From an optimization exercise on the open Yosys and OpenROAD flow, aimed at small area; shortcuts taken in it are not production practice.
The RTL was checked by simulation tests, not by an equivalence proof against the original design.
Some runs may be left out. An edit can pass the tests and still lose a function that they never use.
Power figures rest on the tool's default switching activity, not on a simulated workload.

### config.mk
export PLATFORM = sky130hd
export DESIGN_NAME = pcie_ingress_path
export DESIGN_NICKNAME = pcie_ingress_path
export VERILOG_FILES = /design/flow/design.v
export SDC_FILE = /design/flow/constraint.sdc
export NUM_CORES = 4
export LEC_CHECK = 0
export CAP_MARGIN = 20
export CORE_MARGIN = 2
export CORE_UTILIZATION = 40
export SLEW_MARGIN = 20
### constraint.sdc
create_clock -name core_clock -period 10.0 [get_ports {clk}]
set_input_delay 2.0000 -clock core_clock [delete_from_list [all_inputs] [get_ports {clk}]]
set_output_delay 2.0000 -clock core_clock [all_outputs]
set_load 0.01 [all_outputs]
### design.v
module config_parser (
  input                     rst,
  input                     clk,
  input                     i_en,
  output  reg               o_finished,
  input       [31:0]        i_cfg_do,
  input                     i_cfg_rd_wr_done,
  output reg  [9:0]         o_cfg_dwaddr,
  output reg                o_cfg_rd_en,
  output  reg [31:0]        o_bar_addr0,
  output  reg [31:0]        o_bar_addr1,
  output  reg [31:0]        o_bar_addr2,
  output  reg [31:0]        o_bar_addr3,
  output  reg [31:0]        o_bar_addr4,
  output  reg [31:0]        o_bar_addr5
);
localparam  IDLE          = 4'h0;
localparam  PREP_ADDR     = 4'h1;
localparam  WAIT_STATE    = 4'h2;
localparam  READ_DATA     = 4'h3;
localparam  READ_NEXT     = 4'h4;
reg   [3:0]   state;
reg   [3:0]   index;
wire  [9:0]   w_cfg_addr[0:5];
assign  w_cfg_addr[0] = 10'h010 >> 2;
assign  w_cfg_addr[1] = 10'h014 >> 2;
assign  w_cfg_addr[2] = 10'h018 >> 2;
assign  w_cfg_addr[3] = 10'h01C >> 2;
assign  w_cfg_addr[4] = 10'h020 >> 2;
assign  w_cfg_addr[5] = 10'h024 >> 2;
always @ (posedge clk) begin
  o_cfg_rd_en         <=  0;
  if (rst) begin
    state             <=  IDLE;
    index             <=  0;
    o_cfg_dwaddr      <=  w_cfg_addr[0];
    o_bar_addr0       <=  0;
    o_bar_addr1       <=  0;
    o_bar_addr2       <=  0;
    o_bar_addr3       <=  0;
    o_bar_addr4       <=  0;
    o_bar_addr5       <=  0;
    o_finished        <=  0;
  end
  else begin
    case (state)
      IDLE: begin
        o_finished        <=  0;
        index             <=  0;
        if (i_en) begin
          state           <=  PREP_ADDR;
        end
      end
      PREP_ADDR: begin
        case (index)
          0: begin
            o_cfg_dwaddr  <=  4;
          end
          1: begin
            o_cfg_dwaddr  <=  5;
          end
          2: begin
            o_cfg_dwaddr  <=  6;
          end
          3: begin
            o_cfg_dwaddr  <=  7;
          end
          4: begin
            o_cfg_dwaddr  <=  8;
          end
          5: begin
            o_cfg_dwaddr  <=  9;
          end
        endcase
        state             <=  WAIT_STATE;
      end
      WAIT_STATE: begin
        o_cfg_rd_en       <=  1;
        if (i_cfg_rd_wr_done) begin
          state           <=  READ_DATA;
        end
      end
      READ_DATA: begin
        o_cfg_rd_en       <=  1;
        if (i_cfg_rd_wr_done) begin
          case (index)
            0: begin
              o_bar_addr0 <=  i_cfg_do;
            end
            1: begin
              o_bar_addr1 <=  i_cfg_do;
            end
            2: begin
              o_bar_addr2 <=  i_cfg_do;
            end
            3: begin
              o_bar_addr3 <=  i_cfg_do;
            end
            4: begin
              o_bar_addr4 <=  i_cfg_do;
            end
            5: begin
              o_bar_addr5 <=  i_cfg_do;
            end
            default: begin
            end
          endcase
          state           <=  READ_NEXT;
        end
      end
      READ_NEXT: begin
        if (!i_cfg_rd_wr_done) begin
          if (index < 5 + 1) begin
            state         <=  PREP_ADDR;
            index         <=  index + 1;
          end
          else begin
            o_finished    <=  1;
            if (!i_en) begin
              state       <=  IDLE;
            end
          end
        end
      end
      default: begin
        state             <=  IDLE;
      end
    endcase
  end
end
endmodule
module credit_manager #(
  parameter                 MAX_PKTS = 0
)(
  input                     clk,
  input                     rst,
  output        [2:0]       o_fc_sel,              
  input                     i_rcb_sel,
  input         [7:0]       i_fc_cplh,             
  input         [11:0]      i_fc_cpld,             
  output                    o_ready,               
  input         [9:0]       i_dword_req_count,
  input                     i_cmt_stb,             
  input         [9:0]       i_dword_rcv_count,
  input                     i_rcv_stb
);
reg             [7:0]       r_hdr_in_flt;
reg             [11:0]      r_dat_in_flt;
wire                        w_hdr_rdy;
wire                        w_dat_rdy;
reg             [7:0]       r_max_hdr_req;
wire            [7:0]       w_hdr_avail;
wire            [11:0]      w_dat_avail;
wire            [15:0]      w_dword_avail;
reg             [7:0]       r_hdr_rcv_size;
reg                         r_delay_rcv_stb;
wire            [11:0]      w_data_credit_req_size;
wire            [11:0]      w_data_credit_rcv_size;
always @ (*) begin
  r_max_hdr_req = 0;
  if (i_rcb_sel) begin
    if (i_dword_req_count < (128 / 4)) begin
      r_max_hdr_req             =  1;
    end
    else begin
      r_max_hdr_req             =  i_dword_req_count[9:5];
    end
  end
  else begin
    if (i_dword_req_count < ( 64 / 4)) begin
      r_max_hdr_req             = 1;
    end
    else begin
      r_max_hdr_req             = i_dword_req_count[9:4];
    end
  end
end
always @ (*) begin
  r_hdr_rcv_size  = 0;
  if (i_rcb_sel) begin
    if (i_dword_rcv_count < (128 / 4)) begin
      r_hdr_rcv_size            = 1;
    end
    else begin
      r_hdr_rcv_size            =  i_dword_rcv_count[9:5];
    end
  end
  else begin
    if (i_dword_rcv_count < ( 64 / 4)) begin
      r_hdr_rcv_size            = 1;
    end
    else begin
      r_hdr_rcv_size            =  i_dword_rcv_count[9:4];
    end
  end
end
assign  w_data_credit_req_size  = (i_dword_req_count[9:2] == 0) ? 10'h1  : i_dword_req_count[9:2];
assign  w_data_credit_rcv_size  = (i_dword_rcv_count[9:2] == 0) ? 10'h1  : i_dword_rcv_count[9:2];
assign  w_hdr_avail             = (i_fc_cplh - r_hdr_in_flt);
assign  w_dat_avail             = (i_fc_cpld - r_dat_in_flt);
assign  w_dword_avail           = {w_dat_avail, 2'b00};
assign  w_hdr_rdy               = (w_hdr_avail > r_max_hdr_req);
assign  w_dat_rdy               = (w_dat_avail > w_data_credit_req_size);
assign  o_fc_sel                = 3'h0;
assign  o_ready                 = (MAX_PKTS == 0) ?
                                     (w_hdr_rdy & w_dat_rdy) :
                                    ((w_hdr_rdy & w_dat_rdy) && ((r_hdr_in_flt >> 3) <= MAX_PKTS));
always  @ (posedge clk) begin
  if (rst) begin
    r_hdr_in_flt                <=  0;
    r_dat_in_flt                <=  0;
    r_delay_rcv_stb             <=  0;
  end
  else begin
    if (i_cmt_stb) begin
      r_hdr_in_flt              <=  r_hdr_in_flt + r_max_hdr_req;
      r_dat_in_flt              <=  r_dat_in_flt + w_data_credit_req_size;
      if (i_rcv_stb) begin
        r_delay_rcv_stb         <=  1;
      end
    end
    else if (i_rcv_stb || r_delay_rcv_stb) begin
      r_delay_rcv_stb           <=  0;
      r_hdr_in_flt              <=  r_hdr_in_flt - r_hdr_rcv_size;
      r_dat_in_flt              <=  r_dat_in_flt - w_data_credit_rcv_size;
    end
  end
end
endmodule
module ingress_buffer_manager #(
  parameter                 BUFFER_WIDTH              = 12,    
  parameter                 MAX_REQ_WIDTH             = 9
)(
  input                     clk,
  input                     rst,
  input                     i_hst_buf_rdy_stb,     
  input         [1:0]       i_hst_buf_rdy,         
  output  reg               o_hst_buf_fin_stb,     
  output  reg   [1:0]       o_hst_buf_fin,         
  input                     i_ctr_en,              
  input                     i_ctr_mem_rd_req_stb,  
  input                     i_ctr_dat_fin,         
  output  reg               o_ctr_tag_rdy,         
  output        [7:0]       o_ctr_tag,             
  output        [9:0]       o_ctr_dword_size,      
  output        [11:0]      o_ctr_start_addr,      
  output  reg               o_ctr_buf_sel,         
  output                    o_ctr_idle,            
  input                     i_ing_cplt_stb,        
  input         [9:0]       i_ing_cplt_pkt_cnt,    
  input         [7:0]       i_ing_cplt_tag,        
  input         [6:0]       i_ing_cplt_lwr_addr,   
  output        [12:0]      o_bld_mem_addr,        
  output  reg   [1:0]       o_bld_buf_en,          
  input                     i_bld_buf_fin,         
  output        [15:0]      o_dbg_tag_en,
  output        [15:0]      o_dbg_tag_ingress_fin,
  output  reg               o_dbg_reenable_stb,     
  output  reg               o_dbg_reenable_nzero_stb  
);
localparam      IDLE                  = 4'h0;
localparam      WAIT_FOR_COMPLETION   = 4'h1;
localparam      FINISHED              = 4'h2;
localparam      WAIT_FOR_HOST         = 4'h1;
localparam      CTRL_TAGS_INTERFACE   = 4'h2;
localparam      WAIT_FOR_FINISH       = 4'h3;
localparam      BB_SEND_DATA_0        = 4'h1;
localparam      BB_SEND_DATA_1        = 4'h2;
localparam      MAX_REQ_SIZE          = 2 ** MAX_REQ_WIDTH;
localparam      BUFFER_SIZE           = 2 ** BUFFER_WIDTH;
localparam      BIT_FIELD_WIDTH       = 2 ** (BUFFER_WIDTH - MAX_REQ_WIDTH);
localparam      DWORD_COUNT           = MAX_REQ_SIZE / 4;
localparam      NUM_TAGS              = (BUFFER_SIZE / MAX_REQ_SIZE) * 2;
localparam      BUF0_POS              = 0;
localparam      BUF1_POS              = (NUM_TAGS / 2);
localparam      TAG0_BITFIELD         = (2 ** BUF1_POS) - 1;
localparam      TAG1_BITFIELD         = TAG0_BITFIELD << (BUF1_POS);
reg             [3:0]               gen_state;
reg             [3:0]               rcv_state;
reg                                 r_delay_stb;
reg                                 r_toggle;
reg             [1:0]               r_buf_status;
reg             [1:0]               r_hst_buf_rdy_cnt;
reg             [3:0]               r_tag_rdy_pos;
reg             [NUM_TAGS - 1:0]    r_tag_sm_en;
wire            [1:0]               w_tag_sm_idle;
reg             [NUM_TAGS - 1:0]    r_tag_sm_fin;
wire            [7:0]               w_tag_map_min[1:0];
wire            [7:0]               w_tag_map_max[1:0];
wire            [NUM_TAGS - 1:0]    w_tag_bitfield[1:0];
wire            [1:0]               w_tag_ingress_done;
wire            [15:0]              w_tmp_bf        = BIT_FIELD_WIDTH;
wire            [15:0]              w_tmp_ttl_width = MAX_REQ_SIZE;
wire            [15:0]              w_tmp_buf_width = BUFFER_SIZE;
wire            [7:0]               w_max_tags      = NUM_TAGS;
wire            [7:0]               w_tag_map0;
wire            [7:0]               w_tag_map1;
wire            [NUM_TAGS - 1:0]    w_tag_bitfield0;
wire            [NUM_TAGS - 1:0]    w_tag_bitfield1;
reg             [3:0]               tag_state[0:NUM_TAGS];
reg             [11:0]              r_byte_cnt[0:NUM_TAGS];
wire            [11:0]              byte_cnt0;
wire            [11:0]              byte_cnt1;
wire            [11:0]              byte_cnt2;
wire            [11:0]              byte_cnt3;
wire            [11:0]              byte_cnt4;
wire            [11:0]              byte_cnt5;
wire            [11:0]              byte_cnt6;
wire            [11:0]              byte_cnt7;
wire            [11:0]              byte_cnt8;
wire            [11:0]              byte_cnt9;
wire            [11:0]              byte_cnt10;
wire            [11:0]              byte_cnt11;
wire            [11:0]              byte_cnt12;
wire            [11:0]              byte_cnt13;
wire            [11:0]              byte_cnt14;
wire            [11:0]              byte_cnt15;
wire            [3:0]               tag_state0;
wire            [3:0]               tag_state1;
wire            [3:0]               tag_state2;
wire            [3:0]               tag_state3;
wire            [3:0]               tag_state4;
wire            [3:0]               tag_state5;
wire            [3:0]               tag_state6;
wire            [3:0]               tag_state7;
wire            [3:0]               tag_state8;
wire            [3:0]               tag_state9;
wire            [3:0]               tag_state10;
wire            [3:0]               tag_state11;
wire            [3:0]               tag_state12;
wire            [3:0]               tag_state13;
wire            [3:0]               tag_state14;
wire            [3:0]               tag_state15;
assign  o_ctr_tag             = r_tag_rdy_pos;
assign  w_tag_map0            = w_tag_map_min[0];
assign  w_tag_map1            = w_tag_map_min[1];
assign  w_tag_map_min[0]      = BUF0_POS;
assign  w_tag_map_min[1]      = BUF1_POS;
assign  w_tag_map_max[0]      = BUF0_POS + ((NUM_TAGS / 2) - 1);
assign  w_tag_map_max[1]      = BUF1_POS + ((NUM_TAGS / 2) - 1);
assign  o_ctr_start_addr      = o_ctr_tag << MAX_REQ_WIDTH;
assign  w_tag_bitfield[0]     = TAG0_BITFIELD;
assign  w_tag_bitfield[1]     = TAG1_BITFIELD;
assign  w_tag_bitfield0       = w_tag_bitfield[0];
assign  w_tag_bitfield1       = w_tag_bitfield[1];
assign  w_tag_sm_idle[0]      = ((r_tag_sm_en & w_tag_bitfield[0]) == 0);
assign  w_tag_sm_idle[1]      = ((r_tag_sm_en & w_tag_bitfield[1]) == 0);
assign  w_tag_ingress_done[0] = i_ctr_dat_fin ? ((r_tag_sm_fin & w_tag_bitfield[0])   == (r_tag_sm_en & w_tag_bitfield[0]) &&
                                                  ((r_tag_sm_en & w_tag_bitfield[0])  > 0)):
                                                ((r_tag_sm_fin & w_tag_bitfield[0])   == (r_tag_sm_en & w_tag_bitfield[0]) &&
                                                  ((r_tag_sm_en & w_tag_bitfield[0])  == w_tag_bitfield[0]));
assign  w_tag_ingress_done[1] = i_ctr_dat_fin ? ((r_tag_sm_fin & w_tag_bitfield[1])   == (r_tag_sm_en & w_tag_bitfield[1]) &&
                                                  ((r_tag_sm_en & w_tag_bitfield[1])  > 0)):
                                                ((r_tag_sm_fin & w_tag_bitfield[1])   == (r_tag_sm_en & w_tag_bitfield[1]) &&
                                                  ((r_tag_sm_en & w_tag_bitfield[1])  == w_tag_bitfield[1]));
wire            [11:0]              w_cplt_byte_cnt = (i_ing_cplt_tag < NUM_TAGS) ? r_byte_cnt[i_ing_cplt_tag[$clog2(NUM_TAGS) - 1:0]] : 12'h000;
assign  o_bld_mem_addr        = (i_ing_cplt_tag << (MAX_REQ_WIDTH - 2)) + w_cplt_byte_cnt[11:2];
assign  o_ctr_dword_size      = DWORD_COUNT;
assign  o_ctr_idle            = (r_tag_sm_en == 0);
assign  tag_state0            = tag_state[0];
assign  tag_state1            = tag_state[1];
assign  tag_state2            = tag_state[2];
assign  tag_state3            = tag_state[3];
assign  tag_state4            = tag_state[4];
assign  tag_state5            = tag_state[5];
assign  tag_state6            = tag_state[6];
assign  tag_state7            = tag_state[7];
assign  tag_state8            = tag_state[8];
assign  tag_state9            = tag_state[9];
assign  tag_state10           = tag_state[10];
assign  tag_state11           = tag_state[11];
assign  tag_state12           = tag_state[12];
assign  tag_state13           = tag_state[13];
assign  tag_state14           = tag_state[14];
assign  tag_state15           = tag_state[15];
assign  byte_cnt0             = r_byte_cnt[0];
assign  byte_cnt1             = r_byte_cnt[1];
assign  byte_cnt2             = r_byte_cnt[2];
assign  byte_cnt3             = r_byte_cnt[3];
assign  byte_cnt4             = r_byte_cnt[4];
assign  byte_cnt5             = r_byte_cnt[5];
assign  byte_cnt6             = r_byte_cnt[6];
assign  byte_cnt7             = r_byte_cnt[7];
assign  byte_cnt8             = r_byte_cnt[8];
assign  byte_cnt9             = r_byte_cnt[9];
assign  byte_cnt10            = r_byte_cnt[10];
assign  byte_cnt11            = r_byte_cnt[11];
assign  byte_cnt12            = r_byte_cnt[12];
assign  byte_cnt13            = r_byte_cnt[13];
assign  byte_cnt14            = r_byte_cnt[14];
assign  byte_cnt15            = r_byte_cnt[15];
assign  o_dbg_tag_en          = r_tag_sm_en;
assign  o_dbg_tag_ingress_fin = r_tag_sm_fin;
integer x;
always @ (posedge clk) begin
  o_hst_buf_fin_stb   <=  0;
  o_bld_buf_en        <=  0;
  o_hst_buf_fin       <=  2'b00;
  r_delay_stb         <=  0;
  o_dbg_reenable_stb  <=  0;
  o_dbg_reenable_nzero_stb  <=  0;
  if (rst || !i_ctr_en) begin
    r_tag_rdy_pos                       <=  0;
    r_tag_sm_en                         <=  0;
    o_ctr_buf_sel                       <=  0;
    o_ctr_tag_rdy                       <=  0;
    r_hst_buf_rdy_cnt                   <=  0;
    r_buf_status                        <=  0;
    gen_state                           <=  IDLE;
    rcv_state                           <=  IDLE;
    r_toggle                            <=  0;
  end
  else begin
    case (gen_state)
      IDLE: begin
        o_hst_buf_fin_stb               <=  1;
        r_toggle                        <=  0;             
        gen_state                       <=  WAIT_FOR_HOST;
      end
      WAIT_FOR_HOST: begin
        if (!i_hst_buf_rdy_stb && !r_delay_stb && (r_hst_buf_rdy_cnt > 0))  begin
          o_ctr_buf_sel                 <=  r_buf_status[0];
          r_buf_status[0]               <=  r_buf_status[1];
          r_tag_rdy_pos                 <=  w_tag_map_min[r_buf_status[0]];
          r_hst_buf_rdy_cnt             <=  r_hst_buf_rdy_cnt - 1;
          gen_state                     <=  CTRL_TAGS_INTERFACE;
        end
      end
      CTRL_TAGS_INTERFACE: begin
        o_ctr_tag_rdy                   <=  1;
        if (i_ctr_mem_rd_req_stb) begin
          if (r_tag_sm_en[r_tag_rdy_pos]) begin
            o_dbg_reenable_stb          <=  1;
            if (r_byte_cnt[r_tag_rdy_pos] > 0) begin
              o_dbg_reenable_nzero_stb  <=  1;
            end
          end
          r_tag_sm_en[r_tag_rdy_pos]    <=  1;
          if (r_tag_rdy_pos < w_tag_map_max[o_ctr_buf_sel]) begin
            r_tag_rdy_pos               <=  r_tag_rdy_pos + 1;
          end
          else begin
            gen_state                   <= WAIT_FOR_FINISH;
            o_ctr_tag_rdy               <=  0;
          end
        end
      end
      WAIT_FOR_FINISH: begin
        if (o_hst_buf_fin_stb) begin
          gen_state                     <= WAIT_FOR_HOST;
        end
      end
      default: begin
        gen_state                       <= IDLE;
      end
    endcase
    case (rcv_state)
      IDLE: begin
        if (w_tag_ingress_done[0]) begin
          rcv_state                   <=  BB_SEND_DATA_0;
        end
        else if (w_tag_ingress_done[1]) begin
          rcv_state                   <=  BB_SEND_DATA_1;
        end
      end
      BB_SEND_DATA_0: begin
        o_bld_buf_en[0]               <=  1;
        if (i_bld_buf_fin) begin
          o_hst_buf_fin[0]            <=  1;
          o_hst_buf_fin_stb           <=  1;
          r_tag_sm_en                 <=  r_tag_sm_en & ~TAG0_BITFIELD;
          rcv_state                   <=  IDLE;
        end
      end
      BB_SEND_DATA_1: begin
        o_bld_buf_en[1]               <=  1;
        if (i_bld_buf_fin) begin
          o_hst_buf_fin[1]            <=  1;
          o_hst_buf_fin_stb           <=  1;
          r_tag_sm_en                 <=  r_tag_sm_en & ~TAG1_BITFIELD;
          rcv_state                   <=  IDLE;
        end
      end
      default: begin
        rcv_state                     <=  IDLE;
      end
    endcase
    if (i_hst_buf_rdy_stb && (i_hst_buf_rdy > 0)) begin
      if (r_hst_buf_rdy_cnt < 2) begin
        r_buf_status[r_hst_buf_rdy_cnt[0]] <=  i_hst_buf_rdy[1];
      end
      r_hst_buf_rdy_cnt                 <=  r_hst_buf_rdy_cnt + 1;
      r_delay_stb                       <=  1;
    end
  end
end
genvar i;
generate
for (i = 0; i < NUM_TAGS; i = i + 1) begin : tag_sm
always @ (posedge clk) begin
  r_tag_sm_fin[i]           <=  0;
  if (rst || !i_ctr_en) begin
    tag_state[i]            <=  IDLE;
    r_tag_sm_fin[i]         <=  0;
    r_byte_cnt[i]           <=  0;
  end
  else begin
    case (tag_state[i])
      IDLE: begin
        r_byte_cnt[i]       <=  0;
        if (r_tag_sm_en[i]) begin
          tag_state[i]      <=  WAIT_FOR_COMPLETION;
        end
      end
      WAIT_FOR_COMPLETION: begin
        if (i_ing_cplt_stb && (i_ing_cplt_tag == i)) begin
          r_byte_cnt[i]       <=  r_byte_cnt[i] + {i_ing_cplt_pkt_cnt, 2'b00};
        end
        if (r_byte_cnt[i] >= MAX_REQ_SIZE) begin
          tag_state[i]        <=  FINISHED;
        end
      end
      FINISHED: begin
        r_tag_sm_fin[i]     <=  1;
        if (!r_tag_sm_en[i]) begin
          tag_state[i]      <=  IDLE;
        end
      end
    endcase
  end
end
end
endgenerate
endmodule
module pcie_ingress (
  input                     clk,
  input                     rst,
  output  reg               o_axi_ingress_ready,
  input       [31:0]        i_axi_ingress_data,
  input       [3:0]         i_axi_ingress_keep,
  input                     i_axi_ingress_last,
  input                     i_axi_ingress_valid,
  output  reg [31:0]        o_write_a_addr,
  output  reg [31:0]        o_write_b_addr,
  output  reg [31:0]        o_read_a_addr,
  output  reg [31:0]        o_read_b_addr,
  output  reg [31:0]        o_status_addr,
  output  reg [31:0]        o_buffer_size,
  output  reg [31:0]        o_ping_value,
  output  reg               o_update_buf_stb,
  output  reg [1:0]         o_update_buf,
  output  reg [31:0]        o_dev_addr,
  input       [6:0]         i_bar_hit,
  input       [31:0]        i_control_addr_base,
  output  reg               o_enable_config_read,
  input                     i_finished_config_read,
  output  reg               o_reg_write_stb,
  output  reg               o_cmd_rst_stb,
  output  reg               o_cmd_wr_stb,
  output  reg               o_cmd_rd_stb,
  output  reg               o_cmd_ping_stb,
  output  reg               o_cmd_rd_cfg_stb,
  output  reg               o_cmd_unknown_stb,
  output  reg               o_cmd_flg_fifo_stb,
  output  reg               o_cmd_flg_sel_per_stb,
  output  reg               o_cmd_flg_sel_mem_stb,
  output  reg               o_cmd_flg_sel_dma_stb,
  output  reg [31:0]        o_cmd_data_count,
  output  reg [31:0]        o_cmd_data_address,
  output  reg               o_cplt_pkt_stb,
  output  reg [9:0]         o_cplt_pkt_cnt,
  output      [7:0]         o_cplt_pkt_tag,
  output      [6:0]         o_cplt_pkt_lwr_addr,
  input       [12:0]        i_buf_offset,
  output  reg               o_buf_we,
  output  reg [10:0]        o_buf_addr,
  output  reg [31:0]        o_buf_data,
  output      [3:0]         o_state,
  output  reg [7:0]         o_ingress_count,
  output  reg [7:0]         o_ingress_ri_count,
  output  reg [7:0]         o_ingress_ci_count,
  output  reg [31:0]        o_ingress_addr,
  output  reg [31:0]        o_ingress_cmplt_count,
  output  reg [2:0]         o_cplt_sts,
  output  reg               o_unknown_tlp_stb,
  output  reg               o_unexpected_end_stb
);
localparam  IDLE                    = 4'h0;
localparam  READY                   = 4'h1;
localparam  READ_HDR                = 4'h2;
localparam  WRITE_REG_CMD           = 4'h3;
localparam  READ_ADDR               = 4'h4;
localparam  READ_CMPLT              = 4'h5;
localparam  READ_CMPLT_DATA         = 4'h6;
localparam  GET_CMPLT_ADDR          = 4'h7;
localparam  SEND_DATA               = 4'h8;
localparam  READ_BAR_ADDR           = 4'h9;
localparam  FLUSH                   = 4'hA;
localparam  CMD_MEM_READ            = 8'h00;
localparam  CMD_MEM_READ_LOCK       = 8'h01;
localparam  CMD_MEM_WRITE           = 8'h02;
localparam  CMD_IO_READ             = 8'h03;
localparam  CMD_IO_WRITE            = 8'h04;
localparam  CMD_CONFIG_READD0       = 8'h05;
localparam  CMD_CONFIG_WRITE0       = 8'h06;
localparam  CMD_CONFIG_READ1        = 8'h07;
localparam  CMD_CONFIG_WRITE1       = 8'h08;
localparam  CMD_TCFGRD              = 8'h09;
localparam  CMD_TCFGWR              = 8'h0A;
localparam  CMD_MESSAGE             = 8'h0B;
localparam  CMD_MESSAGE_DATA        = 8'h0C;
localparam  CMD_COMPLETE            = 8'h0D;
localparam  CMD_COMPLETE_DATA       = 8'h0E;
localparam  CMD_COMPLETE_LOCK       = 8'h0F;
localparam  CMD_COMPLETE_DATA_LOCK  = 8'h10;
localparam  CMD_FETCH_ADD           = 8'h11;
localparam  CMD_SWAP                = 8'h12;
localparam  CMD_COMPARE_AND_SWAP    = 8'h13;
localparam  CMD_LPRF                = 8'h14;
localparam  CMD_EPRF                = 8'h15;
localparam  CMD_UNKNOWN             = 8'h16;
reg   [3:0]                 state;
reg   [23:0]                r_data_count;
reg   [3:0]                 r_hdr_index;
reg   [31:0]                r_hdr [0:3];
reg   [2:0]                 r_hdr_size;
reg   [7:0]                 r_hdr_cmd;
wire  [9:0]                 w_pkt_data_size;
wire  [31:0]                w_pkt_addr;
wire  [31:0]                w_buf_pkt_addr_base;
wire  [31:0]                w_reg_addr;
wire                        w_cmd_en;
reg   [31:0]                r_buf_cnt;
wire  [6:0]                 w_cmplt_lower_addr;
reg                         r_config_space_done;
wire  [7:0]                 w_cplt_pkt_tag;
wire                        w_cplt_sts;    
wire  [6:0]                 w_cplt_pkt_lwr_addr;
wire  [31:0]                w_hdr0;
wire  [31:0]                w_hdr1;
wire  [31:0]                w_hdr2;
wire  [31:0]                w_hdr3;
assign  w_hdr0        =     r_hdr[0];
assign  w_hdr1        =     r_hdr[1];
assign  w_hdr2        =     r_hdr[2];
assign  w_hdr3        =     r_hdr[3];
assign  o_state       =     state;
always @ (*) begin
  case (r_hdr[0][31:29])
    3'b000:  r_hdr_size = 3;
    3'b001:  r_hdr_size = 4;
    3'b010:     r_hdr_size = 3;
    3'b011:     r_hdr_size = 4;
    default:                r_hdr_size = 0;
  endcase
end
always @ (*) begin
  casex (r_hdr[0][31:24])
    8'b00X00000:              r_hdr_cmd = CMD_MEM_READ;
    8'b00X00001:            r_hdr_cmd = CMD_MEM_READ_LOCK;
    8'b01X00000:              r_hdr_cmd = CMD_MEM_WRITE;
    8'b0X000010:             r_hdr_cmd = CMD_IO_READ;
    8'b01000010:             r_hdr_cmd = CMD_IO_WRITE;
    8'b00000100:           r_hdr_cmd = CMD_CONFIG_READD0;
    8'b01000100:           r_hdr_cmd = CMD_CONFIG_WRITE0;
    8'b00000101:           r_hdr_cmd = CMD_CONFIG_READ1;
    8'b01000101:           r_hdr_cmd = CMD_CONFIG_WRITE1;
    8'b00011011:           r_hdr_cmd = CMD_TCFGRD;
    8'b01011011:           r_hdr_cmd = CMD_TCFGWR;
    8'b00110XXX:              r_hdr_cmd = CMD_MESSAGE;
    8'b01110XXX:            r_hdr_cmd = CMD_MESSAGE_DATA;
    8'b00001010:              r_hdr_cmd = CMD_COMPLETE;
    8'b01001010:            r_hdr_cmd = CMD_COMPLETE_DATA;
    8'b00001011:            r_hdr_cmd = CMD_COMPLETE_LOCK;
    8'b01001011:           r_hdr_cmd = CMD_COMPLETE_DATA_LOCK;
    8'b01X01100:        r_hdr_cmd = CMD_FETCH_ADD;
    8'b01X01101:             r_hdr_cmd = CMD_SWAP;
    8'b01X01110:              r_hdr_cmd = CMD_COMPARE_AND_SWAP;
    8'b1000XXXX:             r_hdr_cmd = CMD_LPRF;
    8'b1001XXXX:             r_hdr_cmd = CMD_EPRF;
    default:                r_hdr_cmd = CMD_UNKNOWN;
  endcase
end
assign  w_pkt_data_size       = r_hdr[0][9:0];
assign  w_pkt_addr            = {r_hdr[2][31:2], 2'b00};
assign  w_cmplt_lower_addr    = r_hdr[2][6:0];
assign  w_reg_addr            = (i_control_addr_base >= 0) ? ((w_pkt_addr - i_control_addr_base) >> 2): 32'h00;
assign  w_cmd_en              = (w_reg_addr >= 32'h00000080);
assign  w_buf_pkt_addr_base   = i_buf_offset;
assign  w_cplt_pkt_tag        = (r_hdr_cmd == CMD_COMPLETE_DATA) ? r_hdr[2][15:8] : 8'h00;
assign  w_cplt_pkt_lwr_addr   = (r_hdr_cmd == CMD_COMPLETE_DATA) ? r_hdr[2][6:0]  : 7'h0;
assign  w_cplt_sts            = r_hdr[1][15:13];
assign  o_cplt_pkt_tag        =  w_cplt_pkt_tag;
assign  o_cplt_pkt_lwr_addr   =  w_cplt_pkt_lwr_addr;
integer i;
always @ (posedge clk) begin
  o_reg_write_stb             <=  0;
  o_buf_we                    <=  0;
  o_cmd_rst_stb               <=  0;
  o_cmd_wr_stb                <=  0;
  o_cmd_rd_stb                <=  0;
  o_cmd_ping_stb              <=  0;
  o_cmd_rd_cfg_stb            <=  0;
  o_cmd_unknown_stb           <=  0;
  o_cmd_flg_fifo_stb          <=  0;
  o_cmd_flg_sel_per_stb       <=  0;
  o_cmd_flg_sel_mem_stb       <=  0;
  o_cmd_flg_sel_dma_stb       <=  0;
  o_update_buf_stb            <=  0;
  o_cplt_pkt_stb              <=  0;
  o_unknown_tlp_stb           <=  0;
  o_unexpected_end_stb        <=  0;
  if (rst) begin
    state                     <=  IDLE;
    o_write_a_addr            <=  0;
    o_write_b_addr            <=  0;
    o_read_a_addr             <=  0;
    o_read_b_addr             <=  0;
    o_status_addr             <=  0;
    o_update_buf              <=  0;
    o_ping_value              <=  0;
    o_buffer_size             <=  0;
    o_dev_addr                <=  0;
    o_cmd_data_count          <=  0;
    o_cmd_data_address        <=  0;
    r_data_count              <=  0;
    r_hdr_index               <=  0;
    r_buf_cnt                 <=  0;
    o_buf_addr                <=  0;
    o_buf_data                <=  0;
    o_axi_ingress_ready       <=  0;
    o_enable_config_read      <=  0;
    r_config_space_done       <=  0;
    o_ingress_count           <=  0;
    o_ingress_ri_count        <=  0;
    o_ingress_ci_count        <=  0;
    o_ingress_cmplt_count     <=  0;
    o_ingress_addr            <=  0;
    o_cplt_pkt_cnt            <=  0;
    o_cplt_sts                <=  0;
    for (i = 0; i < 4; i = i + 1) begin
      r_hdr[i]                <=  0;
    end
  end
  else begin
    case (state)
      IDLE: begin
        r_buf_cnt                     <=  0;
        o_buf_addr                    <=  0;
        r_data_count                  <=  0;
        r_hdr_index                   <=  0;
        o_enable_config_read          <=  0;
        if (i_axi_ingress_valid) begin
          if (!r_config_space_done && (i_bar_hit != 0)) begin
            state                     <= READ_BAR_ADDR;
          end
          else begin
            state                     <=  READY;
          end
        end
      end
      READY: begin
        o_ingress_count               <=  o_ingress_count + 1;
        o_axi_ingress_ready           <=  1;
        state                         <=  READ_HDR;
      end
      READ_HDR: begin
        r_hdr[r_hdr_index]            <=  i_axi_ingress_data;
        r_hdr_index                   <=  r_hdr_index + 1;
        if (r_hdr_index + 1 >= r_hdr_size) begin
          case (r_hdr_cmd)
            CMD_MEM_WRITE: begin
              state                   <=  WRITE_REG_CMD;
            end
            CMD_COMPLETE: begin
              state                   <=  READ_CMPLT;
            end
            CMD_COMPLETE_DATA: begin
              o_cplt_pkt_cnt          <=  w_pkt_data_size;
              state                   <=  READ_CMPLT_DATA;
            end
            default: begin
              o_unknown_tlp_stb       <=  1;
              state                   <=  FLUSH;
            end
          endcase
        end
      end
      WRITE_REG_CMD: begin
        o_ingress_addr                        <=  w_reg_addr;
        if (w_cmd_en) begin
          o_update_buf                        <=  2'b00;
          o_cmd_data_count                    <=  i_axi_ingress_data;
          o_cmd_flg_sel_per_stb               <=  0;
          o_cmd_flg_sel_mem_stb               <=  0;
          o_cmd_flg_sel_dma_stb               <=  0;
          case (w_reg_addr)
            32'h00000080: begin
              r_config_space_done             <=  0;
              o_cmd_rst_stb                   <=  1;
            end
            32'h00000081: begin
              o_ingress_cmplt_count           <=  0;
              o_cplt_sts                      <=  0;
              o_cmd_flg_sel_per_stb           <=  1;
              o_cmd_wr_stb                    <=  1;
            end
            32'h00000082: begin
              o_cmd_flg_sel_per_stb           <=  1;
              o_cmd_wr_stb                    <=  1;
              o_cmd_flg_fifo_stb              <=  1;
            end
            32'h00000083: begin
              o_cmd_flg_sel_per_stb           <=  1;
              o_cmd_rd_stb                    <=  1;
            end
            32'h00000084: begin
              o_cmd_flg_sel_per_stb           <=  1;
              o_cmd_rd_stb                    <=  1;
              o_cmd_flg_fifo_stb              <=  1;
            end
            32'h00000085: begin
              o_cmd_flg_sel_mem_stb           <=  1;
              o_cmd_wr_stb                    <=  1;
            end
            32'h00000086: begin
              o_cmd_flg_sel_mem_stb           <=  1;
              o_cmd_rd_stb                    <=  1;
            end
            32'h00000087: begin
              o_cmd_flg_sel_dma_stb           <=  1;
              o_cmd_wr_stb                    <=  1;
            end
            32'h00000088: begin
              o_cmd_flg_sel_dma_stb           <=  1;
              o_cmd_rd_stb                    <=  1;
            end
            32'h00000089: begin
              o_cmd_ping_stb                  <=  1;
              o_ping_value                    <=  i_axi_ingress_data;
            end
            32'h0000008A: begin
              o_cmd_rd_cfg_stb                <=  1;
            end
            default: begin
              o_cmd_unknown_stb               <=  1;
              o_ingress_ci_count              <=  o_ingress_ci_count + 1;
            end
          endcase
        end
        else begin
          case (w_reg_addr)
            0: begin
              o_status_addr           <=  i_axi_ingress_data;
            end
            1: begin
              o_update_buf            <=  i_axi_ingress_data[1:0];
              o_update_buf_stb        <=  1;
            end
            14: begin
              o_update_buf            <=  i_axi_ingress_data[1:0];
              o_update_buf_stb        <=  1;
            end
            2: begin
              o_write_a_addr          <=  i_axi_ingress_data;
            end
            3: begin
              o_write_b_addr          <=  i_axi_ingress_data;
            end
            4: begin
              o_read_a_addr           <=  i_axi_ingress_data;
            end
            5: begin
              o_read_b_addr           <=  i_axi_ingress_data;
            end
            6: begin
              o_buffer_size           <=  i_axi_ingress_data;
            end
            9: begin
              o_dev_addr              <=  i_axi_ingress_data;
              o_cmd_data_address      <=  i_axi_ingress_data;
            end
            default: begin
              o_ingress_ri_count      <=  o_ingress_ri_count + 1;
            end
          endcase
          o_reg_write_stb             <=  1;
        end
        state                         <=  FLUSH;
      end
      READ_ADDR: begin
        o_cmd_data_address            <=  i_axi_ingress_data;
        state                         <=  FLUSH;
      end
      READ_CMPLT: begin
        if (w_cplt_sts != 0) begin
          o_cplt_sts                  <=  w_cplt_sts;
        end
        state                         <=  FLUSH;
      end
      READ_CMPLT_DATA: begin
        o_buf_addr                    <=  w_buf_pkt_addr_base;
        if (w_cplt_sts != 0) begin
          o_cplt_sts                  <=  w_cplt_sts;
        end
        o_buf_we                      <=  1;
        o_buf_data                    <=  i_axi_ingress_data;
        r_buf_cnt                     <=  r_buf_cnt + 1;
        o_ingress_cmplt_count         <=  o_ingress_cmplt_count + 1;
        state                         <=  SEND_DATA;
      end
      GET_CMPLT_ADDR: begin
        state                         <=  SEND_DATA;
      end
      SEND_DATA: begin
        if (r_buf_cnt < w_pkt_data_size) begin
          o_buf_addr                  <=  o_buf_addr + 1;
          r_buf_cnt                   <=  r_buf_cnt + 1;
          o_buf_data                  <=  i_axi_ingress_data;
          o_buf_we                    <=  1;
        end
        else begin
          o_cplt_pkt_stb              <=  1;
          state                       <=  FLUSH;
        end
        if ((r_buf_cnt < w_pkt_data_size) && !o_axi_ingress_ready) begin
          o_unexpected_end_stb        <=  1;
          state                       <=  IDLE;
        end
      end
      FLUSH: begin
        if (!o_axi_ingress_ready) begin
          state                       <=  IDLE;
        end
      end
      READ_BAR_ADDR: begin
        o_enable_config_read          <=  1;
        if (i_finished_config_read) begin
          r_config_space_done         <=  1;
          o_enable_config_read        <=  0;
          state                       <=  IDLE;
        end
      end
      default: begin
        state                         <=  IDLE;
      end
    endcase
    if (i_axi_ingress_last) begin
      o_axi_ingress_ready             <=  0;
    end
  end
end
endmodule
module pcie_ingress_path (
  input                     clk,
  input                     rst,
  output                    o_axi_rx_ready,
  input         [31:0]      i_axi_rx_data,
  input         [3:0]       i_axi_rx_keep,
  input                     i_axi_rx_last,
  input                     i_axi_rx_valid,
  input         [6:0]       i_bar_hit,
  input         [31:0]      i_cfg_do,
  input                     i_cfg_rd_wr_done,
  output        [9:0]       o_cfg_dwaddr,
  output                    o_cfg_rd_en,
  output        [31:0]      o_bar_addr0,
  output        [31:0]      o_bar_addr1,
  output        [31:0]      o_bar_addr2,
  output        [31:0]      o_bar_addr3,
  output        [31:0]      o_bar_addr4,
  output        [31:0]      o_bar_addr5,
  output        [31:0]      o_write_a_addr,
  output        [31:0]      o_write_b_addr,
  output        [31:0]      o_read_a_addr,
  output        [31:0]      o_read_b_addr,
  output        [31:0]      o_status_addr,
  output        [31:0]      o_buffer_size,
  output        [31:0]      o_ping_value,
  output        [31:0]      o_dev_addr,
  output        [1:0]       o_update_buf,
  output                    o_update_buf_stb,
  output                    o_reg_write_stb,
  output                    o_cmd_rst_stb,
  output                    o_cmd_wr_stb,
  output                    o_cmd_rd_stb,
  output                    o_cmd_ping_stb,
  output                    o_cmd_rd_cfg_stb,
  output                    o_cmd_unknown_stb,
  output                    o_cmd_flg_fifo_stb,
  output                    o_cmd_flg_sel_per_stb,
  output                    o_cmd_flg_sel_mem_stb,
  output                    o_cmd_flg_sel_dma_stb,
  output        [31:0]      o_cmd_data_count,
  output        [31:0]      o_cmd_data_address,
  output                    o_buf_we,
  output        [10:0]      o_buf_addr,
  output        [31:0]      o_buf_data,
  output                    o_cplt_pkt_stb,
  output        [9:0]       o_cplt_pkt_cnt,
  output        [7:0]       o_cplt_pkt_tag,
  output        [2:0]       o_cplt_sts,
  output                    o_unknown_tlp_stb,
  output                    o_unexpected_end_stb,
  output        [3:0]       o_ingress_state,
  output        [7:0]       o_ingress_count,
  output        [7:0]       o_ingress_ri_count,
  output        [7:0]       o_ingress_ci_count,
  output        [31:0]      o_ingress_addr,
  output        [31:0]      o_ingress_cmplt_count,
  output                    o_hst_buf_fin_stb,
  output        [1:0]       o_hst_buf_fin,
  input                     i_ctr_en,
  input                     i_ctr_mem_rd_req_stb,
  input                     i_ctr_dat_fin,
  output                    o_ctr_tag_rdy,
  output        [7:0]       o_ctr_tag,
  output        [9:0]       o_ctr_dword_size,
  output        [11:0]      o_ctr_start_addr,
  output                    o_ctr_buf_sel,
  output                    o_ctr_idle,
  output        [1:0]       o_bld_buf_en,
  input                     i_bld_buf_fin,
  output        [15:0]      o_dbg_tag_en,
  output        [15:0]      o_dbg_tag_ingress_fin,
  output                    o_dbg_reenable_stb,
  output                    o_dbg_reenable_nzero_stb,
  output        [2:0]       o_fc_sel,
  input                     i_rcb_sel,
  input         [7:0]       i_fc_cplh,
  input         [11:0]      i_fc_cpld,
  output                    o_fc_ready,
  input         [9:0]       i_dword_req_count,
  input                     i_cmt_stb
);
wire                        w_enable_config_read;
wire                        w_finished_config_read;
wire          [31:0]        w_control_addr_base;
wire          [12:0]        w_ibm_buf_offset;
wire          [6:0]         w_ing_cplt_lwr_addr;
assign  w_control_addr_base = o_bar_addr0;
config_parser cfg (
  .clk                        (clk                        ),
  .rst                        (rst                        ),
  .i_en                       (w_enable_config_read       ),
  .o_finished                 (w_finished_config_read     ),
  .i_cfg_do                   (i_cfg_do                   ),
  .i_cfg_rd_wr_done           (i_cfg_rd_wr_done           ),
  .o_cfg_dwaddr               (o_cfg_dwaddr               ),
  .o_cfg_rd_en                (o_cfg_rd_en                ),
  .o_bar_addr0                (o_bar_addr0                ),
  .o_bar_addr1                (o_bar_addr1                ),
  .o_bar_addr2                (o_bar_addr2                ),
  .o_bar_addr3                (o_bar_addr3                ),
  .o_bar_addr4                (o_bar_addr4                ),
  .o_bar_addr5                (o_bar_addr5                )
);
credit_manager cm (
  .clk                        (clk                        ),
  .rst                        (rst                        ),
  .o_fc_sel                   (o_fc_sel                   ),
  .i_rcb_sel                  (i_rcb_sel                  ),
  .i_fc_cplh                  (i_fc_cplh                  ),
  .i_fc_cpld                  (i_fc_cpld                  ),
  .o_ready                    (o_fc_ready                 ),
  .i_cmt_stb                  (i_cmt_stb                  ),
  .i_dword_req_count          (i_dword_req_count          ),
  .i_rcv_stb                  (o_cplt_pkt_stb             ),
  .i_dword_rcv_count          (o_cplt_pkt_cnt             )
);
ingress_buffer_manager buf_man (
  .clk                        (clk                        ),
  .rst                        (rst                        ),
  .i_hst_buf_rdy_stb          (o_update_buf_stb           ),
  .i_hst_buf_rdy              (o_update_buf               ),
  .o_hst_buf_fin_stb          (o_hst_buf_fin_stb          ),
  .o_hst_buf_fin              (o_hst_buf_fin              ),
  .i_ctr_en                   (i_ctr_en                   ),
  .i_ctr_mem_rd_req_stb       (i_ctr_mem_rd_req_stb       ),
  .i_ctr_dat_fin              (i_ctr_dat_fin              ),
  .o_ctr_tag_rdy              (o_ctr_tag_rdy              ),
  .o_ctr_tag                  (o_ctr_tag                  ),
  .o_ctr_dword_size           (o_ctr_dword_size           ),
  .o_ctr_start_addr           (o_ctr_start_addr           ),
  .o_ctr_buf_sel              (o_ctr_buf_sel              ),
  .o_ctr_idle                 (o_ctr_idle                 ),
  .i_ing_cplt_stb             (o_cplt_pkt_stb             ),
  .i_ing_cplt_tag             (o_cplt_pkt_tag             ),
  .i_ing_cplt_pkt_cnt         (o_cplt_pkt_cnt             ),
  .i_ing_cplt_lwr_addr        (w_ing_cplt_lwr_addr        ),
  .o_bld_mem_addr             (w_ibm_buf_offset           ),
  .o_bld_buf_en               (o_bld_buf_en               ),
  .i_bld_buf_fin              (i_bld_buf_fin              ),
  .o_dbg_tag_ingress_fin      (o_dbg_tag_ingress_fin      ),
  .o_dbg_tag_en               (o_dbg_tag_en               ),
  .o_dbg_reenable_stb         (o_dbg_reenable_stb         ),
  .o_dbg_reenable_nzero_stb   (o_dbg_reenable_nzero_stb   )
);
pcie_ingress ingress (
  .clk                        (clk                        ),
  .rst                        (rst                        ),
  .o_axi_ingress_ready        (o_axi_rx_ready             ),
  .i_axi_ingress_data         (i_axi_rx_data              ),
  .i_axi_ingress_keep         (i_axi_rx_keep              ),
  .i_axi_ingress_last         (i_axi_rx_last              ),
  .i_axi_ingress_valid        (i_axi_rx_valid             ),
  .o_reg_write_stb            (o_reg_write_stb            ),
  .o_write_a_addr             (o_write_a_addr             ),
  .o_write_b_addr             (o_write_b_addr             ),
  .o_read_a_addr              (o_read_a_addr              ),
  .o_read_b_addr              (o_read_b_addr              ),
  .o_status_addr              (o_status_addr              ),
  .o_buffer_size              (o_buffer_size              ),
  .o_ping_value               (o_ping_value               ),
  .o_dev_addr                 (o_dev_addr                 ),
  .o_update_buf               (o_update_buf               ),
  .o_update_buf_stb           (o_update_buf_stb           ),
  .o_cmd_rst_stb              (o_cmd_rst_stb              ),
  .o_cmd_wr_stb               (o_cmd_wr_stb               ),
  .o_cmd_rd_stb               (o_cmd_rd_stb               ),
  .o_cmd_ping_stb             (o_cmd_ping_stb             ),
  .o_cmd_rd_cfg_stb           (o_cmd_rd_cfg_stb           ),
  .o_cmd_unknown_stb          (o_cmd_unknown_stb          ),
  .o_cmd_flg_fifo_stb         (o_cmd_flg_fifo_stb         ),
  .o_cmd_flg_sel_per_stb      (o_cmd_flg_sel_per_stb      ),
  .o_cmd_flg_sel_mem_stb      (o_cmd_flg_sel_mem_stb      ),
  .o_cmd_flg_sel_dma_stb      (o_cmd_flg_sel_dma_stb      ),
  .i_bar_hit                  (i_bar_hit                  ),
  .i_control_addr_base        (w_control_addr_base        ),
  .o_enable_config_read       (w_enable_config_read       ),
  .i_finished_config_read     (w_finished_config_read     ),
  .o_cmd_data_count           (o_cmd_data_count           ),
  .o_cmd_data_address         (o_cmd_data_address         ),
  .o_cplt_pkt_stb             (o_cplt_pkt_stb             ),
  .o_cplt_pkt_cnt             (o_cplt_pkt_cnt             ),
  .o_cplt_sts                 (o_cplt_sts                 ),
  .o_unknown_tlp_stb          (o_unknown_tlp_stb          ),
  .o_unexpected_end_stb       (o_unexpected_end_stb       ),
  .o_cplt_pkt_tag             (o_cplt_pkt_tag             ),
  .o_cplt_pkt_lwr_addr        (w_ing_cplt_lwr_addr        ),
  .i_buf_offset               (w_ibm_buf_offset           ),
  .o_buf_we                   (o_buf_we                   ),
  .o_buf_addr                 (o_buf_addr                 ),
  .o_buf_data                 (o_buf_data                 ),
  .o_state                    (o_ingress_state            ),
  .o_ingress_count            (o_ingress_count            ),
  .o_ingress_ri_count         (o_ingress_ri_count         ),
  .o_ingress_ci_count         (o_ingress_ci_count         ),
  .o_ingress_cmplt_count      (o_ingress_cmplt_count      ),
  .o_ingress_addr             (o_ingress_addr             )
);
endmodule
### run.sh
#!/bin/bash
# synth_recipe.tcl (not shown) runs the flow's synth.tcl, then flattens the netlist and writes it again
# the make line also repeats each setting of config.mk as NAME=value (left out here)
make -C /OpenROAD-flow-scripts/flow DESIGN_CONFIG=/design/flow/config.mk WORK_HOME=/design/flow/orfs CLKGATE_MAP_FILE= SYNTH_SCRIPT=/design/flow/synth_recipe.tcl finish
**Run 1: CTS result over the die**

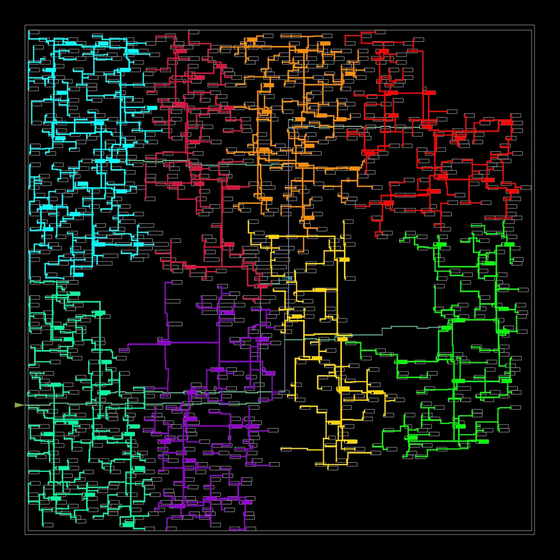
number of clock buffers inserted by TritonCTS: 116
TritonCTS Sinks: 1042
number of flip-flops and latches: 1042

**Run 1: I/O nets highlighted**

(1 px per um)
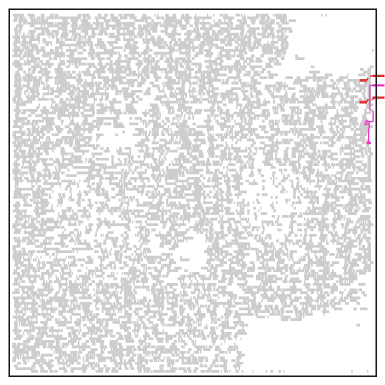
- magenta: `i_ctr_dat_fin` (bits 1; direction input; edge right; end cells 4; buffers 1; wire 75.0 um)
- red: `o_hst_buf_fin` (bits 2; direction output; edge right; end cells 2; buffers 2; wire 15.8 um)

==> results.py, run 1 <==
metrics = {
    "outcome": {
        "outcome": "timing/DRC/antenna clean",
    },
    "layout": {
        "n_clock_buffer": 168,
        "final.signal_inverter_count": 225,
        "reg.largest.list": "buf_man.r_byte_cnt x160, ingress.r_hdr x49",
        "share_of_cells_above_drive_strength_1": 0.0540,
        "seqAreaFraction": 0.321,
        "area_dominant_class": "multi-input gates",
        "register_area_mm2": 0.0214,
        "nonClockBufferCount": 947,
    },
    "global_route": {
        "grt_first_pass_wirelength_um": 313000,
        "gr-usage-all-layers": 0.313,
        "grt_remaining_overflow": 0,
        "first_global_vias": 46200,
    },
    "routing": {
        "num_vias": 49100,
        "drt-pass1-iter-count": 6,
        "mean_number_of_vias_per_cell": 5.59,
        "detailroute.wirelength.met2_um": 101000,
        "route.layer.met1.wl_um": 87600,
        "drc": 0,
        "top_layer_used": "met5",
    },
    "placed_design": {
        "weighted_congestion_at_the_end_of_routability_driven_global_placement": 0.994,
        "detailed_place_hpwl_um": 157000,
        "place_worst_setup_slack_ns": 2.63,
    },
    "yosys": {
        "postSynth.asyncResetShare": 0,
        "ys_dominant_reg_cell": "sky130_fd_sc_hd__dfxtp_1",
        "synth_edf_count": 49,
        "register_area_share_after_synthesis": 0.409,
        "postSynthAreaPerCell_um2": 8.37,
    },
    "worst_hold_path": {
        "hold_end": "ingress.o_read_b_addr[6]$_SDFFE_PP0P_",
        "min_delay_path_depth": 2,
        "timing.hold.worst.start": "ingress.o_read_b_addr[6]$_SDFFE_PP0P_",
    },
    "floorplan": {
        "tapcell.inserted": 1742,
        "initial_core_util": 0.403,
        "placement_rows": 132,
        "die_area_mm2": 0.134,
        "floorplan.die.width_um": 365,
    },
    "worst_setup_path": {
        "cpMaxStageDelayCell": "sky130_fd_sc_hd__clkdlybuf4s50_1",
        "worstPathCellList": "clkdlybuf4s50_1 > inv_1 > ha_1 > inv_1 > fa_1 > nand2_1 > nand2_1 > a21oi_1 > o21bai_1 > a21oi_1 > xnor2_1 > ha_1 > a21o_1 > a21oi_1 > o21ai_0 > a21oi_1 > a41oi_1 > clkdlybuf4s50_1",
        "critical_path.endpoint": "o_fc_ready",
        "crit_path_max_incr_delay_ns": 0.51,
        "worst-endpoint-arrival_ns": 5.36,
        "reg2reg_depth": 18,
        "worst_setup_path_startpoint": "i_fc_cpld[0]",
        "timing.reg2reg.setup_slack_ns": 3.82,
        "reg2reg_to": "ingress.o_buf_addr[10]$_SDFFE_PP0P_",
    },
    "timing": {
        "fin_skew_ns": 0.0913,
        "maxClockFrequency_ghz": 0.136,
        "final.period_utilization": 0.736,
        "setup_total_negative_slack_ns": 0,
        "rsz_0062_raised_after_global_routing": "false",
    },
    "clock_network": {
        "clock_insertion_delay_worst_skew_ns": 0.78,
        "max-clock-path-buffers": 3,
        "cts_tree": "yes",
        "clkTransAtPathRegs_ns": 0.06,
        "ctsHoldBuffers": 0,
    },
    "power_and_ir_drop": {
        "p_total_mw": 10.3,
        "vdd_drop_max_uv": 129,
    },
}
**Run 1: placed cells, one colour a class**

(2 px per um) Fill, decap, tap and diode cells in grey.
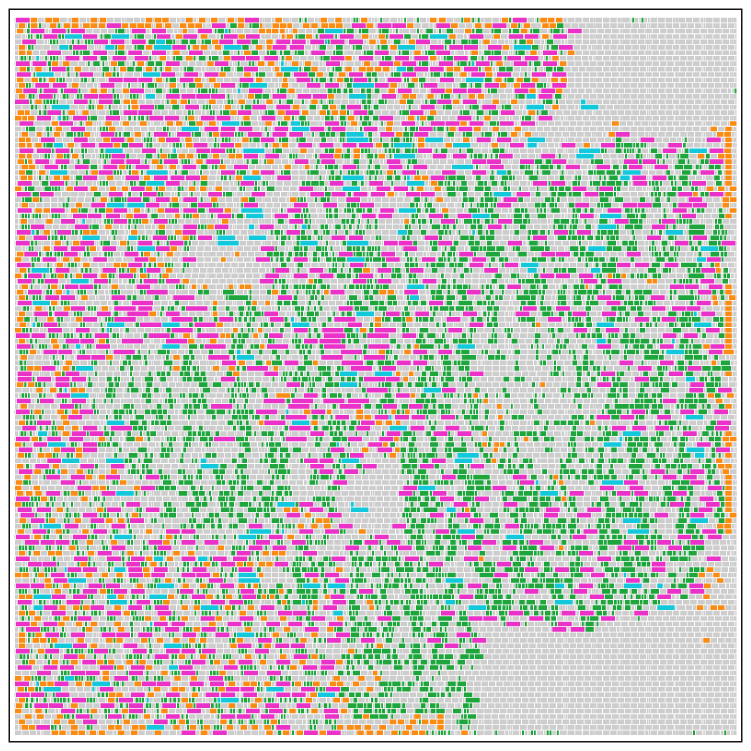
- cyan: clock drivers and dummy loads (cells 214; share of their area 6.5%)
- orange: other buffers and delay cells (cells 947; share of their area 14%)
- magenta: flip-flops (cells 1042; share of their area 33%)
- green: all other logic (cells 4832; share of their area 46%)

**Run 1: cell sizes after repair**

(1.5 px per um)
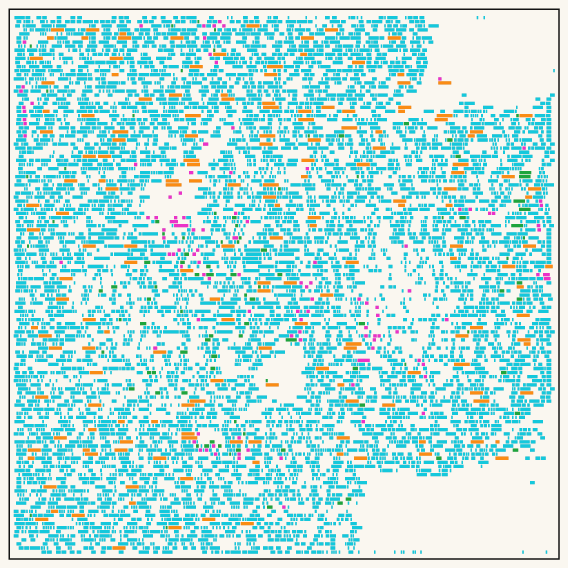
- orange: drive 6 and up (cells 173; share 2.5%)
- cyan: drive 1 or less (cells 6655; share 95%)
- magenta: drive 3 to 4 (cells 109; share 1.5%)
- green: drive 2 (cells 98; share 1.4%)

==> run 1: power breakdown <==
group / leakage [nW] / internal (mW) / switching [mW]
clock: 2.04 / 2.71 / 1.91
combinational: 14.8 / 0.458 / 0.810
sequential: 8.51 / 4.28 / 0.101
total: 25.3 / 7.44 / 2.82
==> run 1: kinds of logic after synthesis <==
kind of cell / Yosys count
other cells: 2
fa+ha+maj: 350
mux: 236
simple gates: 2274
compound gates: 1431
flops: 1042
xor+xnor: 280
buf+inv: 626
==> run 1: cells in the mapped netlist, types with 22 or more instances <==
master                     instances  area [um^2]
sky130_fd_sc_hd__dfxtp_1         993        19900
sky130_fd_sc_hd__nand2_1         961         3610
sky130_fd_sc_hd__a21oi_1         699         3500
sky130_fd_sc_hd__nor2_1          686         2570
sky130_fd_sc_hd__ha_1            329         4120
sky130_fd_sc_hd__clkbuf_1        325         1220
sky130_fd_sc_hd__mux2i_1         227         2270
sky130_fd_sc_hd__inv_1           225          845
sky130_fd_sc_hd__xnor2_1         165         1450
sky130_fd_sc_hd__a22oi_1         141         1060
sky130_fd_sc_hd__o21ai_0         122          611
sky130_fd_sc_hd__xor2_1          115         1010
sky130_fd_sc_hd__nand3_1         108          541
sky130_fd_sc_hd__nor3_1           98          490
sky130_fd_sc_hd__o21bai_1         80          601
sky130_fd_sc_hd__and2_1           77          482
sky130_fd_sc_hd__a21o_1           66          495
sky130_fd_sc_hd__and3_1           66          413
sky130_fd_sc_hd__nand4_1          55          344
sky130_fd_sc_hd__edfxtp_1         49         1470
sky130_fd_sc_hd__nor4_1           48          300
sky130_fd_sc_hd__a211oi_1         44          330
sky130_fd_sc_hd__buf_4            42          315
sky130_fd_sc_hd__nor2b_1          38          238
sky130_fd_sc_hd__a221oi_1         34          298
sky130_fd_sc_hd__a22o_1           29          254
sky130_fd_sc_hd__buf_1            22         82.6
sky130_fd_sc_hd__nand2b_1         22          138
==> run 1: critical path, delay by kind of cell <==
kind / cells / cell delay, ns
simple gates: 2 / 0.15
xor+xnor: 1 / 0.16
fa+ha+maj: 3 / 0.80
buf+inv: 4 / 1.03
compound gates: 8 / 1.22
==> run 1: layer usage <==
metal | global-route usage | vias to the layer above
met5 | 0 | -
met4 | 0.126 | 4
met3 | 0.0842 | 449
met2 | 0.511 | 1881
met1 | 0.389 | 23800
li1 | - | 23000
**Run 1: clock distribution**

(1 px per um)
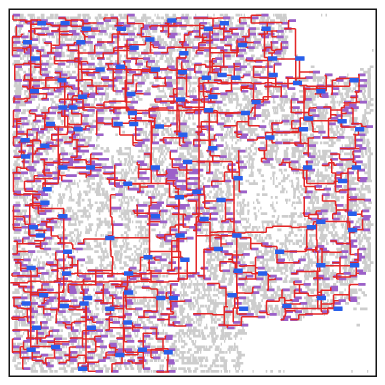

--- run 2 (diff from run 1) ---
==> flow/run.sh (new file) <==
#!/bin/bash
# Standard layout, with the port buffers made from the smallest buffer cell.
set -o pipefail
export BUFFER_PORTS_ARGS="-buffer_cell sky130_fd_sc_hd__buf_1"
bash standard.sh finish > standard.log 2>&1
==> standard.sh (new file) <==
#!/bin/bash
# synth_recipe.tcl (not shown) runs the flow's synth.tcl, then flattens the netlist and writes it again
# the make line also repeats each setting of config.mk as NAME=value (left out here)
make -C /OpenROAD-flow-scripts/flow DESIGN_CONFIG=/design/flow/config.mk WORK_HOME=/design/flow/orfs CLKGATE_MAP_FILE= SYNTH_SCRIPT=/design/flow/synth_recipe.tcl "${@:-finish}"
removed: run.sh
**Run 2: clock distribution**

(1 px per um)
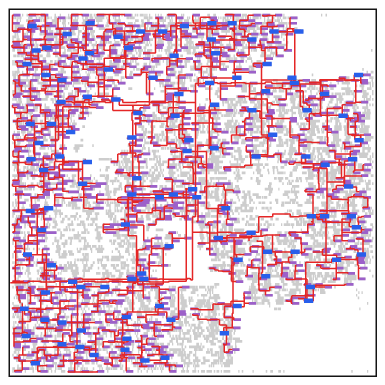
- purple: flip-flops (count 1042)
- red: clock wires (length 14400 um)
- blue: cells driving clock nets (count 116)
- routed clock nets: 117

**Run 2: placed cells, one colour a class**

(2 px per um) Fill, decap, tap and diode cells in grey.
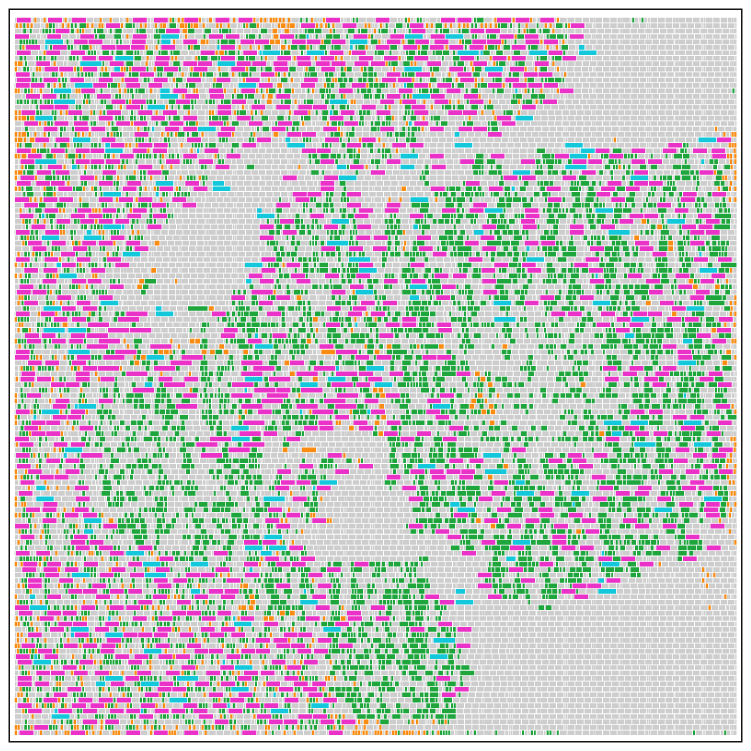
- orange: other buffers and delay cells (cells 953; share of their area 6.8%)
- green: all other logic (cells 4832; share of their area 50%)
- cyan: clock drivers and dummy loads (cells 214; share of their area 6.9%)
- magenta: flip-flops (cells 1042; share of their area 36%)

==> run 2 against run 1 <==
Against the previous run: critical endpoint unchanged; highest routed layer is now met4; power down 1.4%; sequential cell count unchanged; synthesized cell count unchanged; still clean; clock skew down 0.034 ns; design area decreased by 8.0%; setup slack improved by 0.63 ns.
==> results.py, run 2 <==
metrics = {
    "worst_setup_path": {
        "cpMaxStageDelayCell": "sky130_fd_sc_hd__fa_1",
        "worstSetupEndpointType": "primary output",
        "worst-endpoint-arrival_ns": 4.73,
        "timing_worst_setup_path_type": "in -> out",
        "reg2reg_depth": 13,
        "crit_path_max_incr_delay_ns": 0.39,
        "cp.required_ns": 8.00,
        "worst_path_bufs_invs": 4,
        "critical-path-top-delay-family": "compound AO/OA/AOI/OAI gates",
        "critPathMostFrequentCell": "sky130_fd_sc_hd__a21oi_1",
        "reg2reg_launch_point": "ingress.r_hdr[2][11]$_SDFFCE_PN0P_",
        "crit_fanout": 2,
        "worstPathCellList": "buf_1 > inv_1 > ha_1 > inv_1 > fa_1 > nand2_1 > nand2_1 > a21oi_1 > o21bai_1 > a21oi_1 > xnor2_1 > ha_1 > a21o_1 > a21oi_1 > o21ai_0 > a21oi_1 > a41oi_1 > buf_1",
        "timing.reg2reg.setup_slack_ns": 4.26,
        "reg2reg_to": "ingress.o_cmd_data_address[28]$_SDFFE_PP0P_",
        "startpoint_types": "input pin",
    },
    "clock_network": {
        "cts_setup_buffers": 0,
        "cts.sink_count": 1042,
        "cts_root_buffer": "sky130_fd_sc_hd__clkbuf_16",
        "tritoncts.num_buffers": 116,
        "max-clock-path-buffers": 3,
        "ctsResizeCount": 0,
        "clkTransAtPathRegs_ns": 0.06,
        "cts_tree": "yes",
        "ctsHtreeMaxLevel": 3,
        "ctsHoldBuffers": 0,
        "clock_insertion_delay_worst_skew_ns": 0.76,
    },
    "floorplan": {
        "core_region_area_mm2": 0.130,
        "placement_rows": 132,
        "floorplan.die.width_um": 365,
        "initial_core_util": 0.403,
        "design.portCount": 890,
        "die_height_um": 365,
        "die_area_mm2": 0.134,
    },
    "yosys": {
        "postSynthCellCount": 6241,
        "synth-compound-area-share": 0.171,
        "postSynthAreaPerCell_um2": 8.37,
        "largest_family_of_logic_cells_by_synthesized_area": "simple AND/OR/NAND/NOR gates",
        "postSynth.asyncResetShare": 0,
        "synth-xor-area-share": 0.0469,
        "register_area_share_after_synthesis": 0.409,
        "synth.ff_latch_count": 1042,
        "yosys-top-cells-area": "sky130_fd_sc_hd__dfxtp_1, sky130_fd_sc_hd__ha_1, sky130_fd_sc_hd__nand2_1",
        "synth_warnings": 18,
        "post-synth-top-count-cell": "sky130_fd_sc_hd__dfxtp_1",
        "synth_top_area_cell": "sky130_fd_sc_hd__dfxtp_1",
        "yosys.area_share.adder": 0.0868,
        "yosys-top-cells-count": "sky130_fd_sc_hd__dfxtp_1, sky130_fd_sc_hd__nand2_1, sky130_fd_sc_hd__a21oi_1, sky130_fd_sc_hd__nor2_1, sky130_fd_sc_hd__ha_1",
        "post_synth_instance_area_mm2": 0.0523,
        "muxShareOfSynthArea": 0.0465,
        "yosys.area_share.simple": 0.191,
        "synth_edf_count": 49,
        "synth.distinct_cells": 90,
        "ys_dominant_reg_cell": "sky130_fd_sc_hd__dfxtp_1",
        "synth_top_area_share": 0.380,
    },
    "global_route": {
        "first_global_vias": 45400,
        "grt_first_pass_wirelength_um": 297000,
        "antenna_found_initial": 5,
        "gr-usage-all-layers": 0.295,
        "grt_max_degree": 204,
        "grt_remaining_overflow": 0,
    },
    "timing": {
        "setup_total_negative_slack_ns": 0,
        "finalHoldViolCount": 0,
        "fin_skew_ns": 0.0576,
        "timing.slew.headroom": 0.182,
        "setup_viol_count_final": 0,
        "maxClockFrequency_ghz": 0.149,
        "final_period_minus_worst_setup_slack_ns": 6.73,
        "rsz_0062_raised_after_global_routing": "false",
        "worst_slew_pin_slew_ns": 1.23,
        "final-max-slew-violation-count": 0,
        "final.period_utilization": 0.673,
    },
    "layout": {
        "final_core_util": 0.471,
        "nNetsFinal": 7411,
        "most-common-layout-cells": "sky130_fd_sc_hd__dfxtp_1, sky130_fd_sc_hd__nand2_1, sky130_fd_sc_hd__buf_1",
        "areaGrowthSynthToFinish_pct": 16.9,
        "insertedDiodeCount": 0,
        "max_flop_register": "buf_man.r_byte_cnt",
        "n_fill_cell": 12800,
        "largest_reg_flops": 160,
        "share_of_cells_above_drive_strength_1": 0.0540,
        "mostFrequentLayoutCell": "sky130_fd_sc_hd__dfxtp_1",
        "reg.largest.list": "buf_man.r_byte_cnt x160, ingress.r_hdr x49",
    },
    "power_and_ir_drop": {
        "power.density_cell_area_mw_per_mm2": 166,
        "p_leak_nw": 23.4,
        "vdd_drop_max_uv": 139,
    },
    "worst_hold_path": {
        "timing.hold.worst.start": "ingress.o_buf_data[23]$_SDFFE_PP0P_",
        "min_delay_path_depth": 2,
        "hold_class": "reg -> reg",
        "hold_end": "ingress.o_buf_data[23]$_SDFFE_PP0P_",
    },
    "routing": {
        "dr.first_iter.drc_count": 4126,
        "mean_number_of_vias_per_cell": 5.62,
        "drtAntennaViolNets": 0,
        "wl_per_cell_um": 23.6,
        "finalWirelength_um": 207000,
        "num_vias": 49300,
        "drc": 0,
        "drt-pass1-iter-count": 6,
    },
    "placed_design": {
        "port_buffers": 847,
        "detailed_place_hpwl_um": 150000,
        "weighted_congestion_at_the_end_of_routability_driven_global_placement": 0.982,
    },
    "run": {
        "max_cap_violations": 0,
    },
    "outcome": {
        "outcome": "timing/DRC/antenna clean",
    },
}
run 2: cell count changes in the layout (fill, tap and decap cells not counted), sizes merged, moves of 3 or more:
cell	delta
diode	-3
clkdlybuf4s50	-844
clkbuf	-9
buf	+848
inv	+4
clkinvlp	+5
bufinv	+4
run 2: where the power goes:
| part | internal (mW) | switching, mW | leakage, nW | total (mW) |
|---|---|---|---|---|
| sequential | 4.28 | 0.102 | 8.51 | 4.38 |
| combinational | 0.353 | 0.790 | 12.9 | 1.14 |
| clock | 2.69 | 1.91 | 1.98 | 4.59 |
run 2: logic make-up after synthesis:
logic type | after synthesis
simple gates | 2274
compound gates | 1431
flops | 1042
buf+inv | 626
fa+ha+maj | 350
xor+xnor | 280
mux | 236
other cells | 2
run 2: layout make-up:
type                       instances  area (um^2)  area share
clock buffer                     157         3260      0.0533
clock inverter                    57          811      0.0133
inverter                         225          845      0.0138
multi-input combinational       4607        28700       0.469
sequential                      1042        21400       0.349
tap                             1742         2180      0.0357
timing repair buffer             953         4010      0.0656
run 2: tightest hold or removal path: stages (launching register included):
cell and delay (ns):
sky130_fd_sc_hd__dfxtp_1 0.31, sky130_fd_sc_hd__nand2_1 0.05, sky130_fd_sc_hd__a21oi_1 0.05
run 2: per-layer routing:
metal  vias up  share of wire  track usage
met5         -              0            0
met4         0          0.048        0.121
met3       489          0.092       0.0786
met2      2025           0.46        0.479
met1     23900           0.40        0.370
li1      23000              -            -
run 2: per-stage QoR:
step	power, mW	setup slack [ns]	instances	hold WS (ns)	instance area (um^2)
after floorplan	5.18	3.79	6275	0.436	52400
after detailed placement	5.60	3.27	8569	0.445	57000
after global placement	5.58	3.29	8569	0.438	57000
after global routing	10.5	3.02	8783	0.464	61100
after CTS	10.2	3.27	8783	0.454	61100
final	10.1	3.27	8783	0.452	61100
run 2: worst max path at each step:
stage / start / end / slack (ns) / depth (start not counted)
final: i_fc_cpld[0] / o_fc_ready / 3.27 / 18
after global routing: i_fc_cpld[0] / o_fc_ready / 3.02 / 18
after CTS: i_fc_cpld[0] / o_fc_ready / 3.27 / 18
after detailed placement: i_fc_cpld[0] / o_fc_ready / 3.27 / 18
after global placement: i_fc_cpld[0] / o_fc_ready / 3.29 / 18
after floorplan: i_fc_cpld[0] / o_fc_ready / 3.79 / 16

-- afterwards: timing with drivers on the ports --
How much do the figures lean on ideal ports? The routed layouts below were timed once more, with nothing changed but the port constraints. Step 1, drivers: a clkbuf_16 drives clk and a buf_2 each remaining input, both assumed. Step 2 moves the port delays by t, midway between the first and last clock arrival at a register: inputs arrive t later, outputs are due t later. That takes back most of the time a late clock gives input paths. Slacks: ideal ports / drivers / drivers and shift; pairs: ideal ports / drivers.
run | t, ns | slack for setup (ns) | hold slack, ns | worst setup path after step 2 | worst register clock-pin slew, ns
run 1 | 0.800 | 2.641 / 2.619 / 2.619 | 0.452 / 0.452 / 0.452 | input to output | 0.07 / 0.07
run 2 | 0.794 | 3.267 / 3.248 / 3.248 | 0.452 / 0.452 / 0.452 | input to output | 0.08 / 0.08
After both steps every run listed still meets setup and hold. The setup slack of run 1, which loses most, moves by -0.022 ns with the drivers and by -0.022 ns with both steps.
